From an optimization exercise on the open Yosys and OpenROAD flow, aimed at small area, a short achievable clock period and few clock cycles per item; shortcuts taken in it are not production practice.
RTL that was checked went through simulation tests only; none was proved equivalent to the original.
The series may have gaps, and a smaller design here may also do less where the tests do not look.
No functional check of the RTL was part of run 4.

run_1/port_nets.png
Scale bar: 100 microns.
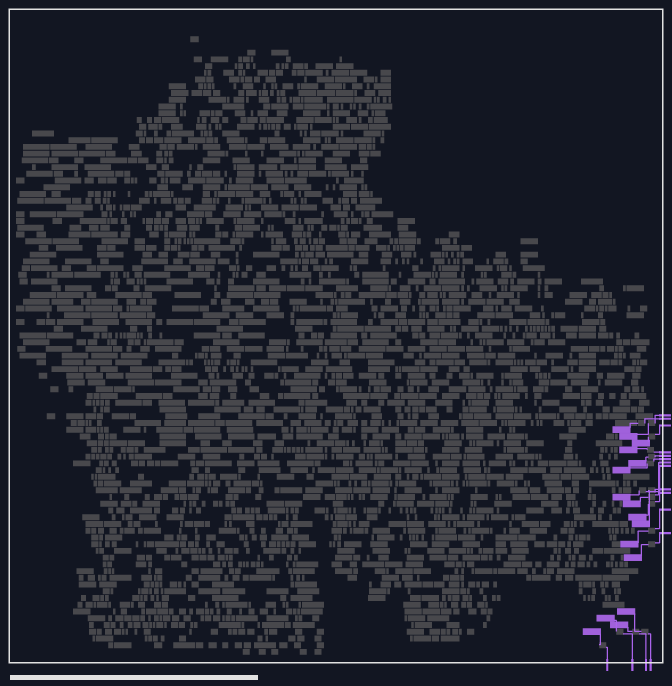
run_1/met1.png
Supply wires on this layer in gray.
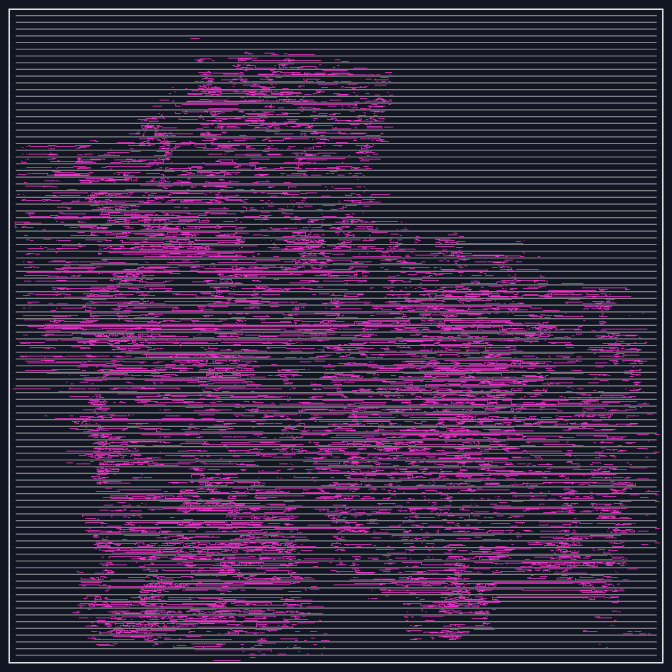
run_1/gate_families.png
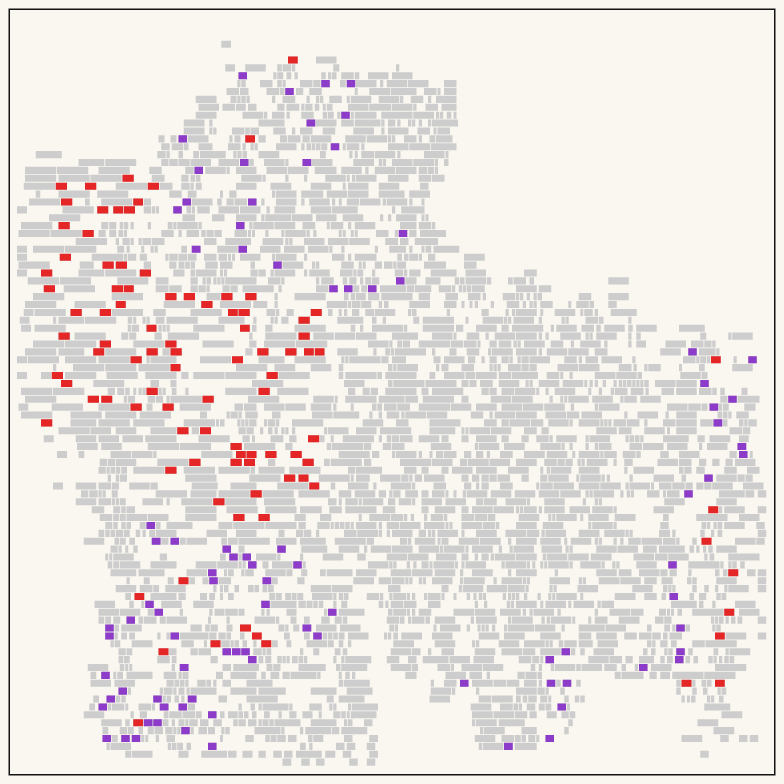
--- flow/design.v: outline only ---
// module milestone1: 205 lines
// module m1_engine1: 644 lines
// module m1_final10: 98 lines
// module m1_final11: 117 lines
// module m1_tap: 108 lines
// module m1_dif: 119 lines
// module m1_filter: 159 lines
module milestone1 (
    input  logic        CLOCK_50_I,
    input  logic        resetn,
    input  logic        M1_start,
    input  logic [15:0] SRAM_read_data,
    output logic [15:0] SRAM_write_data,
    output logic [17:0] SRAM_address,
    output logic        SRAM_we_n,
    output logic        M1_done
);
  // ...
==> flow/flow/run.sh <==
#!/bin/bash
set -euo pipefail
sed 's/SETUP_SLACK_MARGIN=5 /SETUP_SLACK_MARGIN=7 /' standard.sh > standard_m.sh
grep -q 'SETUP_SLACK_MARGIN=7 ' standard_m.sh
bash standard_m.sh > standard_m.log 2>&1
==> flow/standard.sh <==
#!/bin/bash
# synth_recipe.tcl (not shown) runs the flow's synth.tcl, then flattens the netlist and writes it again
# the make line also repeats each setting of config.mk as NAME=value (left out here)
make -C /OpenROAD-flow-scripts/flow DESIGN_CONFIG=/design/flow/config.mk WORK_HOME=/design/flow/orfs CLKGATE_MAP_FILE= SYNTH_SCRIPT=/design/flow/synth_recipe.tcl "${@:-finish}"
==> flow/config.mk <==
export PLATFORM = sky130hd
export DESIGN_NAME = milestone1
export DESIGN_NICKNAME = milestone1
export VERILOG_FILES = /design/flow/design.v
export SDC_FILE = /design/flow/constraint.sdc
export NUM_CORES = 4
export LEC_CHECK = 0
export CAP_MARGIN = 20
export CORE_MARGIN = 2
export CORE_UTILIZATION = 40
export CTS_BUF_LIST = sky130_fd_sc_hd__clkbuf_8 sky130_fd_sc_hd__clkbuf_16
export CTS_CLUSTER_SIZE = 16
export SETUP_SLACK_MARGIN = 5
export SLEW_MARGIN = 20
export SYNTH_HIERARCHICAL = 1
export SYNTH_MINIMUM_KEEP_SIZE = 0
==> flow/constraint.sdc <==
create_clock -name core_clock -period 10.5 [get_ports {CLOCK_50_I}]
set_input_delay 2.1000 -clock core_clock [delete_from_list [all_inputs] [get_ports {CLOCK_50_I}]]
set_output_delay 2.1000 -clock core_clock [all_outputs]
set_load 0.01 [all_outputs]
==> flow_metrics.py, run 1 <==
metrics = {
    "status": {
        "outcome": "finished clean",
    },
    "grt": {
        "grt_pass1_vias": 17600,
        "grt_first_pass_wirelength_microns": 97600,
        "grt_max_degree": 61,
        "grt-ovfl-total": 0,
        "antenna_found_initial": 3,
    },
    "hold_path": {
        "hold_path.class": "reg2reg",
    },
    "worst_setup_path": {
        "critPathBufInv": 5,
        "crit_required_ns": 10.79,
        "cp-start-kind": "register",
        "crit_type": "reg2reg",
        "crit_chain": "inv_2 -> ha_1 -> inv_1 -> fa_1 -> fa_1 -> inv_1 -> fa_1 -> inv_2 -> ha_4 -> and4_1 -> o21ai_4 -> a21oi_2 -> or3_4 -> inv_1 -> a21oi_1",
        "cp_num_cells": 15,
        "cp_slowest_cell": "fa_1",
        "crit_arrival_ns": 3.84,
        "critPathCaptureType": "register",
        "r2r_slack_ns": 6.95,
        "cp_max_fo": 6,
    },
    "clocking": {
        "cts_tree": "yes",
        "clock_latency_ns": 0.60,
        "ctsRootBufferMaster": "clkbuf_16",
        "clkTransAtPathRegs_ns": 0.06,
        "hold_buffers": 0,
        "cts.htree.levels": 2,
        "numCtsBuffers": 47,
        "cts_num_sinks": 413,
    },
    "cells_and_area": {
        "seqCellArea_sq_um": 9950,
        "utilization_pct": 44.2,
        "multiInputGateArea_sq_um": 14300,
        "num_antenna_cells": 0,
        "fillCellCount": 6198,
        "syn2layout_area_growth_pct": 9.92,
        "fin_nets": 2955,
    },
    "place": {
        "dp_hpwl_microns": 47600,
        "gp_congestion": 1.01,
    },
    "drt": {
        "routed_via_density": 5.06,
        "drt_iter0_markers": 1168,
        "route.detailed.drc": 0,
        "final_antenna_net_count": 0,
        "wl_per_cell_microns": 18.3,
        "drtPass1Iterations": 5,
    },
    "sta": {
        "rsz0062_at_grt": "yes",
        "post-route-period-util_pct": 33.8,
        "max_clock_freq_mhz": 282,
        "maxSlewViolCount": 0,
        "fin_crit_ns": 3.55,
        "tightest_slew_ns": 0.921,
        "final_hold_viol_count": 0,
        "setup_viol": 0,
        "max_slew_margin_pct": 38.5,
    },
    "yosys": {
        "yosysWarnings": 9,
        "netlist_area_sq_um": 26900,
        "postSynthCellCount": 2510,
    },
    "run": {
        "drv_cap": 0,
    },
    "die": {
        "die_w_microns": 263,
        "die_area_sq_um": 69400,
        "die_h_microns": 263,
        "start_util_pct": 40.2,
    },
}
Testbench counts for the RTL of run 1, summed over its fixed seeds: cycles 1,152,162, pixels 460,800.
About port_nets.png:
purple -> SRAM_write_data  # bits 16, direction output, edge 12 right, 4 bottom, end cells 16, buffers 16, wire 232 microns
io pins: 55
Buffers on Ports: 54

About met1.png:
longest straight run = 81.0 microns
wire length on this layer = 27.1 mm
nets with wire on the layer = 2835
Vias: 17200
Post-Route WL: 62200 microns

About gate_families.png:
purple -> XOR/XNOR gates  # cells 90, most used xnor2_1, where all over the die
red -> multiplexers  # cells 96, most used mux2_2
most common cell after layout, fill and taps aside: inv_1
Final Non-Filler Cells: 3398
multi-input combinational area share: 48.4%

## run 1: worst reg2reg max path, stage by stage (launching register included)
cell	delay, ns
dfxtp_2	0.32
inv_2	0.05
ha_1	0.19
inv_1	0.07
fa_1	0.43
fa_1	0.42
inv_1	0.08
fa_1	0.40
inv_2	0.09
ha_4	0.22
and4_1	0.23
o21ai_4	0.11
a21oi_2	0.10
or3_4	0.39
inv_1	0.07
a21oi_1	0.06
## run 1: per-stage QoR
stage	hold slack [ns]	setup WS (ns)	instance area (sq um)
2_1_floorplan	0.355	7.02	26900
3_3_place_gp	0.403	6.78	27400
3_5_place_dp	0.402	6.72	27400
4_1_cts	0.410	6.95	29100
5_1_grt	0.408	6.82	29600
6_report	0.398	6.95	29600
## run 1: cell usage in the layout (no fill, tap or decap), types with 66 or more instances in the layout
master and n:
nand2_1 167, o21ai_0 84, fa_1 225, dfxtp_1 227, inv_1 417, a21oi_1 89, buf_4 70, edfxtp_1 154
nor2_1 66, ha_1 216
## run 1: layout make-up
| cell class | instances | area share [%] |
|---|---|---|
| Multi-Input combinational cell | 1480 | 48.4 |
| Sequential cell | 413 | 33.6 |
| Inverter | 418 | 5.41 |
| Clock buffer | 58 | 4.56 |
| Tap cell | 873 | 3.69 |
| Timing Repair Buffer | 126 | 3.53 |
| Clock inverter | 30 | 0.770 |
## run 1: repair_timing
item,CTS,global route
endpoints found under the setup margin,51,25
pin swaps,9,10
resized for setup,50,32
buffers inserted,20,41
## run 1: per-layer routing
| layer | vias to the layer above | wire, microns | GRT usage [%] |
|---|---|---|---|
| li1 | 8164 | - | - |
| met1 | 8458 | 27100 | 23.2 |
| met2 | 431 | 29400 | 29.5 |
| met3 | 128 | 3460 | 3.46 |
| met4 | 0 | 2300 | 7.23 |
| met5 | - | 0 | 0 |
run_1/final_routing.png
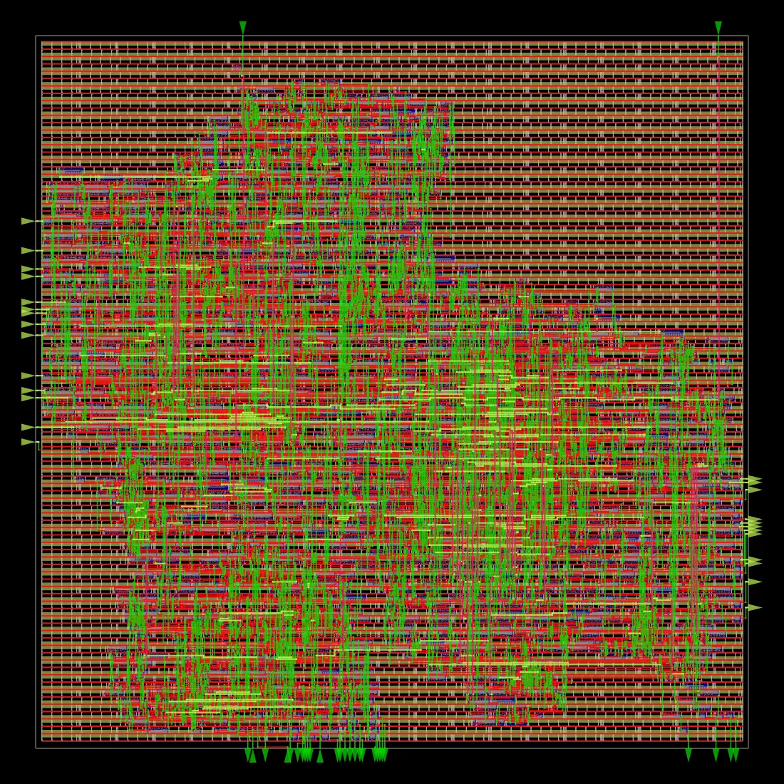

==> run 1 -> run 2 <==
--- a/flow/config.mk
+++ b/flow/config.mk
@@ -8,8 +8,9 @@
 export CAP_MARGIN = 20
 export CORE_MARGIN = 2
 export CORE_UTILIZATION = 40
-export CTS_BUF_LIST = sky130_fd_sc_hd__clkbuf_8 sky130_fd_sc_hd__clkbuf_16
-export CTS_CLUSTER_SIZE = 16
+export CTS_BUF_LIST = sky130_fd_sc_hd__clkbuf_16
+export CTS_CLUSTER_DIAMETER = 60
+export CTS_CLUSTER_SIZE = 32
 export SETUP_SLACK_MARGIN = 5
 export SLEW_MARGIN = 20
 export SYNTH_HIERARCHICAL = 1
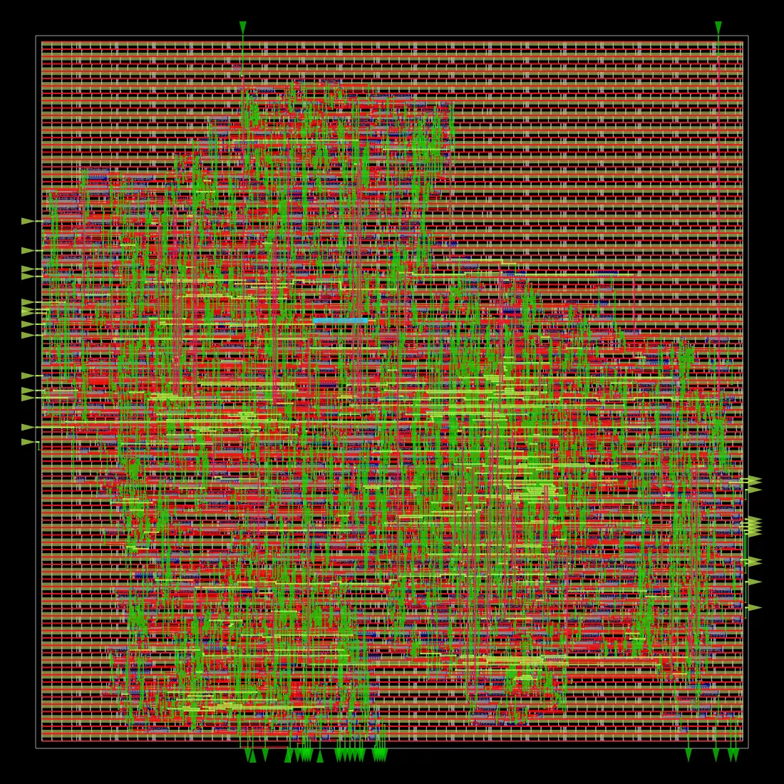
run_2/final_routing.png
Wirelength per Cell: 18.4 microns
met2 WL post-DR: 28700 microns
Vias: 17000
GRT Util Overall: 17.8%
top sig layer: met5

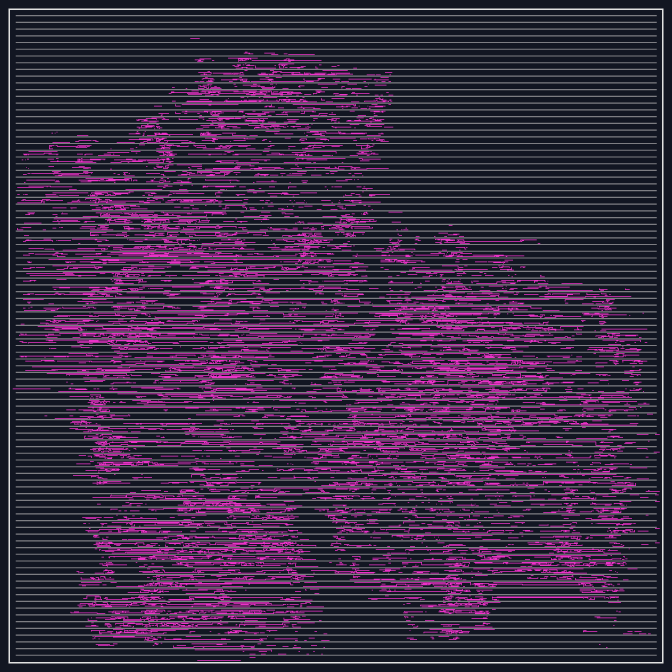
run_2/met1.png
Supply wires on this layer in gray.
wire length on this layer = 26.7 mm
main direction = horizontal
share of all routed wire = 43%
M1 GR Usage: 22.7%
Post-Route WL: 61900 microns

==> run 2 against run 1 <==
Still clean; cell count down 0.71%; die area unchanged; worst setup slack better by 0.056 ns; core utilization down 0.50 points; first-iteration DRC count down 6.4%; register-to-register slack better by 0.06 ns; worst hold slack better by 0.0056 ns; critical endpoint unchanged.
==> flow_metrics.py, run 2 <==
metrics = {
    "status": {
        "outcome": "finished clean",
    },
    "clocking": {
        "cts.htree.levels": 2,
        "max-clock-path-buffers": 3,
        "numCtsBuffers": 35,
        "cts_tree": "yes",
        "ctsRootBufferMaster": "clkbuf_16",
        "hold_buffers": 0,
        "cts_num_sinks": 413,
        "clock_latency_ns": 0.61,
        "clkTransAtPathRegs_ns": 0.09,
    },
    "sta": {
        "setup_ws_ns": 7.01,
        "fin_crit_ns": 3.49,
        "post-route-period-util_pct": 33.2,
        "maxSlewViolCount": 0,
        "rsz0062_at_grt": "yes",
        "tightest_slew_ns": 0.915,
        "setup_viol": 0,
        "fin_setup_tns_ns": 0,
        "max_slew_margin_pct": 38.9,
        "max_clock_freq_mhz": 286,
        "final_hold_viol_count": 0,
    },
    "grt": {
        "grt_max_degree": 61,
        "grt_first_pass_wirelength_microns": 96400,
        "use_met3_pct": 4.42,
        "grt-ovfl-total": 0,
        "gr-usage-met2_pct": 28.8,
        "grt_pass1_vias": 17500,
        "antenna_found_initial": 5,
        "top_usage_layer": "met2",
    },
    "worst_setup_path": {
        "crit_arrival_ns": 3.81,
        "r2r_slack_ns": 7.01,
        "crit_type": "reg2reg",
        "cp_max_fo": 5,
        "cp-start-kind": "register",
        "crit_required_ns": 10.82,
        "critPathCaptureType": "register",
    },
    "die": {
        "num_rows": 95,
        "die_h_microns": 263,
        "start_util_pct": 40.2,
        "die_w_microns": 263,
        "ioPinCount": 55,
        "die_area_sq_um": 69400,
    },
    "place": {
        "gp_congestion": 1.01,
        "post-place-ws_ns": 6.72,
        "port_buffers": 54,
        "dp_hpwl_microns": 47600,
        "place_area_sq_um": 27400,
    },
    "yosys": {
        "postSynthCellCount": 2510,
        "netlist_area_sq_um": 26900,
        "avgSynthCellArea_sq_um": 10.7,
        "yosysWarnings": 9,
    },
    "drt": {
        "routed_via_density": 5.03,
        "final_antenna_net_count": 0,
        "drtPass1Iterations": 7,
        "route.detailed.drc": 0,
        "drt_iter0_markers": 1093,
    },
    "cells_and_area": {
        "fin_nets": 2944,
        "syn2layout_area_growth_pct": 8.67,
        "mostFrequentLayoutCells": "inv_1, dfxtp_1, fa_1",
        "layout-drive-gt1-share_pct": 11.6,
        "final_area_sq_um": 29200,
        "final_common_cell": "inv_1",
        "num_antenna_cells": 0,
    },
    "run": {
        "drv_cap": 0,
    },
    "hold_path": {
        "holdPathStages": 0,
        "hold_path.class": "reg2reg",
    },
}
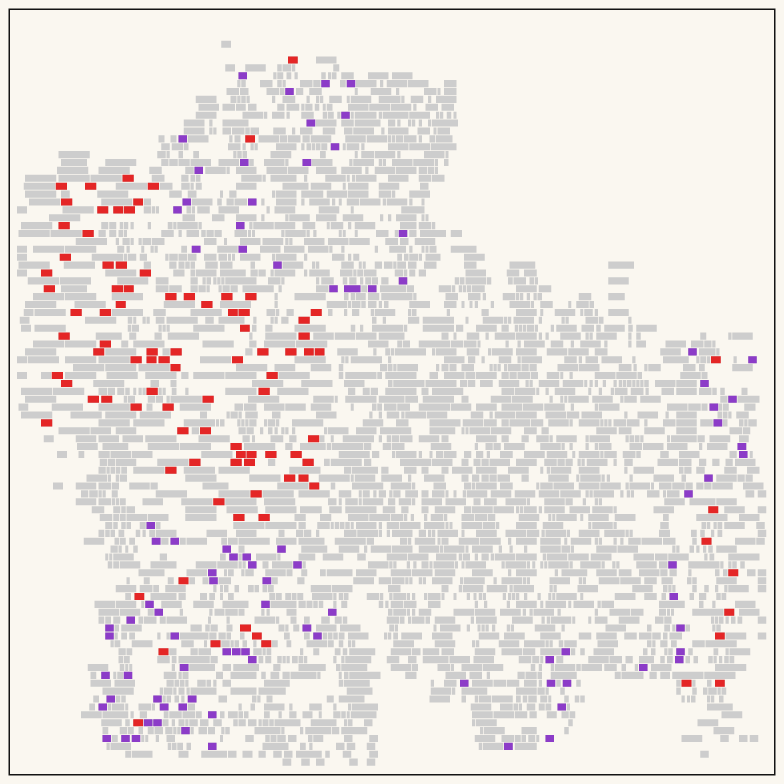
run_2/gate_families.png
purple -> XOR/XNOR gates  # cells 90, most used xnor2_1, where all over the die
red -> multiplexers  # cells 96, most used mux2_2
multi-input combinational area share: 48.8%
Final Non-Filler Cells: 3374

## run 2: cell type report
class	instances	area, sq um
clock buffers	36	901
clock inverters	27	390
fillers	6216	37700
inverters	418	1600
multi-input cells	1480	14300
flip-flops and latches	413	9950
well taps	873	1090
repair buffers	127	1040
## run 2: through the flow
step                std cells  hold slack (ns)  util (%)
floorplan                2511            0.355         -
finish                   3374            0.404      43.7
global route             3374            0.413      43.7
global placement         3249            0.403      41.0
CTS                      3332            0.414      43.1
detailed placement       3249            0.402      41.0
## run 2: per-layer routing
metal,share of wire [%],vias to the layer above
met5,0.029,-
met4,4.3,2
met3,6.3,129
met2,46,441
met1,43,8283
li1,-,8127
## run 2: worst max-delay path, stage by stage, from the launching register on
cell and delay (ns):
dfxtp_2 0.32, inv_2 0.05, ha_1 0.13, inv_1 0.04, fa_1 0.48, inv_2 0.04
fa_2 0.35, fa_1 0.50, inv_2 0.05, ha_4 0.25, a21oi_4 0.14, o21ai_2 0.07
a21oi_2 0.19, a21oi_2 0.08, or3_4 0.39, inv_1 0.07, a21oi_1 0.06
## run 2: what timing repair did
item / 4_1_cts / 5_1_grt
setup buffers: 20 / 42
setup endpoints to repair: 51 / 32
resized for setup: 49 / 22
pin swaps: 8 / 7
run_2/port_nets.png
Scale bar: 100 microns.
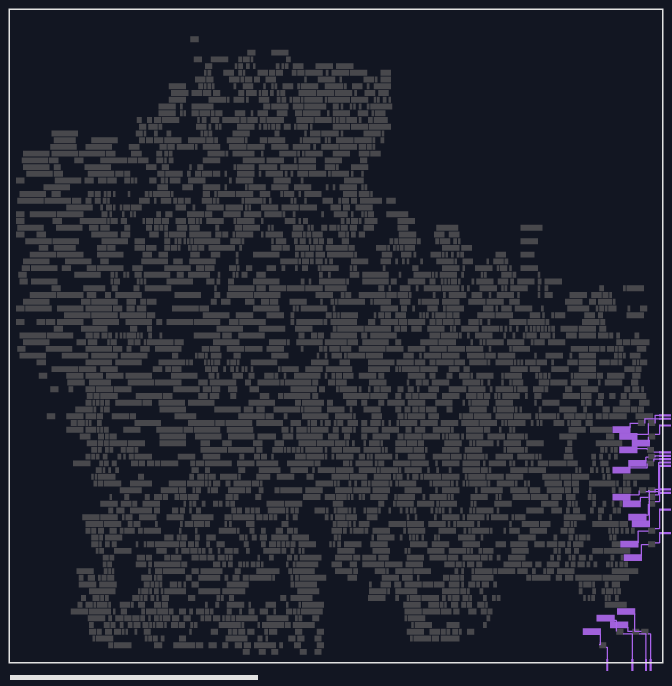

==> run 2 -> run 3 <==
--- a/flow/config.mk
+++ b/flow/config.mk
@@ -9,8 +9,8 @@
 export CORE_MARGIN = 2
 export CORE_UTILIZATION = 40
 export CTS_BUF_LIST = sky130_fd_sc_hd__clkbuf_16
-export CTS_CLUSTER_DIAMETER = 60
-export CTS_CLUSTER_SIZE = 32
+export CTS_CLUSTER_DIAMETER = 80
+export CTS_CLUSTER_SIZE = 24
 export SETUP_SLACK_MARGIN = 5
 export SLEW_MARGIN = 20
 export SYNTH_HIERARCHICAL = 1
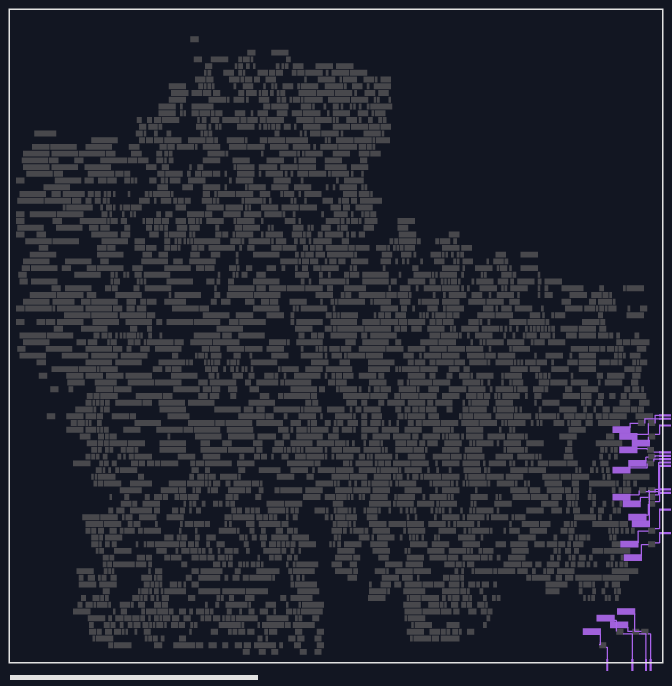
run_3/port_nets.png
Scale bar: 100 microns.
purple -> SRAM_write_data  # bits 16, direction output, edge 12 right, 4 bottom, end cells 16, buffers 16, wire 232 microns

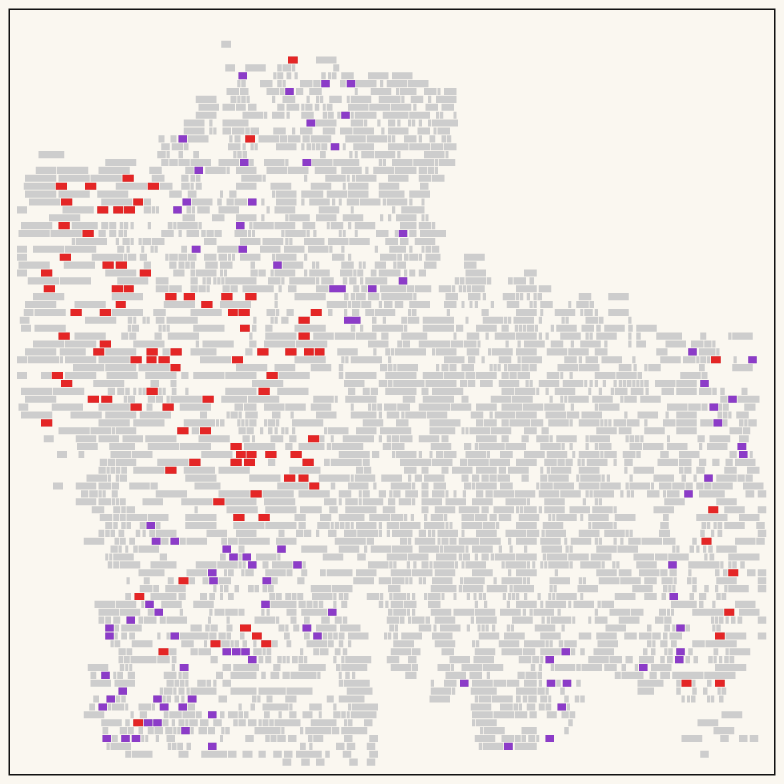
run_3/gate_families.png
purple -> XOR/XNOR gates  # cells 90, most used xnor2_1, where all over the die
red -> multiplexers  # cells 96, most used mux2_2
multi-input combinational area share: 49.6%
Final Non-Filler Cells: 3357

==> run 3 against run 2 <==
Still clean on timing, DRC and antenna; via count hardly changed; critical endpoint unchanged.
==> flow_metrics.py, run 3 <==
metrics = {
    "sta": {
        "setup_viol": 0,
        "tightest_slew_ns": 0.927,
        "fin_crit_ns": 3.53,
        "clock_skew_ns": 0.0284,
        "hold_ws_ns": 0.402,
        "rsz0062_at_grt": "yes",
        "fin_setup_tns_ns": 0,
        "post-route-period-util_pct": 33.7,
        "final_hold_viol_count": 0,
        "max_slew_margin_pct": 38.1,
        "max_clock_freq_mhz": 283,
        "maxSlewViolCount": 0,
    },
    "worst_setup_path": {
        "crit_arrival_ns": 3.87,
        "crit_type": "reg2reg",
        "cp-start-kind": "register",
        "r2r_slack_ns": 6.97,
        "crit_required_ns": 10.84,
        "cpMostUsedCell": "inv_2",
        "cp_slowest_cell": "fa_1",
        "critPathCaptureType": "register",
        "crit_chain": "inv_2 -> ha_4 -> inv_2 -> fa_1 -> inv_1 -> fa_2 -> fa_1 -> inv_2 -> ha_4 -> a21oi_4 -> o21ai_2 -> a21oi_4 -> a21oi_2 -> or3_4 -> inv_2 -> a21oi_2",
        "cp_max_fo": 5,
        "reg2reg_depth": 16,
        "critPathMaxStageDelay_ns": 0.55,
    },
    "cells_and_area": {
        "fillCellCount": 6237,
        "mostFrequentLayoutCells": "inv_1, dfxtp_1, fa_1",
        "fin_nets": 2932,
        "num_antenna_cells": 0,
        "multiInputGateArea_sq_um": 14300,
        "syn2layout_area_growth_pct": 7.39,
        "layout-drive-gt1-share_pct": 11.1,
        "seqCellArea_sq_um": 9950,
        "final_common_cell": "inv_1",
    },
    "clocking": {
        "clock_latency_ns": 0.62,
        "ctsRootBufferMaster": "clkbuf_16",
        "hold_buffers": 0,
        "cts_num_sinks": 413,
        "numCtsBuffers": 27,
        "cts.htree.levels": 1,
        "cts_tree": "yes",
        "max-clock-path-buffers": 3,
        "clkTransAtPathRegs_ns": 0.09,
    },
    "grt": {
        "grt_max_degree": 61,
        "top_usage_layer": "met2",
        "gr-usage-met2_pct": 29.4,
        "grt_first_pass_wirelength_microns": 96000,
        "grt_usage_pct": 17.6,
        "use_met3_pct": 3.08,
        "antenna_found_initial": 4,
        "grt_util_met1_pct": 22.9,
        "grt_pass1_vias": 17400,
        "grt-ovfl-total": 0,
    },
    "drt": {
        "drt-total-wl_microns": 61600,
        "wl_per_cell_microns": 18.3,
        "drt_iter0_markers": 1096,
        "final_antenna_net_count": 0,
        "drtPass1Iterations": 4,
        "vias": 17000,
        "routed_via_density": 5.05,
        "route.detailed.drc": 0,
    },
    "yosys": {
        "avgSynthCellArea_sq_um": 10.7,
        "netlist_area_sq_um": 26900,
        "yosysWarnings": 9,
        "postSynthCellCount": 2510,
    },
    "place": {
        "gp_congestion": 1.01,
        "port_buffers": 54,
        "dp_hpwl_microns": 47600,
    },
    "die": {
        "die_h_microns": 263,
        "num_rows": 95,
        "ioPinCount": 55,
        "core_sq_um": 66900,
        "start_util_pct": 40.2,
        "die_w_microns": 263,
        "die_area_sq_um": 69400,
    },
    "hold_path": {
        "holdPathStages": 0,
        "hold_path.class": "reg2reg",
    },
    "status": {
        "outcome": "finished clean",
    },
    "run": {
        "drv_cap": 0,
    },
}
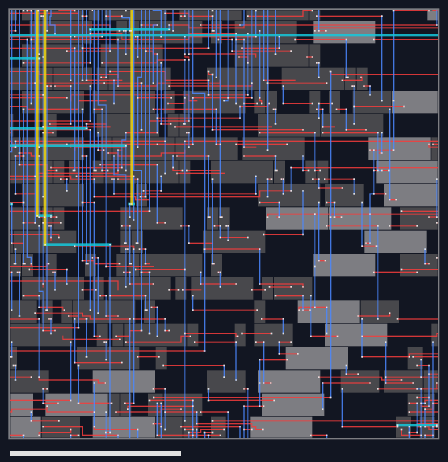
run_3/zoom.png
Scale bar: 20 microns. Region (173, 41) to (223, 91) microns. Cells in gray, sequential cells in the stronger gray; small squares are vias.
cyan -> met3
red -> met1
blue -> met2
yellow -> met4
most frequent = inv_1 (54), fa_1 (37), dfxtp_1 (18)
cells with their middle in the window = 132
sequential cells in the window = 18

run 3: timing repair:
| item | CTS | global route |
|---|---|---|
| endpoints found under the setup margin | 50 | 31 |
| pin swaps | 9 | 17 |
| resized for setup | 52 | 34 |
| setup buffers | 19 | 39 |
| hold endpoints to repair | 0 | 0 |
run 3: through the flow:
stage          worst slack, ns  util [%]  std cells  area [sq um]
2_1_floorplan             7.02         -       2511         26900
3_3_place_gp              6.78      41.0       3249         27400
3_5_place_dp              6.72      41.0       3249         27400
4_1_cts                   6.94      42.6       3318         28500
5_1_grt                   6.84      43.2       3357         28900
6_report                  6.97      43.2       3357         28900
run 3: layout make-up:
class	count	area share [%]
timing repair buffer	123	3.52
sequential	413	34.4
clock inverter	23	0.810
inverter	418	5.54
tap	873	3.78
multi-input combinational	1480	49.6
clock buffer	27	2.34
run 3: critical path: cells and delay by family, from the launching register on:
kind | cells | cell delay, ns
buffers and inverters | 5 | 0.27
flip-flops | 1 | 0.33
AO/OA/AOI/OAI | 5 | 0.54
AND/OR/NAND/NOR | 1 | 0.39
adder cells (fa/ha/maj) | 5 | 1.74
run 3: routing by layer:
layer	part of all wire, %	wire, microns	vias up
li1	-	-	8104
met4	4.0	2440	2
met5	0.021	13	-
met3	5.1	3130	110
met2	47	29000	417
met1	44	27000	8336
run_3/final_all.png
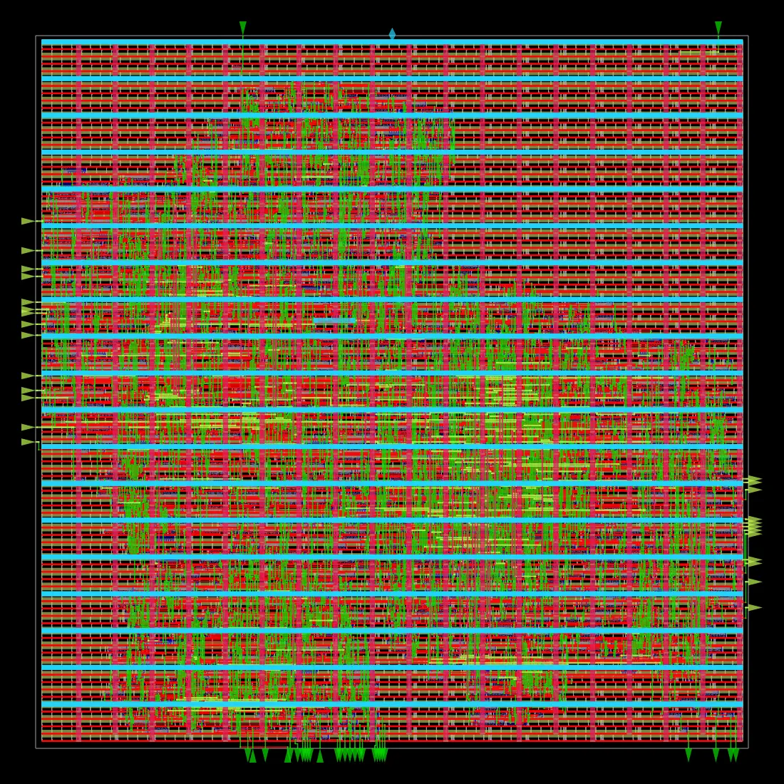

--- run 4: outline of the changes from run 3 ---
flow/design.v: 1452 -> 1403 lines; modules unchanged: 5
  milestone1: edited, 205 -> 210 lines
  m1_engine1: edited, 644 -> 590 lines
==> module milestone1 as of run 4 <==
module milestone1 (
    input  logic        CLOCK_50_I,
    input  logic        resetn,
    input  logic        M1_start,
    input  logic [15:0] SRAM_read_data,
    output logic [15:0] SRAM_write_data,
    output logic [17:0] SRAM_address,
    output logic        SRAM_we_n,
    output logic        M1_done
);
localparam logic [17:0] U_BASE   = 18'd38400;
localparam logic [17:0] V_BASE   = 18'd57600;
localparam logic [17:0] RGB_BASE = 18'd146944;
logic        run;          
logic        pro_n;        
logic        wr;           
logic [4:0]  ph;           
logic [15:0] k;            
logic [7:0]  jc;           
logic [17:0] wa;           
logic [7:0] us [0:6];
logic [7:0] vs [0:6];
always_ff @(posedge CLOCK_50_I) begin
    if (ph[1]) begin
        if (!k[0]) begin
            us[0] <= us[2]; us[1] <= us[3]; us[2] <= us[4]; us[3] <= us[5]; us[4] <= us[6];
            us[5] <= SRAM_read_data[15:8]; us[6] <= SRAM_read_data[7:0];
        end else begin
            vs[0] <= vs[2]; vs[1] <= vs[3]; vs[2] <= vs[4]; vs[3] <= vs[5]; vs[4] <= vs[6];
            vs[5] <= SRAM_read_data[15:8]; vs[6] <= SRAM_read_data[7:0];
        end
    end
end
logic use_v;                        
logic c_odd;
logic sA, sB, sC, sD, sE, sF, sG, sH, sI, sJ, sK, sL;
wire j0 = (jc == 8'd0), j1 = (jc == 8'd1), j157 = (jc == 8'd157);
wire j158 = (jc == 8'd158), j159 = (jc == 8'd159);
wire ne = !jc[0] && !j0 && !j158;
wire no = jc[0] && !j1 && !j157 && !j159;
always_ff @(posedge CLOCK_50_I) begin
    use_v <= ph[0];
    c_odd <= jc[0];
    sA <= j157 | j159 | no;
    sB <= j1 | j158 | ne;
    sC <= j0;
    sD <= jc[0];
    sE <= j158 | ne;
    sF <= !jc[0];
    sG <= j159;
    sH <= j1 | j157 | no;
    sI <= j1 | j157 | j158 | no;
    sJ <= j0 | ne;
    sK <= j157 | j158;
    sL <= j1 | no;
end
wire c_j159 = sG;
wire [7:0] S0 = use_v ? vs[0] : us[0];
wire [7:0] S1 = use_v ? vs[1] : us[1];
wire [7:0] S2 = use_v ? vs[2] : us[2];
wire [7:0] S3 = use_v ? vs[3] : us[3];
wire [7:0] S4 = use_v ? vs[4] : us[4];
wire [7:0] S5 = use_v ? vs[5] : us[5];
wire [7:0] S6 = use_v ? vs[6] : us[6];
function automatic [7:0] pick(input [3:0] sel, input [7:0] a, input [7:0] b,
                              input [7:0] c, input [7:0] d);
    pick = ({8{sel[0]}} & a) | ({8{sel[1]}} & b) | ({8{sel[2]}} & c) | ({8{sel[3]}} & d);
endfunction
wire [7:0] x0 = pick({1'b0, sC, sB, sA}, S0, S1, S3, 8'd0);
wire [7:0] x1 = pick({1'b0, sC, sE, sD}, S1, S2, S3, 8'd0);
wire [7:0] x2 = pick({2'b0, sF, sD}, S2, S3, 8'd0, 8'd0);
wire [7:0] x3 = pick({1'b0, sF, sH, sG}, S2, S3, S4, 8'd0);
wire [7:0] x4 = pick({1'b0, sJ, sI, sG}, S2, S4, S5, 8'd0);
wire [7:0] x5 = pick({sJ, sL, sK, sG}, S2, S4, S5, S6);
logic [8:0] a1, a2, a3;
wire [8:0] a1_n, a2_n, a3_n;
m1_tap u_tap (.x0(x0), .x1(x1), .x2(x2), .x3(x3), .x4(x4), .x5(x5),
    .a1(a1_n), .a2(a2_n), .a3(a3_n));
always_ff @(posedge CLOCK_50_I) begin
    a1 <= a1_n;
    a2 <= a2_n;
    a3 <= a3_n;
end
logic [9:0] e1, e2, e3;
logic [8:0] fa3;
wire [9:0] e1_n, e2_n, e3_n;
m1_dif u_dif (.a1(a1), .a2(a2), .a3(a3), .e1(e1_n), .e2(e2_n), .e3(e3_n));
always_ff @(posedge CLOCK_50_I) begin
    e1  <= e1_n;
    e2  <= e2_n;
    e3  <= e3_n;
    fa3 <= a3;
end
wire [8:0] fw;                      
m1_filter u_filter (.e1(e1), .e2(e2), .e3(e3), .a3(fa3), .fs(fw));
logic [7:0] op_y, ylo;
function automatic [10:0] times3(input [8:0] v);
    times3 = {2'b0, v} + {1'b0, v, 1'b0};
endfunction
logic [8:0] op_u, op_v;             
logic [10:0] op_v3;                 
logic [8:0] fvr;                    
wire [7:0] ue = c_odd ? us[2] : us[3];    
wire [7:0] ve = c_odd ? vs[2] : vs[1];    
always_ff @(posedge CLOCK_50_I) begin
    fvr <= fw;
    if (ph[2]) begin
        op_y <= SRAM_read_data[15:8];
        ylo  <= SRAM_read_data[7:0];
    end
    if (ph[3]) begin
        op_u <= {ue[7], ~ue[7], ue[6:0]};
        op_v <= {ve[7], ~ve[7], ve[6:0]};
    end
    if (ph[3] || ph[4]) op_v3 <= times3(ph[3] ? {ve[7], ~ve[7], ve[6:0]} : fvr);
    if (ph[4]) begin
        op_y <= ylo;
        op_u <= fw;
        op_v <= fvr;
    end
end
wire [9:0]  r_ha, r_hb, g_ha, g_hb;
wire [10:0] b_ha, b_hb;
wire [3:0]  r_gg, r_gp, g_gg, g_gp, b_gg, b_gp;
m1_engine1 u_e1 (.py(op_y), .pu(op_u), .pv(op_v), .pv3(op_v3),
    .tr_ha(r_ha), .tr_hb(r_hb), .tr_gg(r_gg), .tr_gp(r_gp),
    .tg_ha(g_ha), .tg_hb(g_hb), .tg_gg(g_gg), .tg_gp(g_gp),
    .tb_ha(b_ha), .tb_hb(b_hb), .tb_gg(b_gg), .tb_gp(b_gp));
logic [9:0]  q_r_ha, q_r_hb, q_g_ha, q_g_hb;
logic [10:0] q_b_ha, q_b_hb;
logic [3:0]  q_r_gg, q_r_gp, q_g_gg, q_g_gp, q_b_gg, q_b_gp;
logic        q_ku, q_kv;
always_ff @(posedge CLOCK_50_I) begin
    q_r_ha <= r_ha; q_r_hb <= r_hb; q_r_gg <= r_gg; q_r_gp <= r_gp;
    q_g_ha <= g_ha; q_g_hb <= g_hb; q_g_gg <= g_gg; q_g_gp <= g_gp;
    q_b_ha <= b_ha; q_b_hb <= b_hb; q_b_gg <= b_gg; q_b_gp <= b_gp;
    q_ku <= ~op_u[8] & ~op_u[7];
    q_kv <= ~op_v[8] & ~op_v[7];
end
wire [9:0]  tr, tg;
wire [10:0] tb;
m1_final10 u_fr (.ha(q_r_ha), .hb(q_r_hb), .gg(q_r_gg), .gp(q_r_gp), .t(tr));
m1_final10 u_fg (.ha(q_g_ha), .hb(q_g_hb), .gg(q_g_gg), .gp(q_g_gp), .t(tg));
m1_final11 u_fb (.ha(q_b_ha), .hb(q_b_hb), .gg(q_b_gg), .gp(q_b_gp), .t(tb));
wire [7:0] cr = {8{~q_kv & (tr[9] | tr[8])}} & ({8{tr[9]}} | tr[7:0]);             
wire [7:0] cg = {8{~(q_ku | q_kv) & tg[9]}} & ({8{tg[8]}} | tg[7:0]);               
wire [7:0] cb = {8{~q_ku & tb[10]}} & ({8{tb[9] | tb[8]}} | tb[7:0]);              
logic [7:0] b0;
always_ff @(posedge CLOCK_50_I) begin
    b0 <= cb;                       
    if (ph[0])      SRAM_write_data <= {cr, cg};
    else if (ph[1]) SRAM_write_data <= {b0, cr};
    else            SRAM_write_data <= {cg, cb};
end
wire [15:0] ynext = k - 16'd4;               
wire [14:0] cidx = k[15:1];                  
always_ff @(posedge CLOCK_50_I) begin
    if (!run) begin
        wr <= 1'b0;
        k <= 16'd0;
        jc <= 8'd155;
        wa <= RGB_BASE;
    end else begin
        if ((ph[0] || ph[1] || ph[2]) && wr) wa <= wa + 18'd1;
        if (ph[4]) begin
            k <= k + 16'd1;
            jc <= c_j159 ? 8'd0 : jc + 8'd1;
            wr <= pro_n;
        end
    end
end
always_ff @(posedge CLOCK_50_I or negedge resetn) begin
    if (!resetn) begin
        run <= 1'b0;
        pro_n <= 1'b0;
        ph <= 5'b10000;
        SRAM_address <= 18'd0;
        SRAM_we_n <= 1'b1;
        M1_done <= 1'b0;
    end else if (!run) begin
        if (M1_start && !M1_done) begin
            run <= 1'b1;
            SRAM_address <= V_BASE;                
        end
        pro_n <= 1'b0;
        ph <= 5'b10000;
        SRAM_we_n <= 1'b1;
    end else begin
        ph <= {ph[3:0], ph[4]};
        if (ph[0] || ph[1] || ph[2]) begin         
            SRAM_address <= wa;
            SRAM_we_n <= !wr;
        end
        if (ph[3]) begin                           
            SRAM_we_n <= 1'b1;
            if (k[0]) SRAM_address <= U_BASE + {3'd0, cidx};
            else      SRAM_address <= V_BASE + {3'd0, cidx};
            if (wr && wa == 18'd0) begin
                run <= 1'b0;
                M1_done <= 1'b1;
            end
        end
        if (ph[4]) begin                           
            SRAM_address <= {2'd0, ynext};
            SRAM_we_n <= 1'b1;
            if (c_j159) pro_n <= 1'b1;
        end
    end
end
endmodule
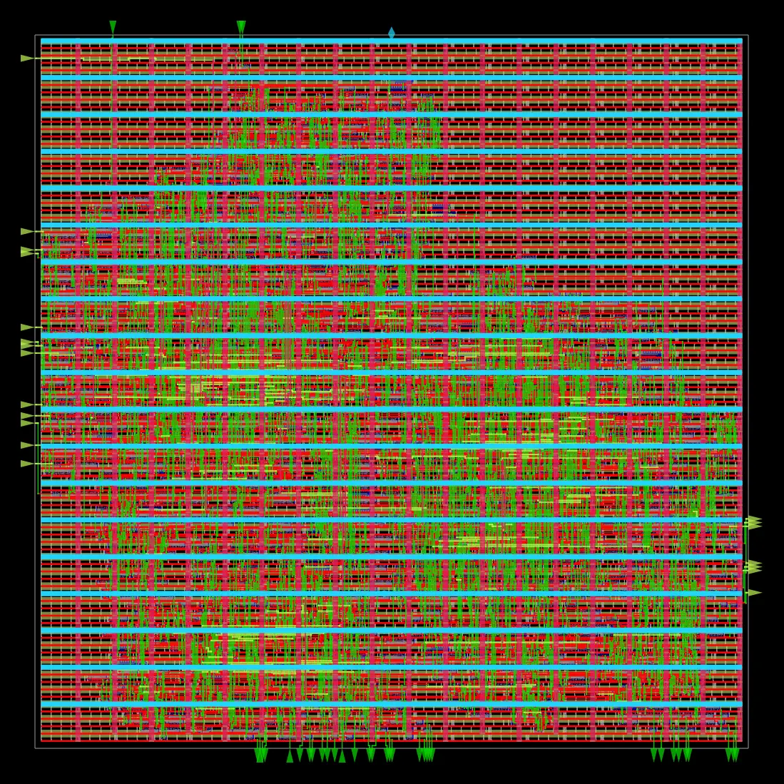
run_4/final_all.png
Final Non-Filler Cells: 3338
Die H: 263 microns

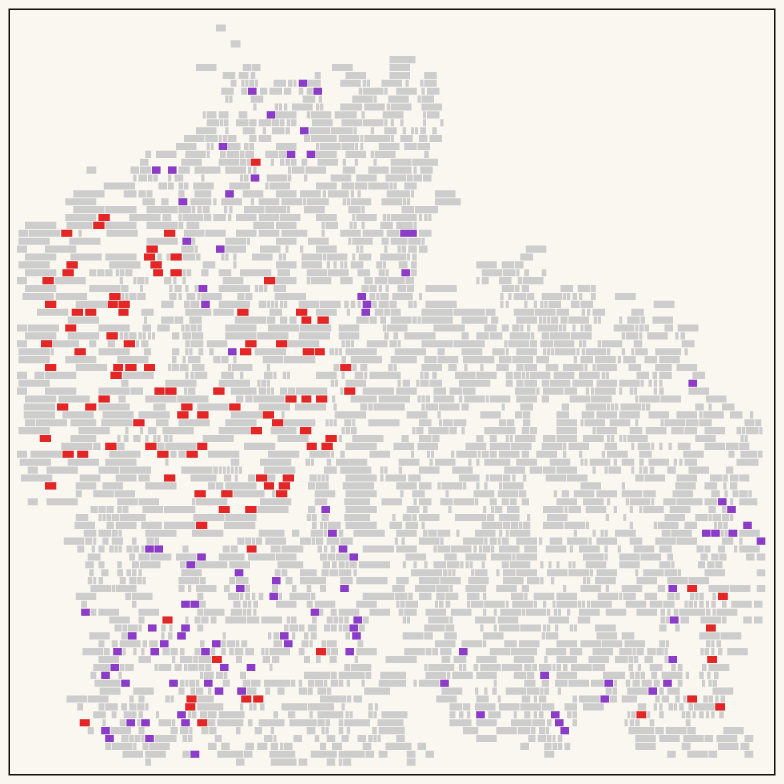
run_4/gate_families.png
red -> multiplexers  # cells 101, most used mux2_2
purple -> XOR/XNOR gates  # cells 94, most used xnor2_1, where all over the die
multi-input combinational area share: 48.8%

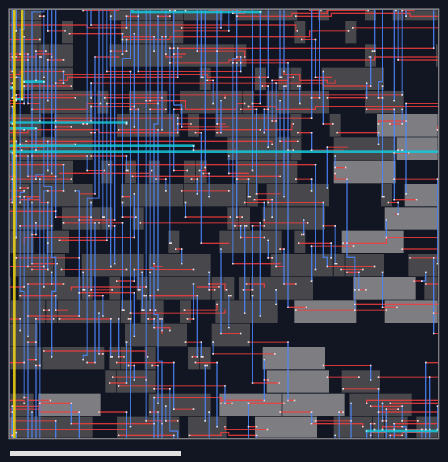
run_4/zoom.png
Scale bar: 20 microns. Region (172, 41) to (222, 91) microns. Cells in gray, sequential cells in the stronger gray; small squares are vias.
blue -> met2
yellow -> met4
cyan -> met3
red -> met1
cells with their middle in the window = 124
sequential cells in the window = 15
most frequent = inv_1 (47), fa_1 (38), dfxtp_1 (15)

==> run 4 against run 3 <==
Still clean; core utilization is essentially flat; cell count fell by 0.57%; worst hold slack lost 0.020 ns; non-clock buffer count shrank 8; wire length grew 1.8%; first-iteration DRC count fell by 9.3%; critical path depth rose by 1; global-route usage is 0.52 points higher; register-to-register slack got worse by 0.02 ns; synthesized cell count down 0.52%.
==> flow_metrics.py, run 4 <==
metrics = {
    "sta": {
        "maxSlewViolCount": 0,
        "max_clock_freq_mhz": 281,
        "fin_setup_tns_ns": 0,
        "setup_ws_ns": 6.94,
        "clock_skew_ns": 0.0460,
        "final_hold_viol_count": 0,
        "setup_viol": 0,
        "rsz0062_at_grt": "yes",
        "tightest_slew_ns": 0.913,
        "fin_crit_ns": 3.56,
        "max_slew_margin_pct": 39.1,
        "post-route-period-util_pct": 33.9,
    },
    "drt": {
        "met1_length_microns": 27400,
        "drt_iter0_markers": 994,
        "final_antenna_net_count": 0,
        "vias": 16900,
        "routed_via_density": 5.06,
        "topRoutingLayerUsed": "met4",
        "drtPass1Iterations": 5,
        "drt-total-wl_microns": 62700,
        "dr_wl_met2_microns": 30800,
        "route.detailed.drc": 0,
        "wl_per_cell_microns": 18.8,
        "wl_met3_microns": 2860,
    },
    "grt": {
        "grt-ovfl-total": 0,
        "grt_pass1_vias": 17500,
        "antenna_found_initial": 3,
        "grt_usage_pct": 18.1,
        "grt_first_pass_wirelength_microns": 98700,
        "grt_max_degree": 62,
    },
    "cells_and_area": {
        "fin_nets": 2889,
        "mostFrequentLayoutCells": "inv_1, dfxtp_1, ha_1",
        "layout-drive-gt1-share_pct": 11.5,
        "num_antenna_cells": 0,
        "syn2layout_area_growth_pct": 7.26,
        "final_common_cell": "inv_1",
    },
    "yosys": {
        "yosysWarnings": 9,
        "avgSynthCellArea_sq_um": 10.8,
        "netlist_area_sq_um": 26900,
        "postSynthCellCount": 2497,
    },
    "worst_setup_path": {
        "critPathCaptureType": "register",
        "cp_max_fo": 5,
        "r2r_slack_ns": 6.94,
        "reg2reg_depth": 17,
        "cp-start-kind": "register",
        "crit_required_ns": 10.94,
        "crit_arrival_ns": 4.00,
        "crit_type": "reg2reg",
    },
    "clocking": {
        "cts_tree": "yes",
        "numCtsBuffers": 28,
        "max-clock-path-buffers": 3,
        "ctsRootBufferMaster": "clkbuf_16",
        "clkTransAtPathRegs_ns": 0.09,
        "cts_num_sinks": 424,
        "clock_latency_ns": 0.64,
        "cts.htree.levels": 1,
    },
    "hold_path": {
        "holdPathStages": 0,
        "hold_path.class": "reg2reg",
    },
    "die": {
        "die_w_microns": 263,
        "die_area_sq_um": 69300,
        "start_util_pct": 40.2,
        "num_rows": 95,
        "core_sq_um": 66800,
        "ioPinCount": 55,
    },
    "run": {
        "drv_cap": 0,
    },
    "place": {
        "port_buffers": 54,
        "post-place-ws_ns": 6.79,
        "dp_hpwl_microns": 48500,
        "dp.cells": 3234,
        "gp_congestion": 0.948,
    },
    "status": {
        "outcome": "finished clean",
    },
}
## run 4: layout make-up
type / count / area, sq um
fillers: 6316 / 38000
multi-input cells: 1483 / 14100
flip-flops and latches: 424 / 10200
inverters: 391 / 1500
well taps: 873 / 1090
repair buffers: 115 / 957
clock buffers: 30 / 751
clock inverters: 22 / 253
## run 4: per-layer routing
layer / GRT usage, % / up-vias
met5: 0 / -
met4: 4.60 / 0
met3: 2.60 / 87
met2: 31.4 / 351
met1: 23.7 / 8299
li1: - / 8146
## run 4: timing repair
action | in CTS | in global routing
setup endpoints to repair | 49 | 21
gates resized for setup | 54 | 22
pin swaps | 8 | 7
hold buffers | 0 | 0
buffers inserted | 15 | 37
## run 4: through the flow
step	instance area [sq um]	hold WS (ns)	util, %
floorplan	26900	0.355	-
global route	28800	0.397	43.2
global placement	27300	0.362	40.9
finish	28800	0.381	43.2
CTS	28500	0.385	42.6
detailed placement	27300	0.363	40.9
## run 4: critical path, stage by stage (launching register included)
cell and delay (ns):
dfxtp_2 0.33, inv_2 0.07, ha_4 0.13, inv_2 0.03
fa_1 0.47, inv_1 0.05, fa_2 0.33, fa_1 0.49
inv_2 0.04, ha_4 0.31, a21oi_4 0.07, o21ai_2 0.15
a21oi_4 0.10, buf_4 0.14, a31oi_1 0.23, xor2_1 0.22
nand2_1 0.07, o21ai_1 0.14
run_4/met1.png
Supply wires on this layer in gray.
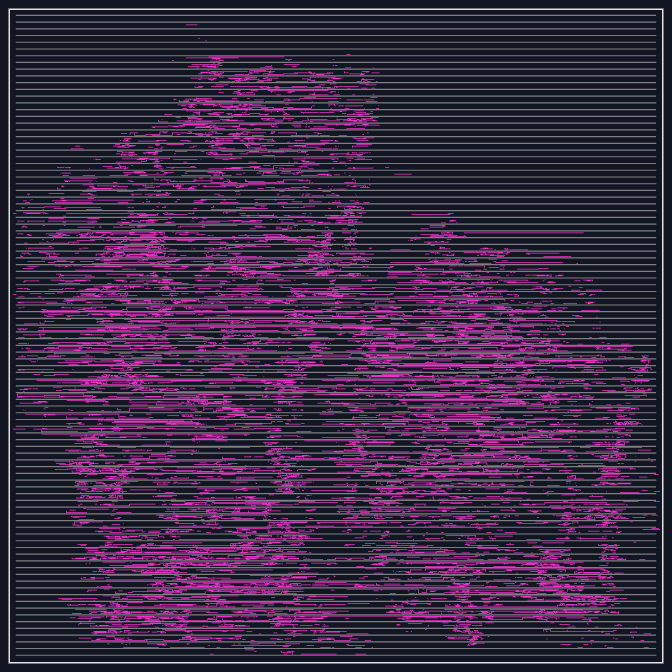

==> run 5: too many edits to list; what changed since run 4 <==
flow/design.v: 1403 -> 1264 lines; modules unchanged: 5
  milestone1: edited, 210 -> 208 lines
  m1_engine1: edited, 590 -> 453 lines
==> module milestone1 as of run 5 <==
module milestone1 (
    input  logic        CLOCK_50_I,
    input  logic        resetn,
    input  logic        M1_start,
    input  logic [15:0] SRAM_read_data,
    output logic [15:0] SRAM_write_data,
    output logic [17:0] SRAM_address,
    output logic        SRAM_we_n,
    output logic        M1_done
);
localparam logic [17:0] U_BASE   = 18'd38400;
localparam logic [17:0] V_BASE   = 18'd57600;
localparam logic [17:0] RGB_BASE = 18'd146944;
logic        run;          
logic        pro_n;        
logic        wr;           
logic [4:0]  ph;           
logic [15:0] k;            
logic [7:0]  jc;           
logic [17:0] wa;           
logic [7:0] us [0:6];
logic [7:0] vs [0:6];
always_ff @(posedge CLOCK_50_I) begin
    if (ph[1]) begin
        if (!k[0]) begin
            us[0] <= us[2]; us[1] <= us[3]; us[2] <= us[4]; us[3] <= us[5]; us[4] <= us[6];
            us[5] <= SRAM_read_data[15:8]; us[6] <= SRAM_read_data[7:0];
        end else begin
            vs[0] <= vs[2]; vs[1] <= vs[3]; vs[2] <= vs[4]; vs[3] <= vs[5]; vs[4] <= vs[6];
            vs[5] <= SRAM_read_data[15:8]; vs[6] <= SRAM_read_data[7:0];
        end
    end
end
logic use_v;                        
logic c_odd;
logic sA, sB, sC, sD, sE, sF, sG, sH, sI, sJ, sK, sL;
wire j0 = (jc == 8'd0), j1 = (jc == 8'd1), j157 = (jc == 8'd157);
wire j158 = (jc == 8'd158), j159 = (jc == 8'd159);
wire ne = !jc[0] && !j0 && !j158;
wire no = jc[0] && !j1 && !j157 && !j159;
always_ff @(posedge CLOCK_50_I) begin
    use_v <= ph[0];
    c_odd <= jc[0];
    sA <= j157 | j159 | no;
    sB <= j1 | j158 | ne;
    sC <= j0;
    sD <= jc[0];
    sE <= j158 | ne;
    sF <= !jc[0];
    sG <= j159;
    sH <= j1 | j157 | no;
    sI <= j1 | j157 | j158 | no;
    sJ <= j0 | ne;
    sK <= j157 | j158;
    sL <= j1 | no;
end
wire c_j159 = sG;
wire [7:0] S0 = use_v ? vs[0] : us[0];
wire [7:0] S1 = use_v ? vs[1] : us[1];
wire [7:0] S2 = use_v ? vs[2] : us[2];
wire [7:0] S3 = use_v ? vs[3] : us[3];
wire [7:0] S4 = use_v ? vs[4] : us[4];
wire [7:0] S5 = use_v ? vs[5] : us[5];
wire [7:0] S6 = use_v ? vs[6] : us[6];
function automatic [7:0] pick(input [3:0] sel, input [7:0] a, input [7:0] b,
                              input [7:0] c, input [7:0] d);
    pick = ({8{sel[0]}} & a) | ({8{sel[1]}} & b) | ({8{sel[2]}} & c) | ({8{sel[3]}} & d);
endfunction
wire [7:0] x0 = pick({1'b0, sC, sB, sA}, S0, S1, S3, 8'd0);
wire [7:0] x1 = pick({1'b0, sC, sE, sD}, S1, S2, S3, 8'd0);
wire [7:0] x2 = pick({2'b0, sF, sD}, S2, S3, 8'd0, 8'd0);
wire [7:0] x3 = pick({1'b0, sF, sH, sG}, S2, S3, S4, 8'd0);
wire [7:0] x4 = pick({1'b0, sJ, sI, sG}, S2, S4, S5, 8'd0);
wire [7:0] x5 = pick({sJ, sL, sK, sG}, S2, S4, S5, S6);
logic [8:0] a1, a2, a3;
wire [8:0] a1_n, a2_n, a3_n;
m1_tap u_tap (.x0(x0), .x1(x1), .x2(x2), .x3(x3), .x4(x4), .x5(x5),
    .a1(a1_n), .a2(a2_n), .a3(a3_n));
always_ff @(posedge CLOCK_50_I) begin
    a1 <= a1_n;
    a2 <= a2_n;
    a3 <= a3_n;
end
logic [9:0] e1, e2, e3;
logic [8:0] fa3;
wire [9:0] e1_n, e2_n, e3_n;
m1_dif u_dif (.a1(a1), .a2(a2), .a3(a3), .e1(e1_n), .e2(e2_n), .e3(e3_n));
always_ff @(posedge CLOCK_50_I) begin
    e1  <= e1_n;
    e2  <= e2_n;
    e3  <= e3_n;
    fa3 <= a3;
end
wire [8:0] fw;                      
m1_filter u_filter (.e1(e1), .e2(e2), .e3(e3), .a3(fa3), .fs(fw));
logic [7:0] op_y, ylo;
logic [8:0] op_u, op_v;             
logic [8:0] fvr;                    
logic [8:0] w;
logic [10:0] w3;
logic isb;                          
wire [7:0] ue = c_odd ? us[2] : us[3];    
wire [7:0] ve = c_odd ? vs[2] : vs[1];    
wire [8:0] ue_w = {ue[7], ~ue[7], ue[6:0]};
wire [8:0] ve_w = {ve[7], ~ve[7], ve[6:0]};
wire [8:0] w_n = ph[2] ? ue_w : ph[3] ? op_v : ph[4] ? fvr : op_u;
always_ff @(posedge CLOCK_50_I) begin
    fvr <= fw;
    w   <= w_n;
    w3  <= {2'b0, w_n} + {1'b0, w_n, 1'b0};
    isb <= ph[2] | ph[0];
    if (ph[2]) begin
        op_y <= SRAM_read_data[15:8];
        ylo  <= SRAM_read_data[7:0];
        op_u <= ue_w;
        op_v <= ve_w;
    end
    if (ph[4]) begin
        op_y <= ylo;
        op_u <= fw;
        op_v <= fvr;
    end
end
wire [10:0] x_ha, x_hb;
wire [9:0]  g_ha, g_hb;
wire [3:0]  x_gg, x_gp, g_gg, g_gp;
m1_engine1 u_e1 (.py(op_y), .pu(op_u), .pv(op_v), .w(w), .w3(w3), .isb(isb),
    .tx_ha(x_ha), .tx_hb(x_hb), .tx_gg(x_gg), .tx_gp(x_gp),
    .tg_ha(g_ha), .tg_hb(g_hb), .tg_gg(g_gg), .tg_gp(g_gp));
logic [10:0] q_x_ha, q_x_hb;
logic [9:0]  q_g_ha, q_g_hb;
logic [3:0]  q_x_gg, q_x_gp, q_g_gg, q_g_gp;
logic        q_kx, q_kg;
always_ff @(posedge CLOCK_50_I) begin
    q_x_ha <= x_ha; q_x_hb <= x_hb; q_x_gg <= x_gg; q_x_gp <= x_gp;
    q_g_ha <= g_ha; q_g_hb <= g_hb; q_g_gg <= g_gg; q_g_gp <= g_gp;
    q_kx <= ~w[8] & ~w[7];
    q_kg <= (~op_u[8] & ~op_u[7]) | (~op_v[8] & ~op_v[7]);
end
wire [10:0] tx;
wire [9:0]  tg;
m1_final11 u_fx (.ha(q_x_ha), .hb(q_x_hb), .gg(q_x_gg), .gp(q_x_gp), .t(tx));
m1_final10 u_fg (.ha(q_g_ha), .hb(q_g_hb), .gg(q_g_gg), .gp(q_g_gp), .t(tg));
wire [7:0] cx = {8{~q_kx & tx[10]}} & ({8{tx[9] | tx[8]}} | tx[7:0]);    
wire [7:0] cg = {8{~q_kg & tg[9]}} & ({8{tg[8]}} | tg[7:0]);             
logic [7:0] b0;
always_ff @(posedge CLOCK_50_I) begin
    if (ph[4]) b0 <= cx;            
    if (ph[0])      SRAM_write_data <= {cx, cg};    
    else if (ph[1]) SRAM_write_data <= {b0, cx};    
    else            SRAM_write_data <= {cg, cx};    
end
wire [15:0] ynext = k - 16'd4;               
wire [14:0] cidx = k[15:1];                  
always_ff @(posedge CLOCK_50_I) begin
    if (!run) begin
        wr <= 1'b0;
        k <= 16'd0;
        jc <= 8'd155;
        wa <= RGB_BASE;
    end else begin
        if ((ph[0] || ph[1] || ph[2]) && wr) wa <= wa + 18'd1;
        if (ph[4]) begin
            k <= k + 16'd1;
            jc <= c_j159 ? 8'd0 : jc + 8'd1;
            wr <= pro_n;
        end
    end
end
always_ff @(posedge CLOCK_50_I or negedge resetn) begin
    if (!resetn) begin
        run <= 1'b0;
        pro_n <= 1'b0;
        ph <= 5'b10000;
        SRAM_address <= 18'd0;
        SRAM_we_n <= 1'b1;
        M1_done <= 1'b0;
    end else if (!run) begin
        if (M1_start && !M1_done) begin
            run <= 1'b1;
            SRAM_address <= V_BASE;                
        end
        pro_n <= 1'b0;
        ph <= 5'b10000;
        SRAM_we_n <= 1'b1;
    end else begin
        ph <= {ph[3:0], ph[4]};
        if (ph[0] || ph[1] || ph[2]) begin         
            SRAM_address <= wa;
            SRAM_we_n <= !wr;
        end
        if (ph[3]) begin                           
            SRAM_we_n <= 1'b1;
            if (k[0]) SRAM_address <= U_BASE + {3'd0, cidx};
            else      SRAM_address <= V_BASE + {3'd0, cidx};
            if (wr && wa == 18'd0) begin
                run <= 1'b0;
                M1_done <= 1'b1;
            end
        end
        if (ph[4]) begin                           
            SRAM_address <= {2'd0, ynext};
            SRAM_we_n <= 1'b1;
            if (c_j159) pro_n <= 1'b1;
        end
    end
end
endmodule
==> flow/flow/run.sh (replaced) <==
#!/bin/bash
set -euo pipefail
sed 's/SETUP_SLACK_MARGIN=5 /SETUP_SLACK_MARGIN=6.7 /' standard.sh > standard_m.sh
grep -q 'SETUP_SLACK_MARGIN=6.7 ' standard_m.sh
bash standard_m.sh > standard_m.log 2>&1
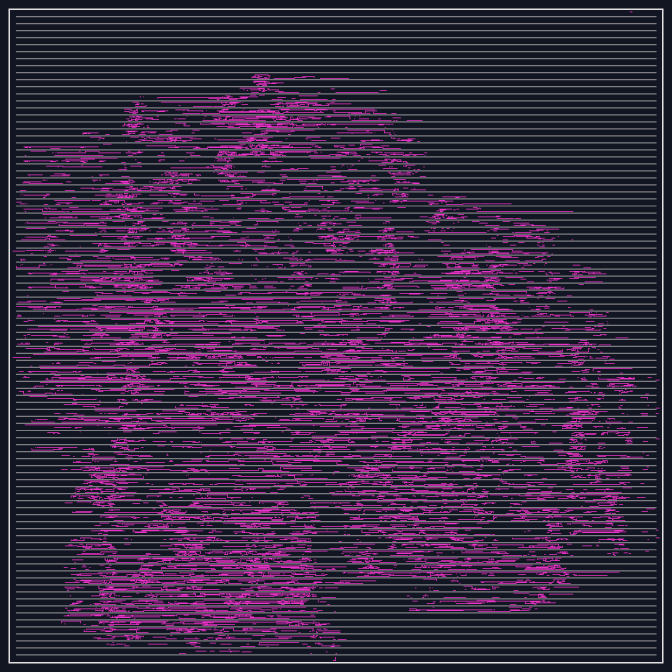
run_5/met1.png
Supply wires on this layer in gray.
longest straight run = 91.5 microns
share of all routed wire = 44%
wire length on this layer = 24.4 mm
nets with wire on the layer = 2502
M1 GR Usage: 23.1%
Post-Route WL: 55500 microns

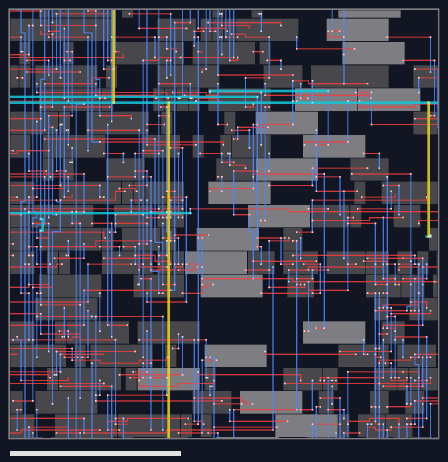
run_5/zoom.png
Scale bar: 20 microns. Region (165, 38) to (215, 88) microns. Cells in gray, sequential cells in the stronger gray; small squares are vias.
blue -> met2
cyan -> met3
red -> met1
yellow -> met4
sequential cells in the window = 17
cells with their middle in the window = 135
most frequent = inv_1 (38), fa_1 (26), ha_1 (21)

==> run 5 against run 4 <==
Sequential share of layout area is 1.9 points higher; worst setup slack worse by 0.088 ns; via count is 6.8% lower; register-to-register slack worse by 0.08 ns; non-clock buffer count is 48 lower; fmax is 2.4% lower; cell count is 8.2% lower; critical endpoint is now SRAM_address[14]; highest routed layer is now met5.
==> flow_metrics.py, run 5 <==
metrics = {
    "status": {
        "outcome": "finished clean",
    },
    "die": {
        "core_sq_um": 61500,
        "start_util_pct": 40.3,
        "die_area_sq_um": 63900,
        "ioPinCount": 55,
        "die_h_microns": 253,
        "num_rows": 91,
        "die_w_microns": 253,
    },
    "cells_and_area": {
        "final_common_cell": "inv_1",
        "fillCellCount": 5820,
        "mostFrequentLayoutCells": "inv_1, dfxtp_1, ha_1",
        "layout-drive-gt1-share_pct": 8.36,
        "multiInputGateArea_sq_um": 12600,
        "fin_nets": 2627,
        "seqCellArea_sq_um": 9820,
        "syn2layout_area_growth_pct": 6.32,
    },
    "clocking": {
        "numCtsBuffers": 27,
        "clock_latency_ns": 0.61,
        "cts.htree.levels": 1,
        "max-clock-path-buffers": 3,
        "cts_num_sinks": 406,
        "ctsRootBufferMaster": "clkbuf_16",
        "cts_tree": "yes",
        "clkTransAtPathRegs_ns": 0.09,
    },
    "worst_setup_path": {
        "critPathMaxStageDelay_ns": 0.55,
        "crit_required_ns": 8.40,
        "cp_num_cells": 1,
        "cp_max_fo": 2,
        "critPathBufInv": 1,
        "cp_slowest_cell": "clkdlybuf4s50_1",
        "r2r_slack_ns": 6.86,
        "crit_chain": "clkdlybuf4s50_1",
        "critPathCaptureType": "primary output",
        "crit_type": "reg2out",
        "crit_arrival_ns": 1.55,
        "critical-path-top-delay-family": "buffers and inverters",
        "reg2reg_depth": 16,
        "cp-start-kind": "register",
    },
    "grt": {
        "grt_usage_pct": 17.6,
        "grt_first_pass_wirelength_microns": 88300,
        "grt_pass1_vias": 15900,
        "grt_max_degree": 57,
        "antenna_found_initial": 6,
        "grt-ovfl-total": 0,
    },
    "yosys": {
        "postSynthCellCount": 2319,
        "yosysWarnings": 9,
        "netlist_area_sq_um": 24800,
        "avgSynthCellArea_sq_um": 10.7,
    },
    "drt": {
        "topRoutingLayerUsed": "met5",
        "drt_iter0_markers": 1158,
        "met1_length_microns": 24400,
        "vias": 15700,
        "wl_per_cell_microns": 18.1,
        "route.detailed.drc": 0,
        "final_antenna_net_count": 0,
        "dr_wl_met2_microns": 26800,
        "drtPass1Iterations": 6,
        "routed_via_density": 5.13,
        "wl_met3_microns": 2550,
    },
    "sta": {
        "setup_viol": 0,
        "rsz0062_at_grt": "yes",
        "fin_setup_tns_ns": 0,
        "fin_crit_ns": 3.65,
        "max_clock_freq_mhz": 274,
        "max_slew_margin_pct": 41.5,
        "clock_skew_ns": 0.0379,
        "maxSlewViolCount": 0,
        "post-route-period-util_pct": 34.7,
        "hold_ws_ns": 0.410,
        "final_hold_viol_count": 0,
        "tightest_slew_ns": 0.878,
    },
    "hold_path": {
        "holdPathStages": 0,
        "hold_path.class": "reg2reg",
    },
    "run": {
        "drv_cap": 0,
    },
    "place": {
        "gp_congestion": 0.900,
        "dp_hpwl_microns": 43000,
        "port_buffers": 54,
    },
}
Testbench counts for the RTL of run 5, summed over its fixed seeds: cycles 1,152,162, pixels 460,800.
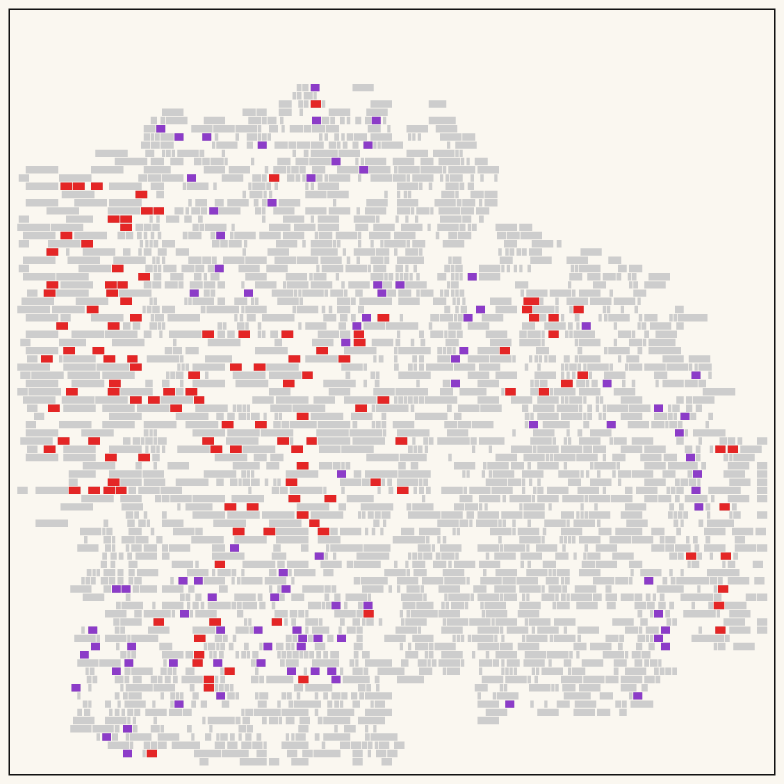
run_5/gate_families.png
red -> multiplexers  # cells 123, most used mux2_2
purple -> XOR/XNOR gates  # cells 90, most used xnor2_1, where all over the die
multi-input combinational area share: 48.0%
Final Non-Filler Cells: 3065

## run 5: layer usage
metal	GRT usage, %	vias to the layer above
met5	0	-
met4	5.46	4
met3	2.44	97
met2	30.1	342
met1	23.1	7726
li1	-	7564
## run 5: layout make-up
| cell class | count | area share, % |
|---|---|---|
| multi-input cells | 1394 | 48.0 |
| flip-flops and latches | 406 | 37.3 |
| inverters | 357 | 5.10 |
| well taps | 790 | 3.75 |
| clock buffers | 27 | 2.57 |
| repair buffers | 67 | 2.42 |
| clock inverters | 23 | 0.865 |
| diodes | 1 | 0.00951 |
## run 5: repair_timing
action	CTS	global route
setup endpoints to repair	3	6
resized for setup	2	3
hold buffers	0	0
pin swaps	1	2
setup buffers	0	1
## run 5: metrics by stage
stage | worst slack [ns] | cells | cell area, sq um | util, %
after global routing | 6.69 | 3065 | 26300 | 42.8
final | 6.85 | 3065 | 26300 | 42.8
after floorplan | 6.88 | 2319 | 24800 | -
after detailed placement | 6.51 | 3013 | 25400 | 41.3
after CTS | 6.73 | 3063 | 26300 | 42.8
after global placement | 6.61 | 3013 | 25400 | 41.3
run_5/final_routing.png
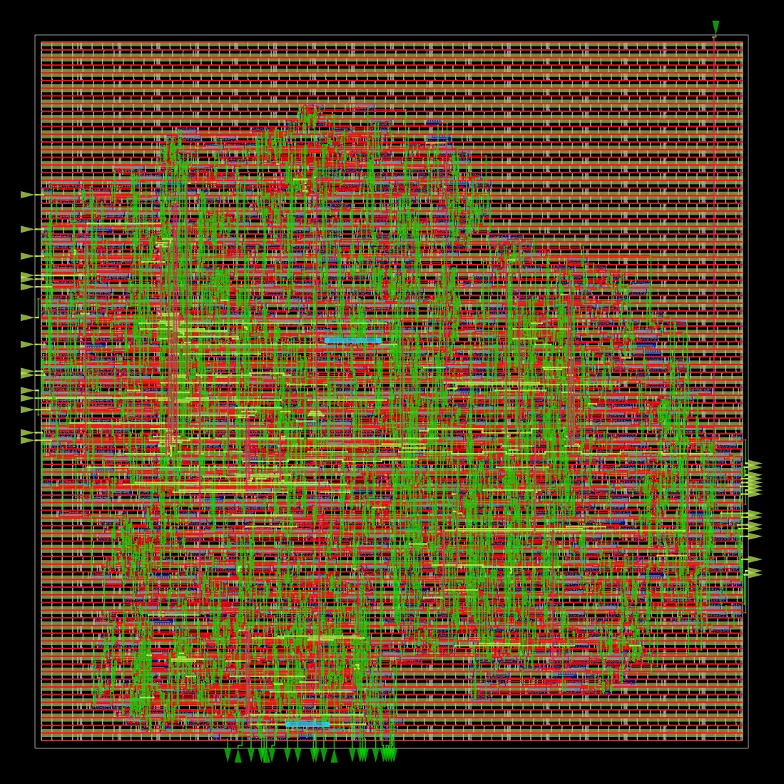

==> run 5 -> run 6 <==
==> flow/flow/run.sh (replaced) <==
#!/bin/bash
set -euo pipefail
sed 's/SETUP_SLACK_MARGIN=5 /SETUP_SLACK_MARGIN=7 /' standard.sh > standard_m.sh
grep -q 'SETUP_SLACK_MARGIN=7 ' standard_m.sh
bash standard_m.sh > standard_m.log 2>&1
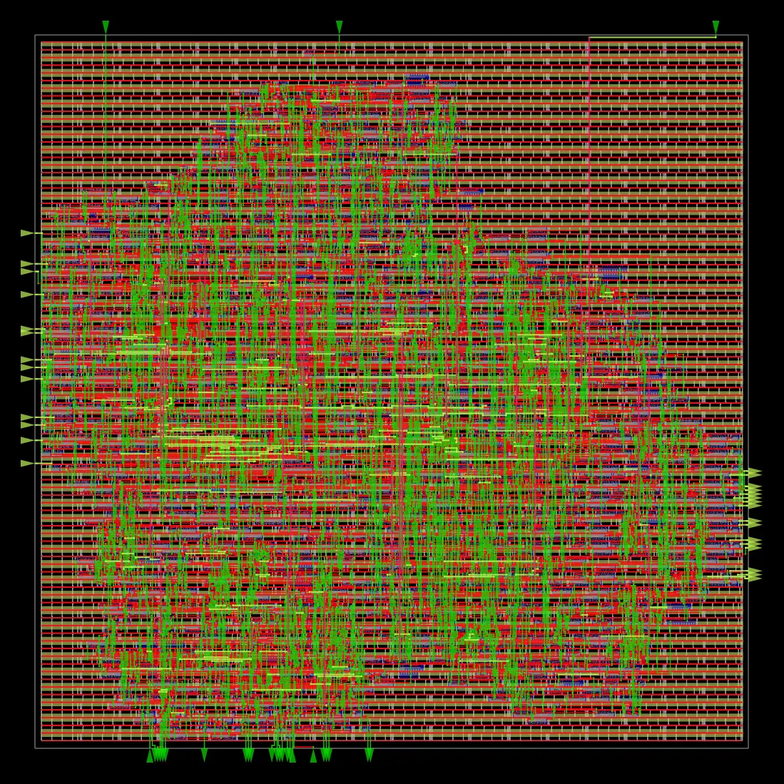
run_6/final_routing.png
top sig layer: met4
Post-Route WL: 55900 microns
Vias: 15800
met2 WL post-DR: 27600 microns

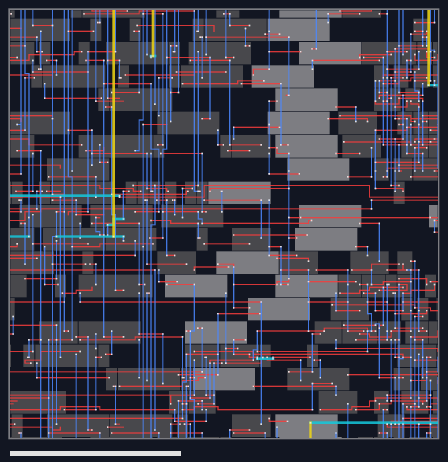
run_6/zoom.png
Scale bar: 20 microns. Region (165, 38) to (215, 88) microns. Cells in gray, sequential cells in the stronger gray; small squares are vias.
blue -> met2
cyan -> met3
red -> met1
yellow -> met4
sequential cells in the window = 17
cells with their middle in the window = 128
most frequent = inv_1 (35), fa_1 (25), dfxtp_1 (17)

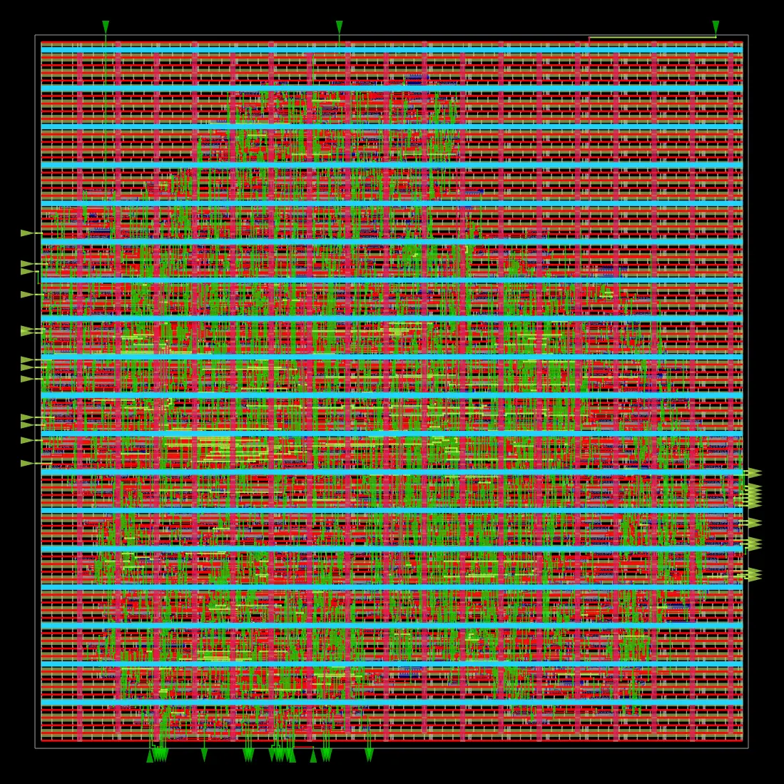
run_6/final_all.png
Final Non-Filler Cells: 3091
die area: 63900 sq um

==> run 6 against run 5 <==
Still clean on timing, DRC and antenna; cell count increased by 0.85%; sequential share of layout area is 0.43 points lower; register-to-register slack improved by 0.12 ns; worst setup slack better by 0.13 ns; worst hold slack lost 0.020 ns; clock-buffer cell count up 1; die area unchanged; clock skew shrank 0.011 ns; critical path type is now reg2reg; highest routed layer is now met4; synthesized cell count stayed put.
==> flow_metrics.py, run 6 <==
metrics = {
    "die": {
        "ioPinCount": 55,
        "die_h_microns": 253,
        "num_rows": 91,
        "core_sq_um": 61500,
        "die_w_microns": 253,
        "start_util_pct": 40.3,
    },
    "worst_setup_path": {
        "cp_max_fo": 4,
        "critPathCaptureType": "register",
        "crit_chain": "fa_1 -> inv_1 -> fa_1 -> fa_1 -> inv_2 -> ha_4 -> nand2_1 -> a21oi_4 -> a211oi_2 -> o21ai_2 -> a41o_1 -> xor2_2 -> a21o_1",
        "cpMostUsedCell": "fa_1",
        "critPathBufInv": 2,
        "cp_num_cells": 13,
        "critPathMaxStageDelay_ns": 0.53,
        "reg2reg_depth": 13,
        "crit_required_ns": 10.86,
        "r2r_slack_ns": 6.98,
        "critical-path-top-delay-family": "adder cells",
        "crit_type": "reg2reg",
        "cp_slowest_cell": "fa_1",
        "cp-start-kind": "register",
        "crit_arrival_ns": 3.88,
    },
    "drt": {
        "routed_via_density": 5.11,
        "drtPass1Iterations": 5,
        "final_antenna_net_count": 0,
        "wl_per_cell_microns": 18.1,
        "route.detailed.drc": 0,
        "wl_met3_microns": 2030,
        "met1_length_microns": 24600,
        "drt_iter0_markers": 1074,
    },
    "clocking": {
        "numCtsBuffers": 28,
        "cts_tree": "yes",
        "cts.htree.levels": 1,
        "max-clock-path-buffers": 3,
        "hold_buffers": 0,
        "clkTransAtPathRegs_ns": 0.09,
        "ctsRootBufferMaster": "clkbuf_16",
        "clock_latency_ns": 0.61,
        "cts_num_sinks": 406,
    },
    "place": {
        "gp_congestion": 0.929,
        "port_buffers": 54,
        "dp_hpwl_microns": 42600,
    },
    "grt": {
        "grt-ovfl-total": 0,
        "grt_max_degree": 57,
        "antenna_found_initial": 0,
        "grt_first_pass_wirelength_microns": 88900,
        "grt_usage_pct": 17.6,
        "grt_pass1_vias": 16200,
    },
    "yosys": {
        "postSynthCellCount": 2319,
        "yosysWarnings": 9,
        "avgSynthCellArea_sq_um": 10.7,
        "netlist_area_sq_um": 24800,
    },
    "cells_and_area": {
        "fillCellCount": 5828,
        "mostFrequentLayoutCells": "inv_1, dfxtp_1, ha_1",
        "syn2layout_area_growth_pct": 7.60,
        "layout-drive-gt1-share_pct": 10.4,
        "final_common_cell": "inv_1",
        "num_antenna_cells": 0,
        "fin_nets": 2653,
    },
    "sta": {
        "maxSlewViolCount": 0,
        "final_hold_viol_count": 0,
        "setup_viol": 0,
        "fin_setup_tns_ns": 0,
        "clock_skew_ns": 0.0268,
        "fin_crit_ns": 3.52,
        "rsz0062_at_grt": "yes",
        "tightest_slew_ns": 0.968,
        "post-route-period-util_pct": 33.5,
        "max_clock_freq_mhz": 284,
        "max_slew_margin_pct": 34.8,
    },
    "status": {
        "outcome": "finished clean",
    },
    "hold_path": {
        "holdPathStages": 0,
        "hold_path.class": "reg2reg",
    },
    "run": {
        "drv_cap": 0,
    },
}
run 6: final cells by class:
type                       count  area [sq um]  share of cell area [%]
inverter                     357          1350                    5.07
clock inverter                24           274                    1.03
sequential                   406          9820                    36.9
clock buffer                  28           701                    2.63
multi-input combinational   1394         12700                    47.7
timing repair buffer          92           808                    3.03
tap                          790           988                    3.71
run 6: worst reg2reg max path, delay by kind of cell (launching register included):
family                   cells  cell delay, ns
adder cells (fa/ha/maj)      4            1.75
AO/OA/AOI/OAI                5            0.78
XOR/XNOR                     1            0.19
buffers and inverters        2            0.10
flip-flops                   1            0.34
AND/OR/NAND/NOR              1            0.12
run 6: timing repair:
item | CTS | global route
endpoints found under the hold margin | 0 | 0
setup endpoints to repair | 44 | 20
pin swaps | 4 | 6
buffers inserted | 6 | 22
resized for setup | 46 | 18
run 6: stage by stage:
stage	setup slack, ns	hold slack [ns]	area (sq um)	utilization (%)	instances
after CTS	6.94	0.396	26400	43.0	3069
after global routing	6.84	0.399	26600	43.3	3091
after detailed placement	6.50	0.395	25400	41.3	3011
after global placement	6.62	0.392	25400	41.3	3011
final	6.98	0.391	26600	43.3	3091
after floorplan	7.00	0.342	24800	-	2319
run 6: layer usage:
| metal | vias up | track usage [%] |
|---|---|---|
| met5 | - | 0 |
| met4 | 0 | 4.78 |
| met3 | 96 | 1.90 |
| met2 | 350 | 31.0 |
| met1 | 7747 | 23.1 |
| li1 | 7593 | - |
run_6/met1.png
Supply wires on this layer in gray.
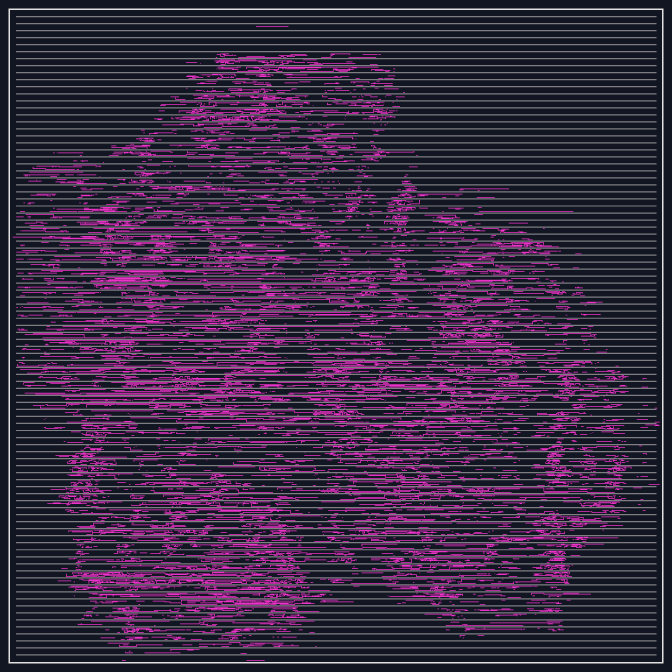

==> run 6 -> run 7 <==
--- a/flow/config.mk
+++ b/flow/config.mk
@@ -7,10 +7,11 @@
 export LEC_CHECK = 0
 export CAP_MARGIN = 20
 export CORE_MARGIN = 2
-export CORE_UTILIZATION = 40
+export CORE_UTILIZATION = 55
 export CTS_BUF_LIST = sky130_fd_sc_hd__clkbuf_16
 export CTS_CLUSTER_DIAMETER = 80
 export CTS_CLUSTER_SIZE = 24
+export PLACE_DENSITY = 0.7
 export SETUP_SLACK_MARGIN = 5
 export SLEW_MARGIN = 20
 export SYNTH_HIERARCHICAL = 1
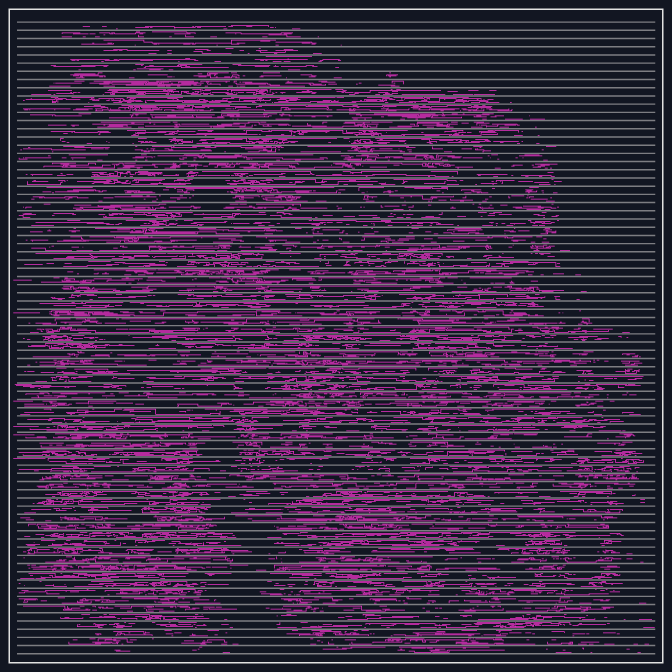
run_7/met1.png
Supply wires on this layer in gray.
wire length on this layer = 24.5 mm
share of all routed wire = 45%
nets with wire on the layer = 2536
Post-Route WL: 54800 microns
Vias: 16100
M1 GR Usage: 33.0%

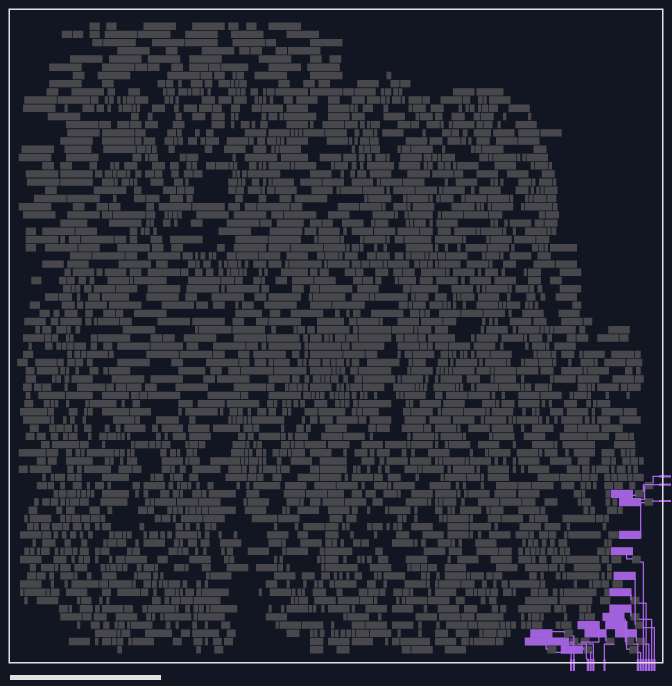
run_7/port_nets.png
Scale bar: 50 microns.
purple -> SRAM_write_data  # bits 16, direction output, edge 13 bottom, 3 right, end cells 16, buffers 16, wire 250 microns

==> run 7 against run 6 <==
Worst setup slack improved by 0.0072 ns; non-clock buffer count increased by 4; wire length is 1.9% lower; first-iteration DRC count is 4.7% higher; worst hold slack lost 0.012 ns; design area shrank 1.2%; flip-flop and latch count unchanged; still clean; critical path depth increased by 2.
==> flow_metrics.py, run 7 <==
metrics = {
    "sta": {
        "max_slew_margin_pct": 45.3,
        "fin_setup_tns_ns": 0,
        "final_hold_viol_count": 0,
        "setup_viol": 0,
        "max_clock_freq_mhz": 285,
        "rsz0062_at_grt": "yes",
        "post-route-period-util_pct": 33.4,
        "tightest_slew_ns": 0.820,
        "maxSlewViolCount": 0,
        "clock_skew_ns": 0.0322,
        "fin_crit_ns": 3.51,
    },
    "worst_setup_path": {
        "critPathCaptureType": "register",
        "r2r_slack_ns": 6.99,
        "crit_required_ns": 10.85,
        "cp_max_fo": 3,
        "cp-start-kind": "register",
        "crit_arrival_ns": 3.86,
        "crit_type": "reg2reg",
        "reg2reg_depth": 15,
    },
    "die": {
        "die_h_microns": 216,
        "num_rows": 77,
        "start_util_pct": 55.9,
        "ioPinCount": 55,
        "die_area_sq_um": 46700,
        "die_w_microns": 216,
        "core_sq_um": 44300,
    },
    "cells_and_area": {
        "syn2layout_area_growth_pct": 6.29,
        "layout-drive-gt1-share_pct": 10.4,
        "fin_nets": 2653,
        "utilization_pct": 59.4,
        "num_antenna_cells": 0,
        "final_area_sq_um": 26300,
        "final_common_cell": "inv_1",
        "seqCellArea_sq_um": 9820,
        "fillCellCount": 3701,
        "mostFrequentLayoutCells": "inv_1, dfxtp_1, ha_1",
        "multiInputGateArea_sq_um": 12700,
    },
    "hold_path": {
        "hold_path.class": "reg2reg",
        "holdPathStages": 0,
    },
    "run": {
        "drv_cap": 0,
    },
    "clocking": {
        "clkTransAtPathRegs_ns": 0.10,
        "cts_num_sinks": 406,
        "ctsRootBufferMaster": "clkbuf_16",
        "cts_tree": "yes",
        "numCtsBuffers": 24,
        "max-clock-path-buffers": 3,
        "cts.htree.levels": 1,
        "clock_latency_ns": 0.58,
    },
    "grt": {
        "grt_max_degree": 73,
        "grt_pass1_vias": 16100,
        "grt_first_pass_wirelength_microns": 86700,
        "antenna_found_initial": 2,
        "grt-ovfl-total": 0,
        "grt_usage_pct": 23.4,
    },
    "yosys": {
        "netlist_area_sq_um": 24800,
        "postSynthCellCount": 2319,
        "yosysWarnings": 9,
        "avgSynthCellArea_sq_um": 10.7,
    },
    "drt": {
        "drtPass1Iterations": 6,
        "final_antenna_net_count": 0,
        "wl_per_cell_microns": 19.0,
        "routed_via_density": 5.56,
        "route.detailed.drc": 0,
        "drt_iter0_markers": 1124,
    },
    "place": {
        "port_buffers": 54,
        "place_area_sq_um": 25200,
        "dp_hpwl_microns": 40900,
        "gp_congestion": 0.892,
    },
    "status": {
        "outcome": "finished clean",
    },
}
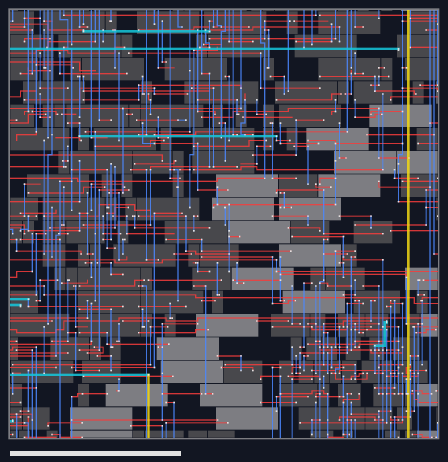
run_7/zoom.png
Scale bar: 20 microns. Region (137, 29) to (187, 79) microns. Cells in gray, sequential cells in the stronger gray; small squares are vias.
cyan -> met3
blue -> met2
yellow -> met4
red -> met1
most frequent = inv_1 (48), fa_1 (33), dfxtp_1 (19)
cells with their middle in the window = 151
sequential cells in the window = 19

==> run 7: changes by cell type in the layout (fill, tap and decap cells not counted), moves of 2 or more <==
cell,previous run,this run
a21oi_1,95,93
a21oi_2,2,5
buf_4,35,37
clkbuf_16,28,26
inv_16,3,1
inv_2,6,8
inv_6,6,2
==> run 7: per-stage QoR <==
stage               hold WS (ns)  worst slack (ns)  std cells
global placement           0.370              6.56       2814
CTS                        0.381              6.97       2869
finish                     0.379              6.99       2889
floorplan                  0.342              7.00       2319
detailed placement         0.369              6.43       2814
global route               0.400              6.84       2889
==> run 7: final cells by class <==
| cell class | instances | area share (%) |
|---|---|---|
| clock inverter | 19 | 0.732 |
| tap | 592 | 2.81 |
| clock buffer | 25 | 2.38 |
| inverter | 357 | 5.12 |
| sequential | 406 | 37.3 |
| timing repair buffer | 96 | 3.31 |
| multi-input combinational | 1394 | 48.4 |
==> run 7: per-layer routing <==
metal | global-route usage, % | vias up | part of all wire, %
met5 | 0 | - | 0.024
met4 | 6.58 | 2 | 2.8
met3 | 2.91 | 107 | 6.1
met2 | 38.3 | 486 | 46
met1 | 33.0 | 7874 | 45
li1 | - | 7606 | -
==> run 7: timing repair <==
item	CTS	global route
gates cloned	0	1
endpoints found under the setup margin	49	25
buffers inserted	11	18
resized for setup	51	23
pin swaps	6	11
hold buffers	0	0
==> run 7: worst max-delay path: stages, from the launching register on <==
cell and delay, ns:
dfxtp_2 0.32, inv_2 0.06, ha_1 0.14, inv_1 0.05
fa_1 0.47, inv_1 0.05, fa_2 0.33, fa_1 0.50
inv_2 0.05, ha_4 0.28, buf_4 0.11, nand2_1 0.05
o211ai_1 0.25, a21oi_1 0.14, xnor2_1 0.21, mux2_2 0.29
run_7/final_routing.png
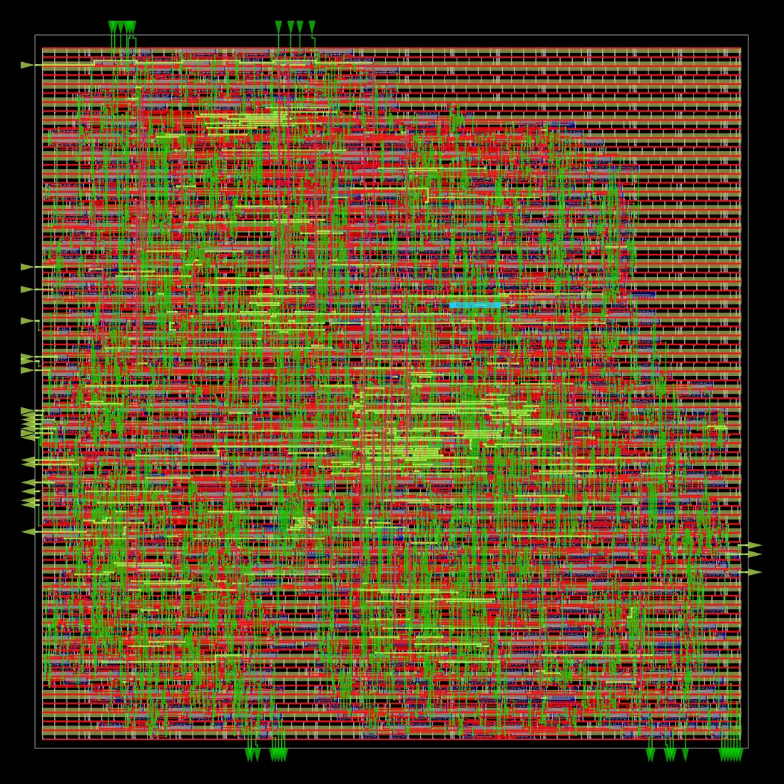

==> run 7 -> run 8 <==
==> flow/flow/run.sh (replaced) <==
#!/bin/bash
set -euo pipefail
sed "s/SETUP_SLACK_MARGIN=5 /SETUP_SLACK_MARGIN=7 BUFFER_PORTS_ARGS='-buffer_cell sky130_fd_sc_hd__buf_2' /" standard.sh > standard_m.sh
grep -q 'SETUP_SLACK_MARGIN=7 ' standard_m.sh
bash standard_m.sh > standard_m.log 2>&1
--- a/flow/config.mk
+++ b/flow/config.mk
@@ -7,11 +7,10 @@
 export LEC_CHECK = 0
 export CAP_MARGIN = 20
 export CORE_MARGIN = 2
-export CORE_UTILIZATION = 55
+export CORE_UTILIZATION = 40
 export CTS_BUF_LIST = sky130_fd_sc_hd__clkbuf_16
 export CTS_CLUSTER_DIAMETER = 80
 export CTS_CLUSTER_SIZE = 24
-export PLACE_DENSITY = 0.7
 export SETUP_SLACK_MARGIN = 5
 export SLEW_MARGIN = 20
 export SYNTH_HIERARCHICAL = 1
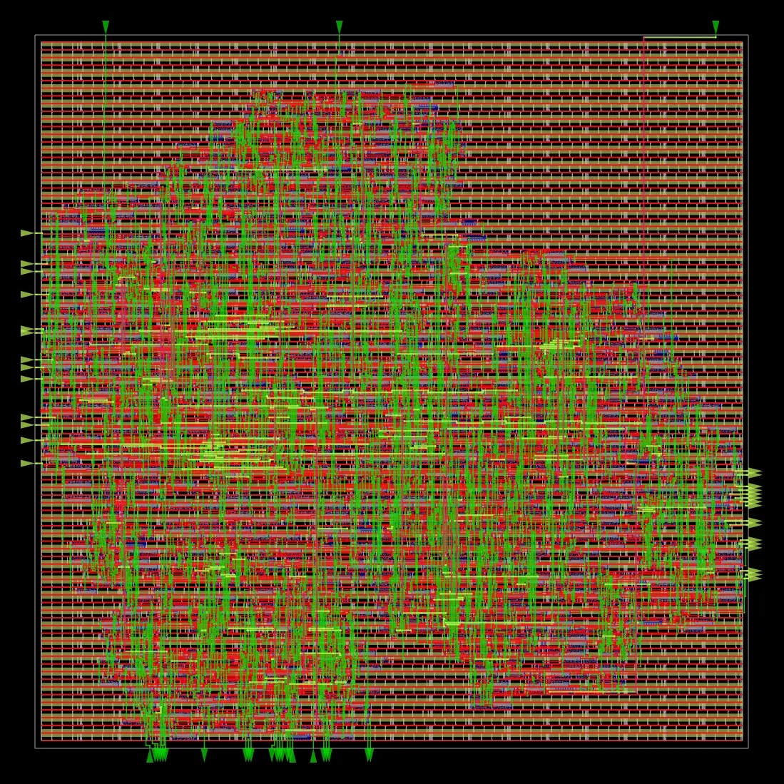
run_8/final_routing.png
Post-Route WL: 55300 microns
Vias: 15600
met3 WL post-DR: 2220 microns

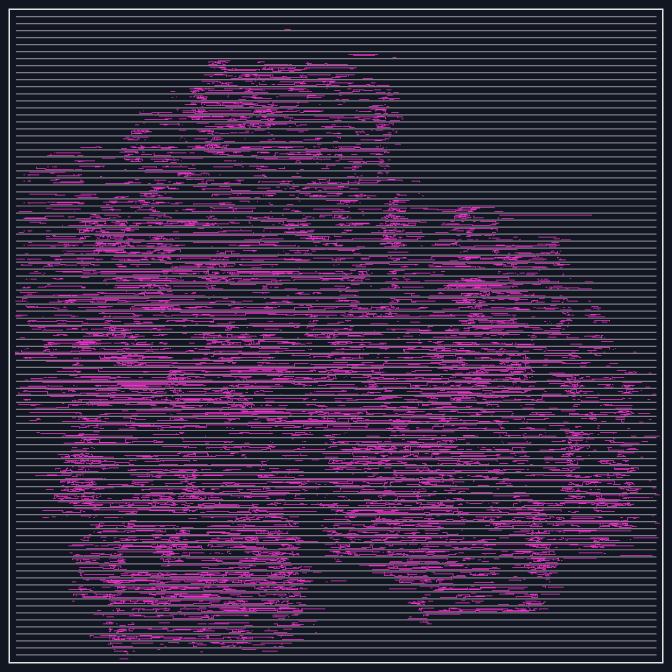
run_8/met1.png
Supply wires on this layer in gray.
share of all routed wire = 44%
nets with wire on the layer = 2525
longest straight run = 96.6 microns
wire length on this layer = 24.5 mm
M1 GR Usage: 22.7%

==> run 8 against run 7 <==
Still clean; core utilization shrank 17 points; via count shrank 2.7%; clock skew grew 0.012 ns; sequential share of layout area grew 0.066 points; wire length grew 0.85%; die area grew 37%.
==> flow_metrics.py, run 8 <==
metrics = {
    "worst_setup_path": {
        "critPathCaptureType": "register",
        "reg2reg_depth": 13,
        "critPathBufInv": 2,
        "cp_num_cells": 13,
        "critPathMaxStageDelay_ns": 0.53,
        "cpMostUsedCell": "fa_1",
        "r2r_slack_ns": 6.98,
        "cp_slowest_cell": "fa_1",
        "crit_type": "reg2reg",
        "crit_required_ns": 10.87,
        "cp_max_fo": 4,
        "crit_chain": "fa_1 -> inv_1 -> fa_1 -> fa_1 -> inv_2 -> ha_4 -> nand2_2 -> a21oi_2 -> a211oi_2 -> o21ai_2 -> a41o_1 -> xor2_1 -> a21o_1",
        "cp-start-kind": "register",
        "critical-path-top-delay-family": "adder cells",
        "crit_arrival_ns": 3.88,
    },
    "cells_and_area": {
        "syn2layout_area_growth_pct": 6.10,
        "num_antenna_cells": 0,
        "layout-drive-gt1-share_pct": 12.3,
        "final_common_cell": "inv_1",
        "fin_nets": 2636,
        "mostFrequentLayoutCells": "inv_1, dfxtp_1, nand2_1, ha_1, fa_1",
        "fillCellCount": 5791,
    },
    "run": {
        "drv_cap": 0,
    },
    "clocking": {
        "clkTransAtPathRegs_ns": 0.09,
        "cts_tree": "yes",
        "numCtsBuffers": 28,
        "max-clock-path-buffers": 3,
        "ctsRootBufferMaster": "clkbuf_16",
        "cts.htree.levels": 1,
        "cts_num_sinks": 406,
        "clock_latency_ns": 0.62,
        "hold_buffers": 0,
    },
    "sta": {
        "max_clock_freq_mhz": 284,
        "final_hold_viol_count": 0,
        "fin_crit_ns": 3.52,
        "fin_setup_tns_ns": 0,
        "clock_skew_ns": 0.0443,
        "tightest_slew_ns": 0.853,
        "post-route-period-util_pct": 33.5,
        "maxSlewViolCount": 0,
        "setup_viol": 0,
        "rsz0062_at_grt": "yes",
        "max_slew_margin_pct": 43.1,
    },
    "die": {
        "num_rows": 91,
        "start_util_pct": 40.3,
        "core_sq_um": 61500,
        "die_area_sq_um": 63900,
        "ioPinCount": 55,
    },
    "drt": {
        "dr_wl_met2_microns": 27000,
        "routed_via_density": 5.09,
        "route.detailed.drc": 0,
        "met1_length_microns": 24500,
        "topRoutingLayerUsed": "met4",
        "drt_iter0_markers": 942,
        "drtPass1Iterations": 5,
        "wl_per_cell_microns": 18.0,
        "final_antenna_net_count": 0,
    },
    "yosys": {
        "yosysWarnings": 9,
        "netlist_area_sq_um": 24800,
        "postSynthCellCount": 2319,
        "avgSynthCellArea_sq_um": 10.7,
    },
    "grt": {
        "grt_pass1_vias": 15900,
        "grt_first_pass_wirelength_microns": 87400,
        "grt-ovfl-total": 0,
        "antenna_found_initial": 4,
        "grt_max_degree": 72,
        "grt_usage_pct": 17.4,
    },
    "place": {
        "dp_hpwl_microns": 42100,
        "gp_congestion": 0.912,
        "port_buffers": 54,
    },
    "hold_path": {
        "holdPathStages": 0,
        "hold_path.class": "reg2reg",
    },
    "status": {
        "outcome": "finished clean",
    },
}
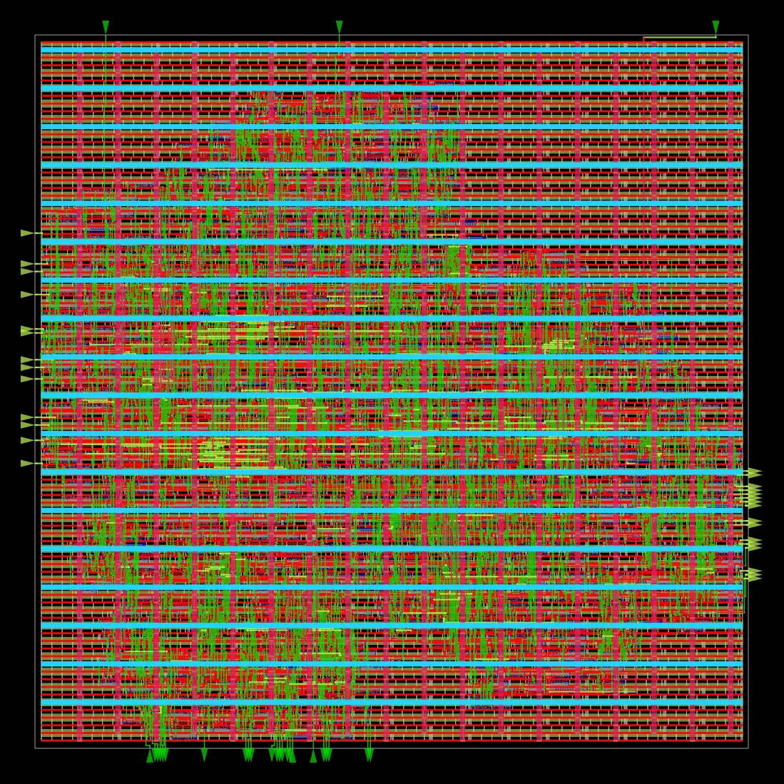
run_8/final_all.png
Final Cell Area: 26300 sq um
end-of-flow core utilization: 42.7%
Die H: 253 microns
DIE WIDTH: 253 microns
Final Non-Filler Cells: 3074

[run 8: layout make-up]
class / instances / area (sq um) / area share (%)
Timing Repair Buffer: 75 / 448 / 1.71
Multi-Input combinational cell: 1394 / 12700 / 48.4
Tap cell: 790 / 988 / 3.76
Clock buffer: 28 / 701 / 2.67
Clock inverter: 24 / 251 / 0.957
Sequential cell: 406 / 9820 / 37.4
Inverter: 357 / 1350 / 5.12
[run 8: stage by stage]
| step | hold WS (ns) | setup slack, ns | instance area (sq um) | std cells |
|---|---|---|---|---|
| 3_3_place_gp | 0.406 | 6.76 | 25100 | 3011 |
| 3_5_place_dp | 0.409 | 6.71 | 25100 | 3011 |
| 6_report | 0.416 | 6.98 | 26300 | 3074 |
| 5_1_grt | 0.427 | 6.86 | 26300 | 3074 |
| 4_1_cts | 0.417 | 7.01 | 26100 | 3063 |
| 2_1_floorplan | 0.342 | 7.00 | 24800 | 2319 |
[run 8: routing by layer]
layer | GRT usage, % | vias up
met2 | 30.0 | 314
met3 | 2.40 | 80
met5 | 0 | -
met4 | 4.87 | 0
li1 | - | 7573
met1 | 22.7 | 7678
[run 8: what timing repair did]
| item | 4_1_cts | 5_1_grt |
|---|---|---|
| buffers inserted | 0 | 11 |
| resized for setup | 11 | 22 |
| pin swaps | 4 | 7 |
| endpoints found under the setup margin | 11 | 21 |
run_8/port_nets.png
Scale bar: 100 microns.
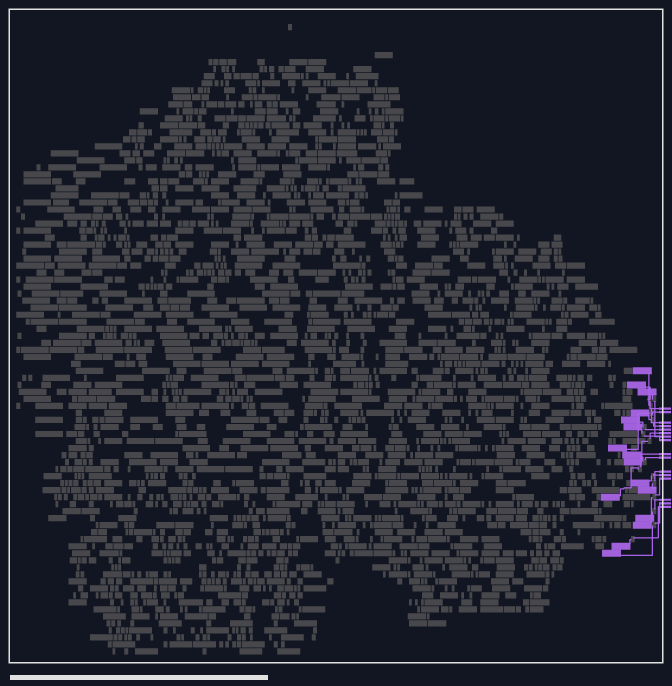

==> run 8 -> run 9 <==
==> flow/flow/run.sh (replaced) <==
#!/bin/bash
set -euo pipefail
sed "s/SETUP_SLACK_MARGIN=5 /SETUP_SLACK_MARGIN=7 BUFFER_PORTS_ARGS='-buffer_cell sky130_fd_sc_hd__buf_1' /" standard.sh > standard_m.sh
grep -q 'SETUP_SLACK_MARGIN=7 ' standard_m.sh
bash standard_m.sh > standard_m.log 2>&1
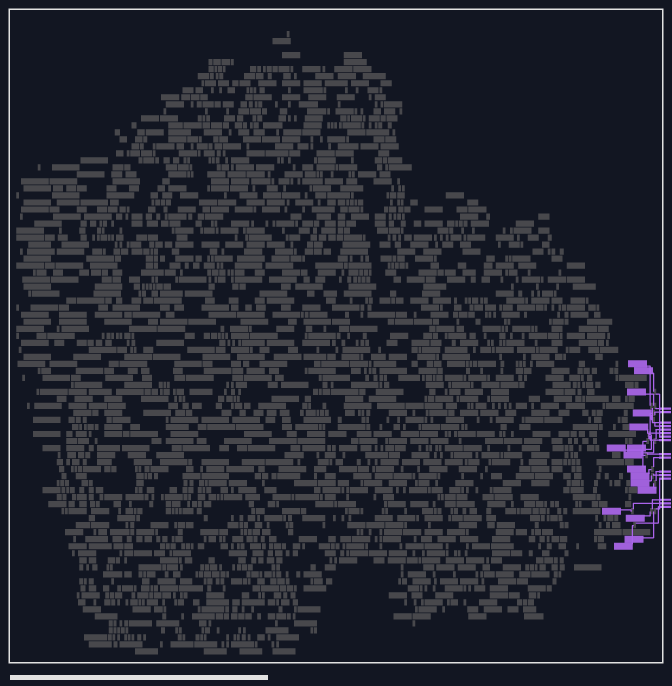
run_9/port_nets.png
Scale bar: 100 microns.
purple -> SRAM_write_data  # bits 16, direction output, edge right, end cells 16, buffers 16, wire 251 microns

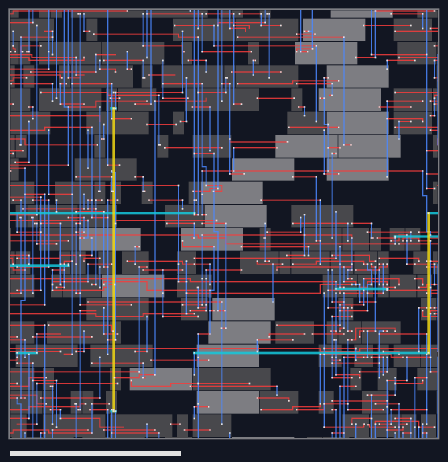
run_9/zoom.png
Scale bar: 20 microns. Region (165, 38) to (215, 88) microns. Cells in gray, sequential cells in the stronger gray; small squares are vias.
cyan -> met3
red -> met1
blue -> met2
yellow -> met4
most frequent = inv_1 (35), fa_1 (21), ha_1 (20)
sequential cells in the window = 19
cells with their middle in the window = 135

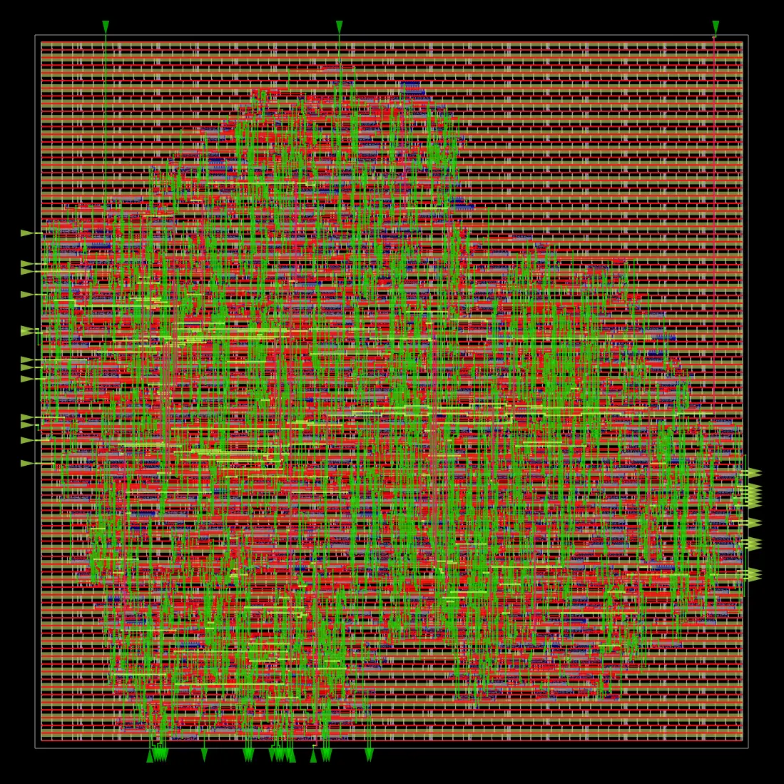
run_9/final_routing.png
met2 WL post-DR: 27600 microns
Post-Route WL: 55900 microns
GRT Util Overall: 17.5%
Vias: 15700

==> run 9 against run 8 <==
Still clean on timing, DRC and antenna; cell count increased by 0.16%; sequential share of layout area down 0.077 points; register-to-register slack gained 0.03 ns; clock skew is 0.0066 ns lower; core utilization up 0.094 points; flip-flop and latch count stayed put; fmax increased by 0.89%; synthesized area unchanged; global-route usage up 0.15 points; highest routed layer unchanged.
==> flow_metrics.py, run 9 <==
metrics = {
    "place": {
        "port_buffers": 54,
        "dp_hpwl_microns": 42600,
        "gp_congestion": 0.913,
    },
    "worst_setup_path": {
        "critical-path-top-delay-family": "adder cells",
        "cp_num_cells": 16,
        "crit_required_ns": 10.87,
        "crit_chain": "inv_2 -> ha_4 -> inv_2 -> fa_1 -> inv_1 -> fa_2 -> fa_1 -> inv_2 -> ha_4 -> nand2_4 -> a21oi_2 -> a211oi_2 -> o21ai_4 -> mux2i_1 -> xnor2_1 -> mux2_4",
        "critPathMaxStageDelay_ns": 0.50,
        "cpMostUsedCell": "inv_2",
        "r2r_slack_ns": 7.01,
        "critPathCaptureType": "register",
        "crit_type": "reg2reg",
        "cp-start-kind": "register",
        "cp_slowest_cell": "fa_1",
        "crit_arrival_ns": 3.86,
        "reg2reg_depth": 16,
        "cp_max_fo": 4,
        "critPathBufInv": 4,
    },
    "clocking": {
        "cts_tree": "yes",
        "cts_num_sinks": 406,
        "ctsRootBufferMaster": "clkbuf_16",
        "clock_latency_ns": 0.62,
        "cts.htree.levels": 1,
        "max-clock-path-buffers": 3,
        "hold_buffers": 0,
        "clkTransAtPathRegs_ns": 0.09,
        "numCtsBuffers": 28,
    },
    "yosys": {
        "avgSynthCellArea_sq_um": 10.7,
        "yosysWarnings": 9,
        "postSynthCellCount": 2319,
        "netlist_area_sq_um": 24800,
    },
    "sta": {
        "post-route-period-util_pct": 33.2,
        "rsz0062_at_grt": "yes",
        "fin_setup_tns_ns": 0,
        "hold_ws_ns": 0.412,
        "clock_skew_ns": 0.0377,
        "setup_viol": 0,
        "maxSlewViolCount": 0,
        "tightest_slew_ns": 0.816,
        "max_slew_margin_pct": 45.6,
        "final_hold_viol_count": 0,
        "fin_crit_ns": 3.49,
        "max_clock_freq_mhz": 287,
    },
    "grt": {
        "grt_first_pass_wirelength_microns": 88400,
        "grt-ovfl-total": 0,
        "grt_max_degree": 72,
        "grt_pass1_vias": 16100,
        "antenna_found_initial": 1,
    },
    "die": {
        "start_util_pct": 40.3,
        "die_h_microns": 253,
        "core_sq_um": 61500,
        "ioPinCount": 55,
        "num_rows": 91,
        "die_area_sq_um": 63900,
        "die_w_microns": 253,
    },
    "drt": {
        "final_antenna_net_count": 0,
        "routed_via_density": 5.09,
        "wl_per_cell_microns": 18.1,
        "drt_iter0_markers": 1078,
        "route.detailed.drc": 0,
        "drtPass1Iterations": 5,
    },
    "cells_and_area": {
        "utilization_pct": 42.8,
        "syn2layout_area_growth_pct": 6.34,
        "layout-drive-gt1-share_pct": 10.2,
        "mostFrequentLayoutCells": "inv_1, dfxtp_1, nand2_1, fa_1, ha_1",
        "fin_nets": 2640,
        "final_common_cell": "inv_1",
    },
    "hold_path": {
        "holdPathStages": 0,
        "hold_path.class": "reg2reg",
    },
    "status": {
        "outcome": "finished clean",
    },
    "run": {
        "drv_cap": 0,
    },
}
## run 9: per-stage QoR
stage / worst slack, ns / std cells / cell area, sq um
after floorplan: 7.00 / 2319 / 24800
after global placement: 6.75 / 3011 / 25100
after detailed placement: 6.77 / 3011 / 25100
after CTS: 7.01 / 3063 / 26100
after global routing: 6.90 / 3079 / 26300
final: 7.01 / 3079 / 26300
## run 9: worst reg2reg max path, cell delays in order (launching register included)
cell and delay (ns):
dfxtp_2 0.33, inv_2 0.09, ha_4 0.14, inv_2 0.03
fa_1 0.46, inv_1 0.05, fa_2 0.33, fa_1 0.50
inv_2 0.05, ha_4 0.29, nand2_4 0.06, a21oi_2 0.15
a211oi_2 0.06, o21ai_4 0.10, mux2i_1 0.24, xnor2_1 0.10
mux2_4 0.27
## run 9: final cells by class
cell class / count / area (sq um)
Clock buffer: 30 / 751
Multi-Input combinational cell: 1394 / 12700
Sequential cell: 406 / 9820
Clock inverter: 22 / 263
Antenna cell: 1 / 2.50
Fill cell: 5850 / 35200
Timing Repair Buffer: 79 / 414
Tap cell: 790 / 988
Inverter: 357 / 1340
## run 9: repair_timing
action / CTS / global route
endpoints found under the setup margin: 11 / 22
pin swaps: 3 / 9
buffers inserted: 0 / 15
gates resized for setup: 6 / 31
## run 9: metal layers
metal / vias to the layer above / share of wire (%) / track usage, %
met3: 77 / 3.4 / 1.85
met2: 284 / 49 / 30.8
li1: 7589 / - / -
met4: 0 / 2.5 / 4.68
met1: 7722 / 45 / 22.9
met5: - / 0 / 0

==> gallery <==
Top view of the die.
shot_01.png
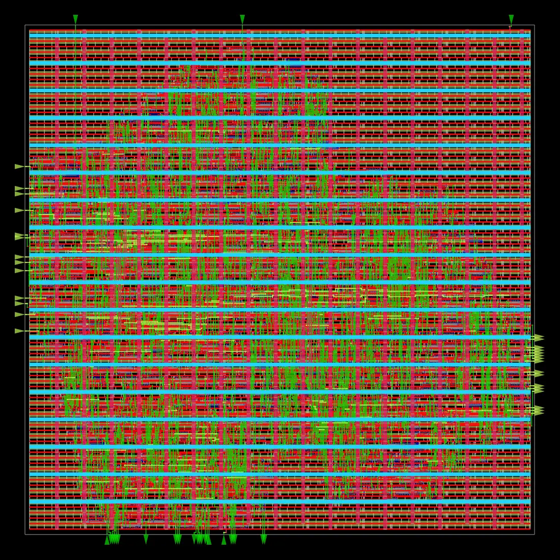
shot_02.png
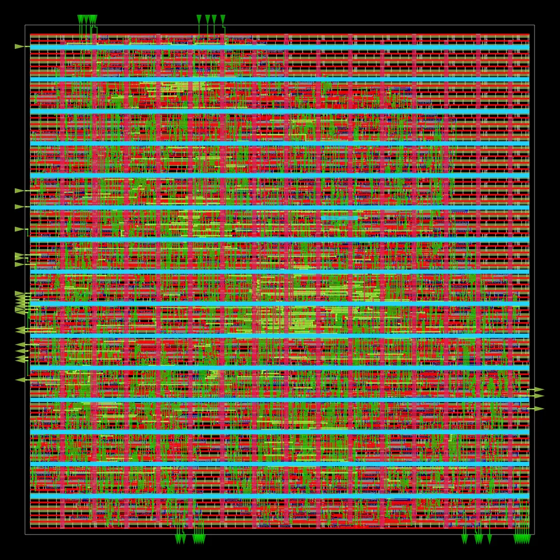
Of these, highest utilization: shot_02.png
Of these, largest die: shot_01.png
shot_02.png comes from run 7.
shot_01.png comes from run 9.

afterwards: timing with drivers on the ports:
Ports are ideal in the flow. The routed layouts listed here were re-timed in OpenROAD.
Step 1 assumes that a clkbuf_16 drives the clock port and a buf_2 every other input.
Step 2 adds t to the input delays and takes it off the output delays; t is the mean of the earliest and latest rising clock arrival at the registers after step 1. Input paths then give back, and output paths get back, about the clock's delay inside the block.
Three values: no drivers, after step 1, after step 2; two values: the first two.
| run | shift t [ns] | slack for setup (ns) | hold WS [ns] | slew at the worst register clock pin (ns) |
|---|---|---|---|---|
| run 1 | 0.645 | 6.954 / 6.954 / 6.700 | 0.398 / 0.398 / 0.398 | 0.06 / 0.06 |
| run 2 | 0.642 | 7.009 / 7.009 / 6.732 | 0.404 / 0.404 / 0.404 | 0.11 / 0.11 |
| run 3 | 0.669 | 6.966 / 6.966 / 6.718 | 0.402 / 0.402 / 0.402 | 0.10 / 0.10 |
| run 4 | 0.675 | 6.943 / 6.943 / 6.839 | 0.381 / 0.381 / 0.381 | 0.10 / 0.10 |
| run 5 | 0.659 | 6.855 / 6.794 / 6.472 | 0.410 / 0.410 / 0.410 | 0.10 / 0.10 |
| run 6 | 0.657 | 6.984 / 6.984 / 6.586 | 0.391 / 0.391 / 0.391 | 0.10 / 0.10 |
| run 7 | 0.625 | 6.991 / 6.991 / 6.564 | 0.379 / 0.379 / 0.379 | 0.10 / 0.10 |
| run 8 | 0.659 | 6.981 / 6.981 / 6.866 | 0.416 / 0.416 / 0.416 | 0.10 / 0.10 |
| run 9 | 0.663 | 7.012 / 7.012 / 6.790 | 0.412 / 0.412 / 0.412 | 0.10 / 0.10 |
After both steps setup and hold are still met in every run listed. The setup slack of run 7, which loses most, moves by 0.000 ns with the drivers and by -0.427 ns with both steps.
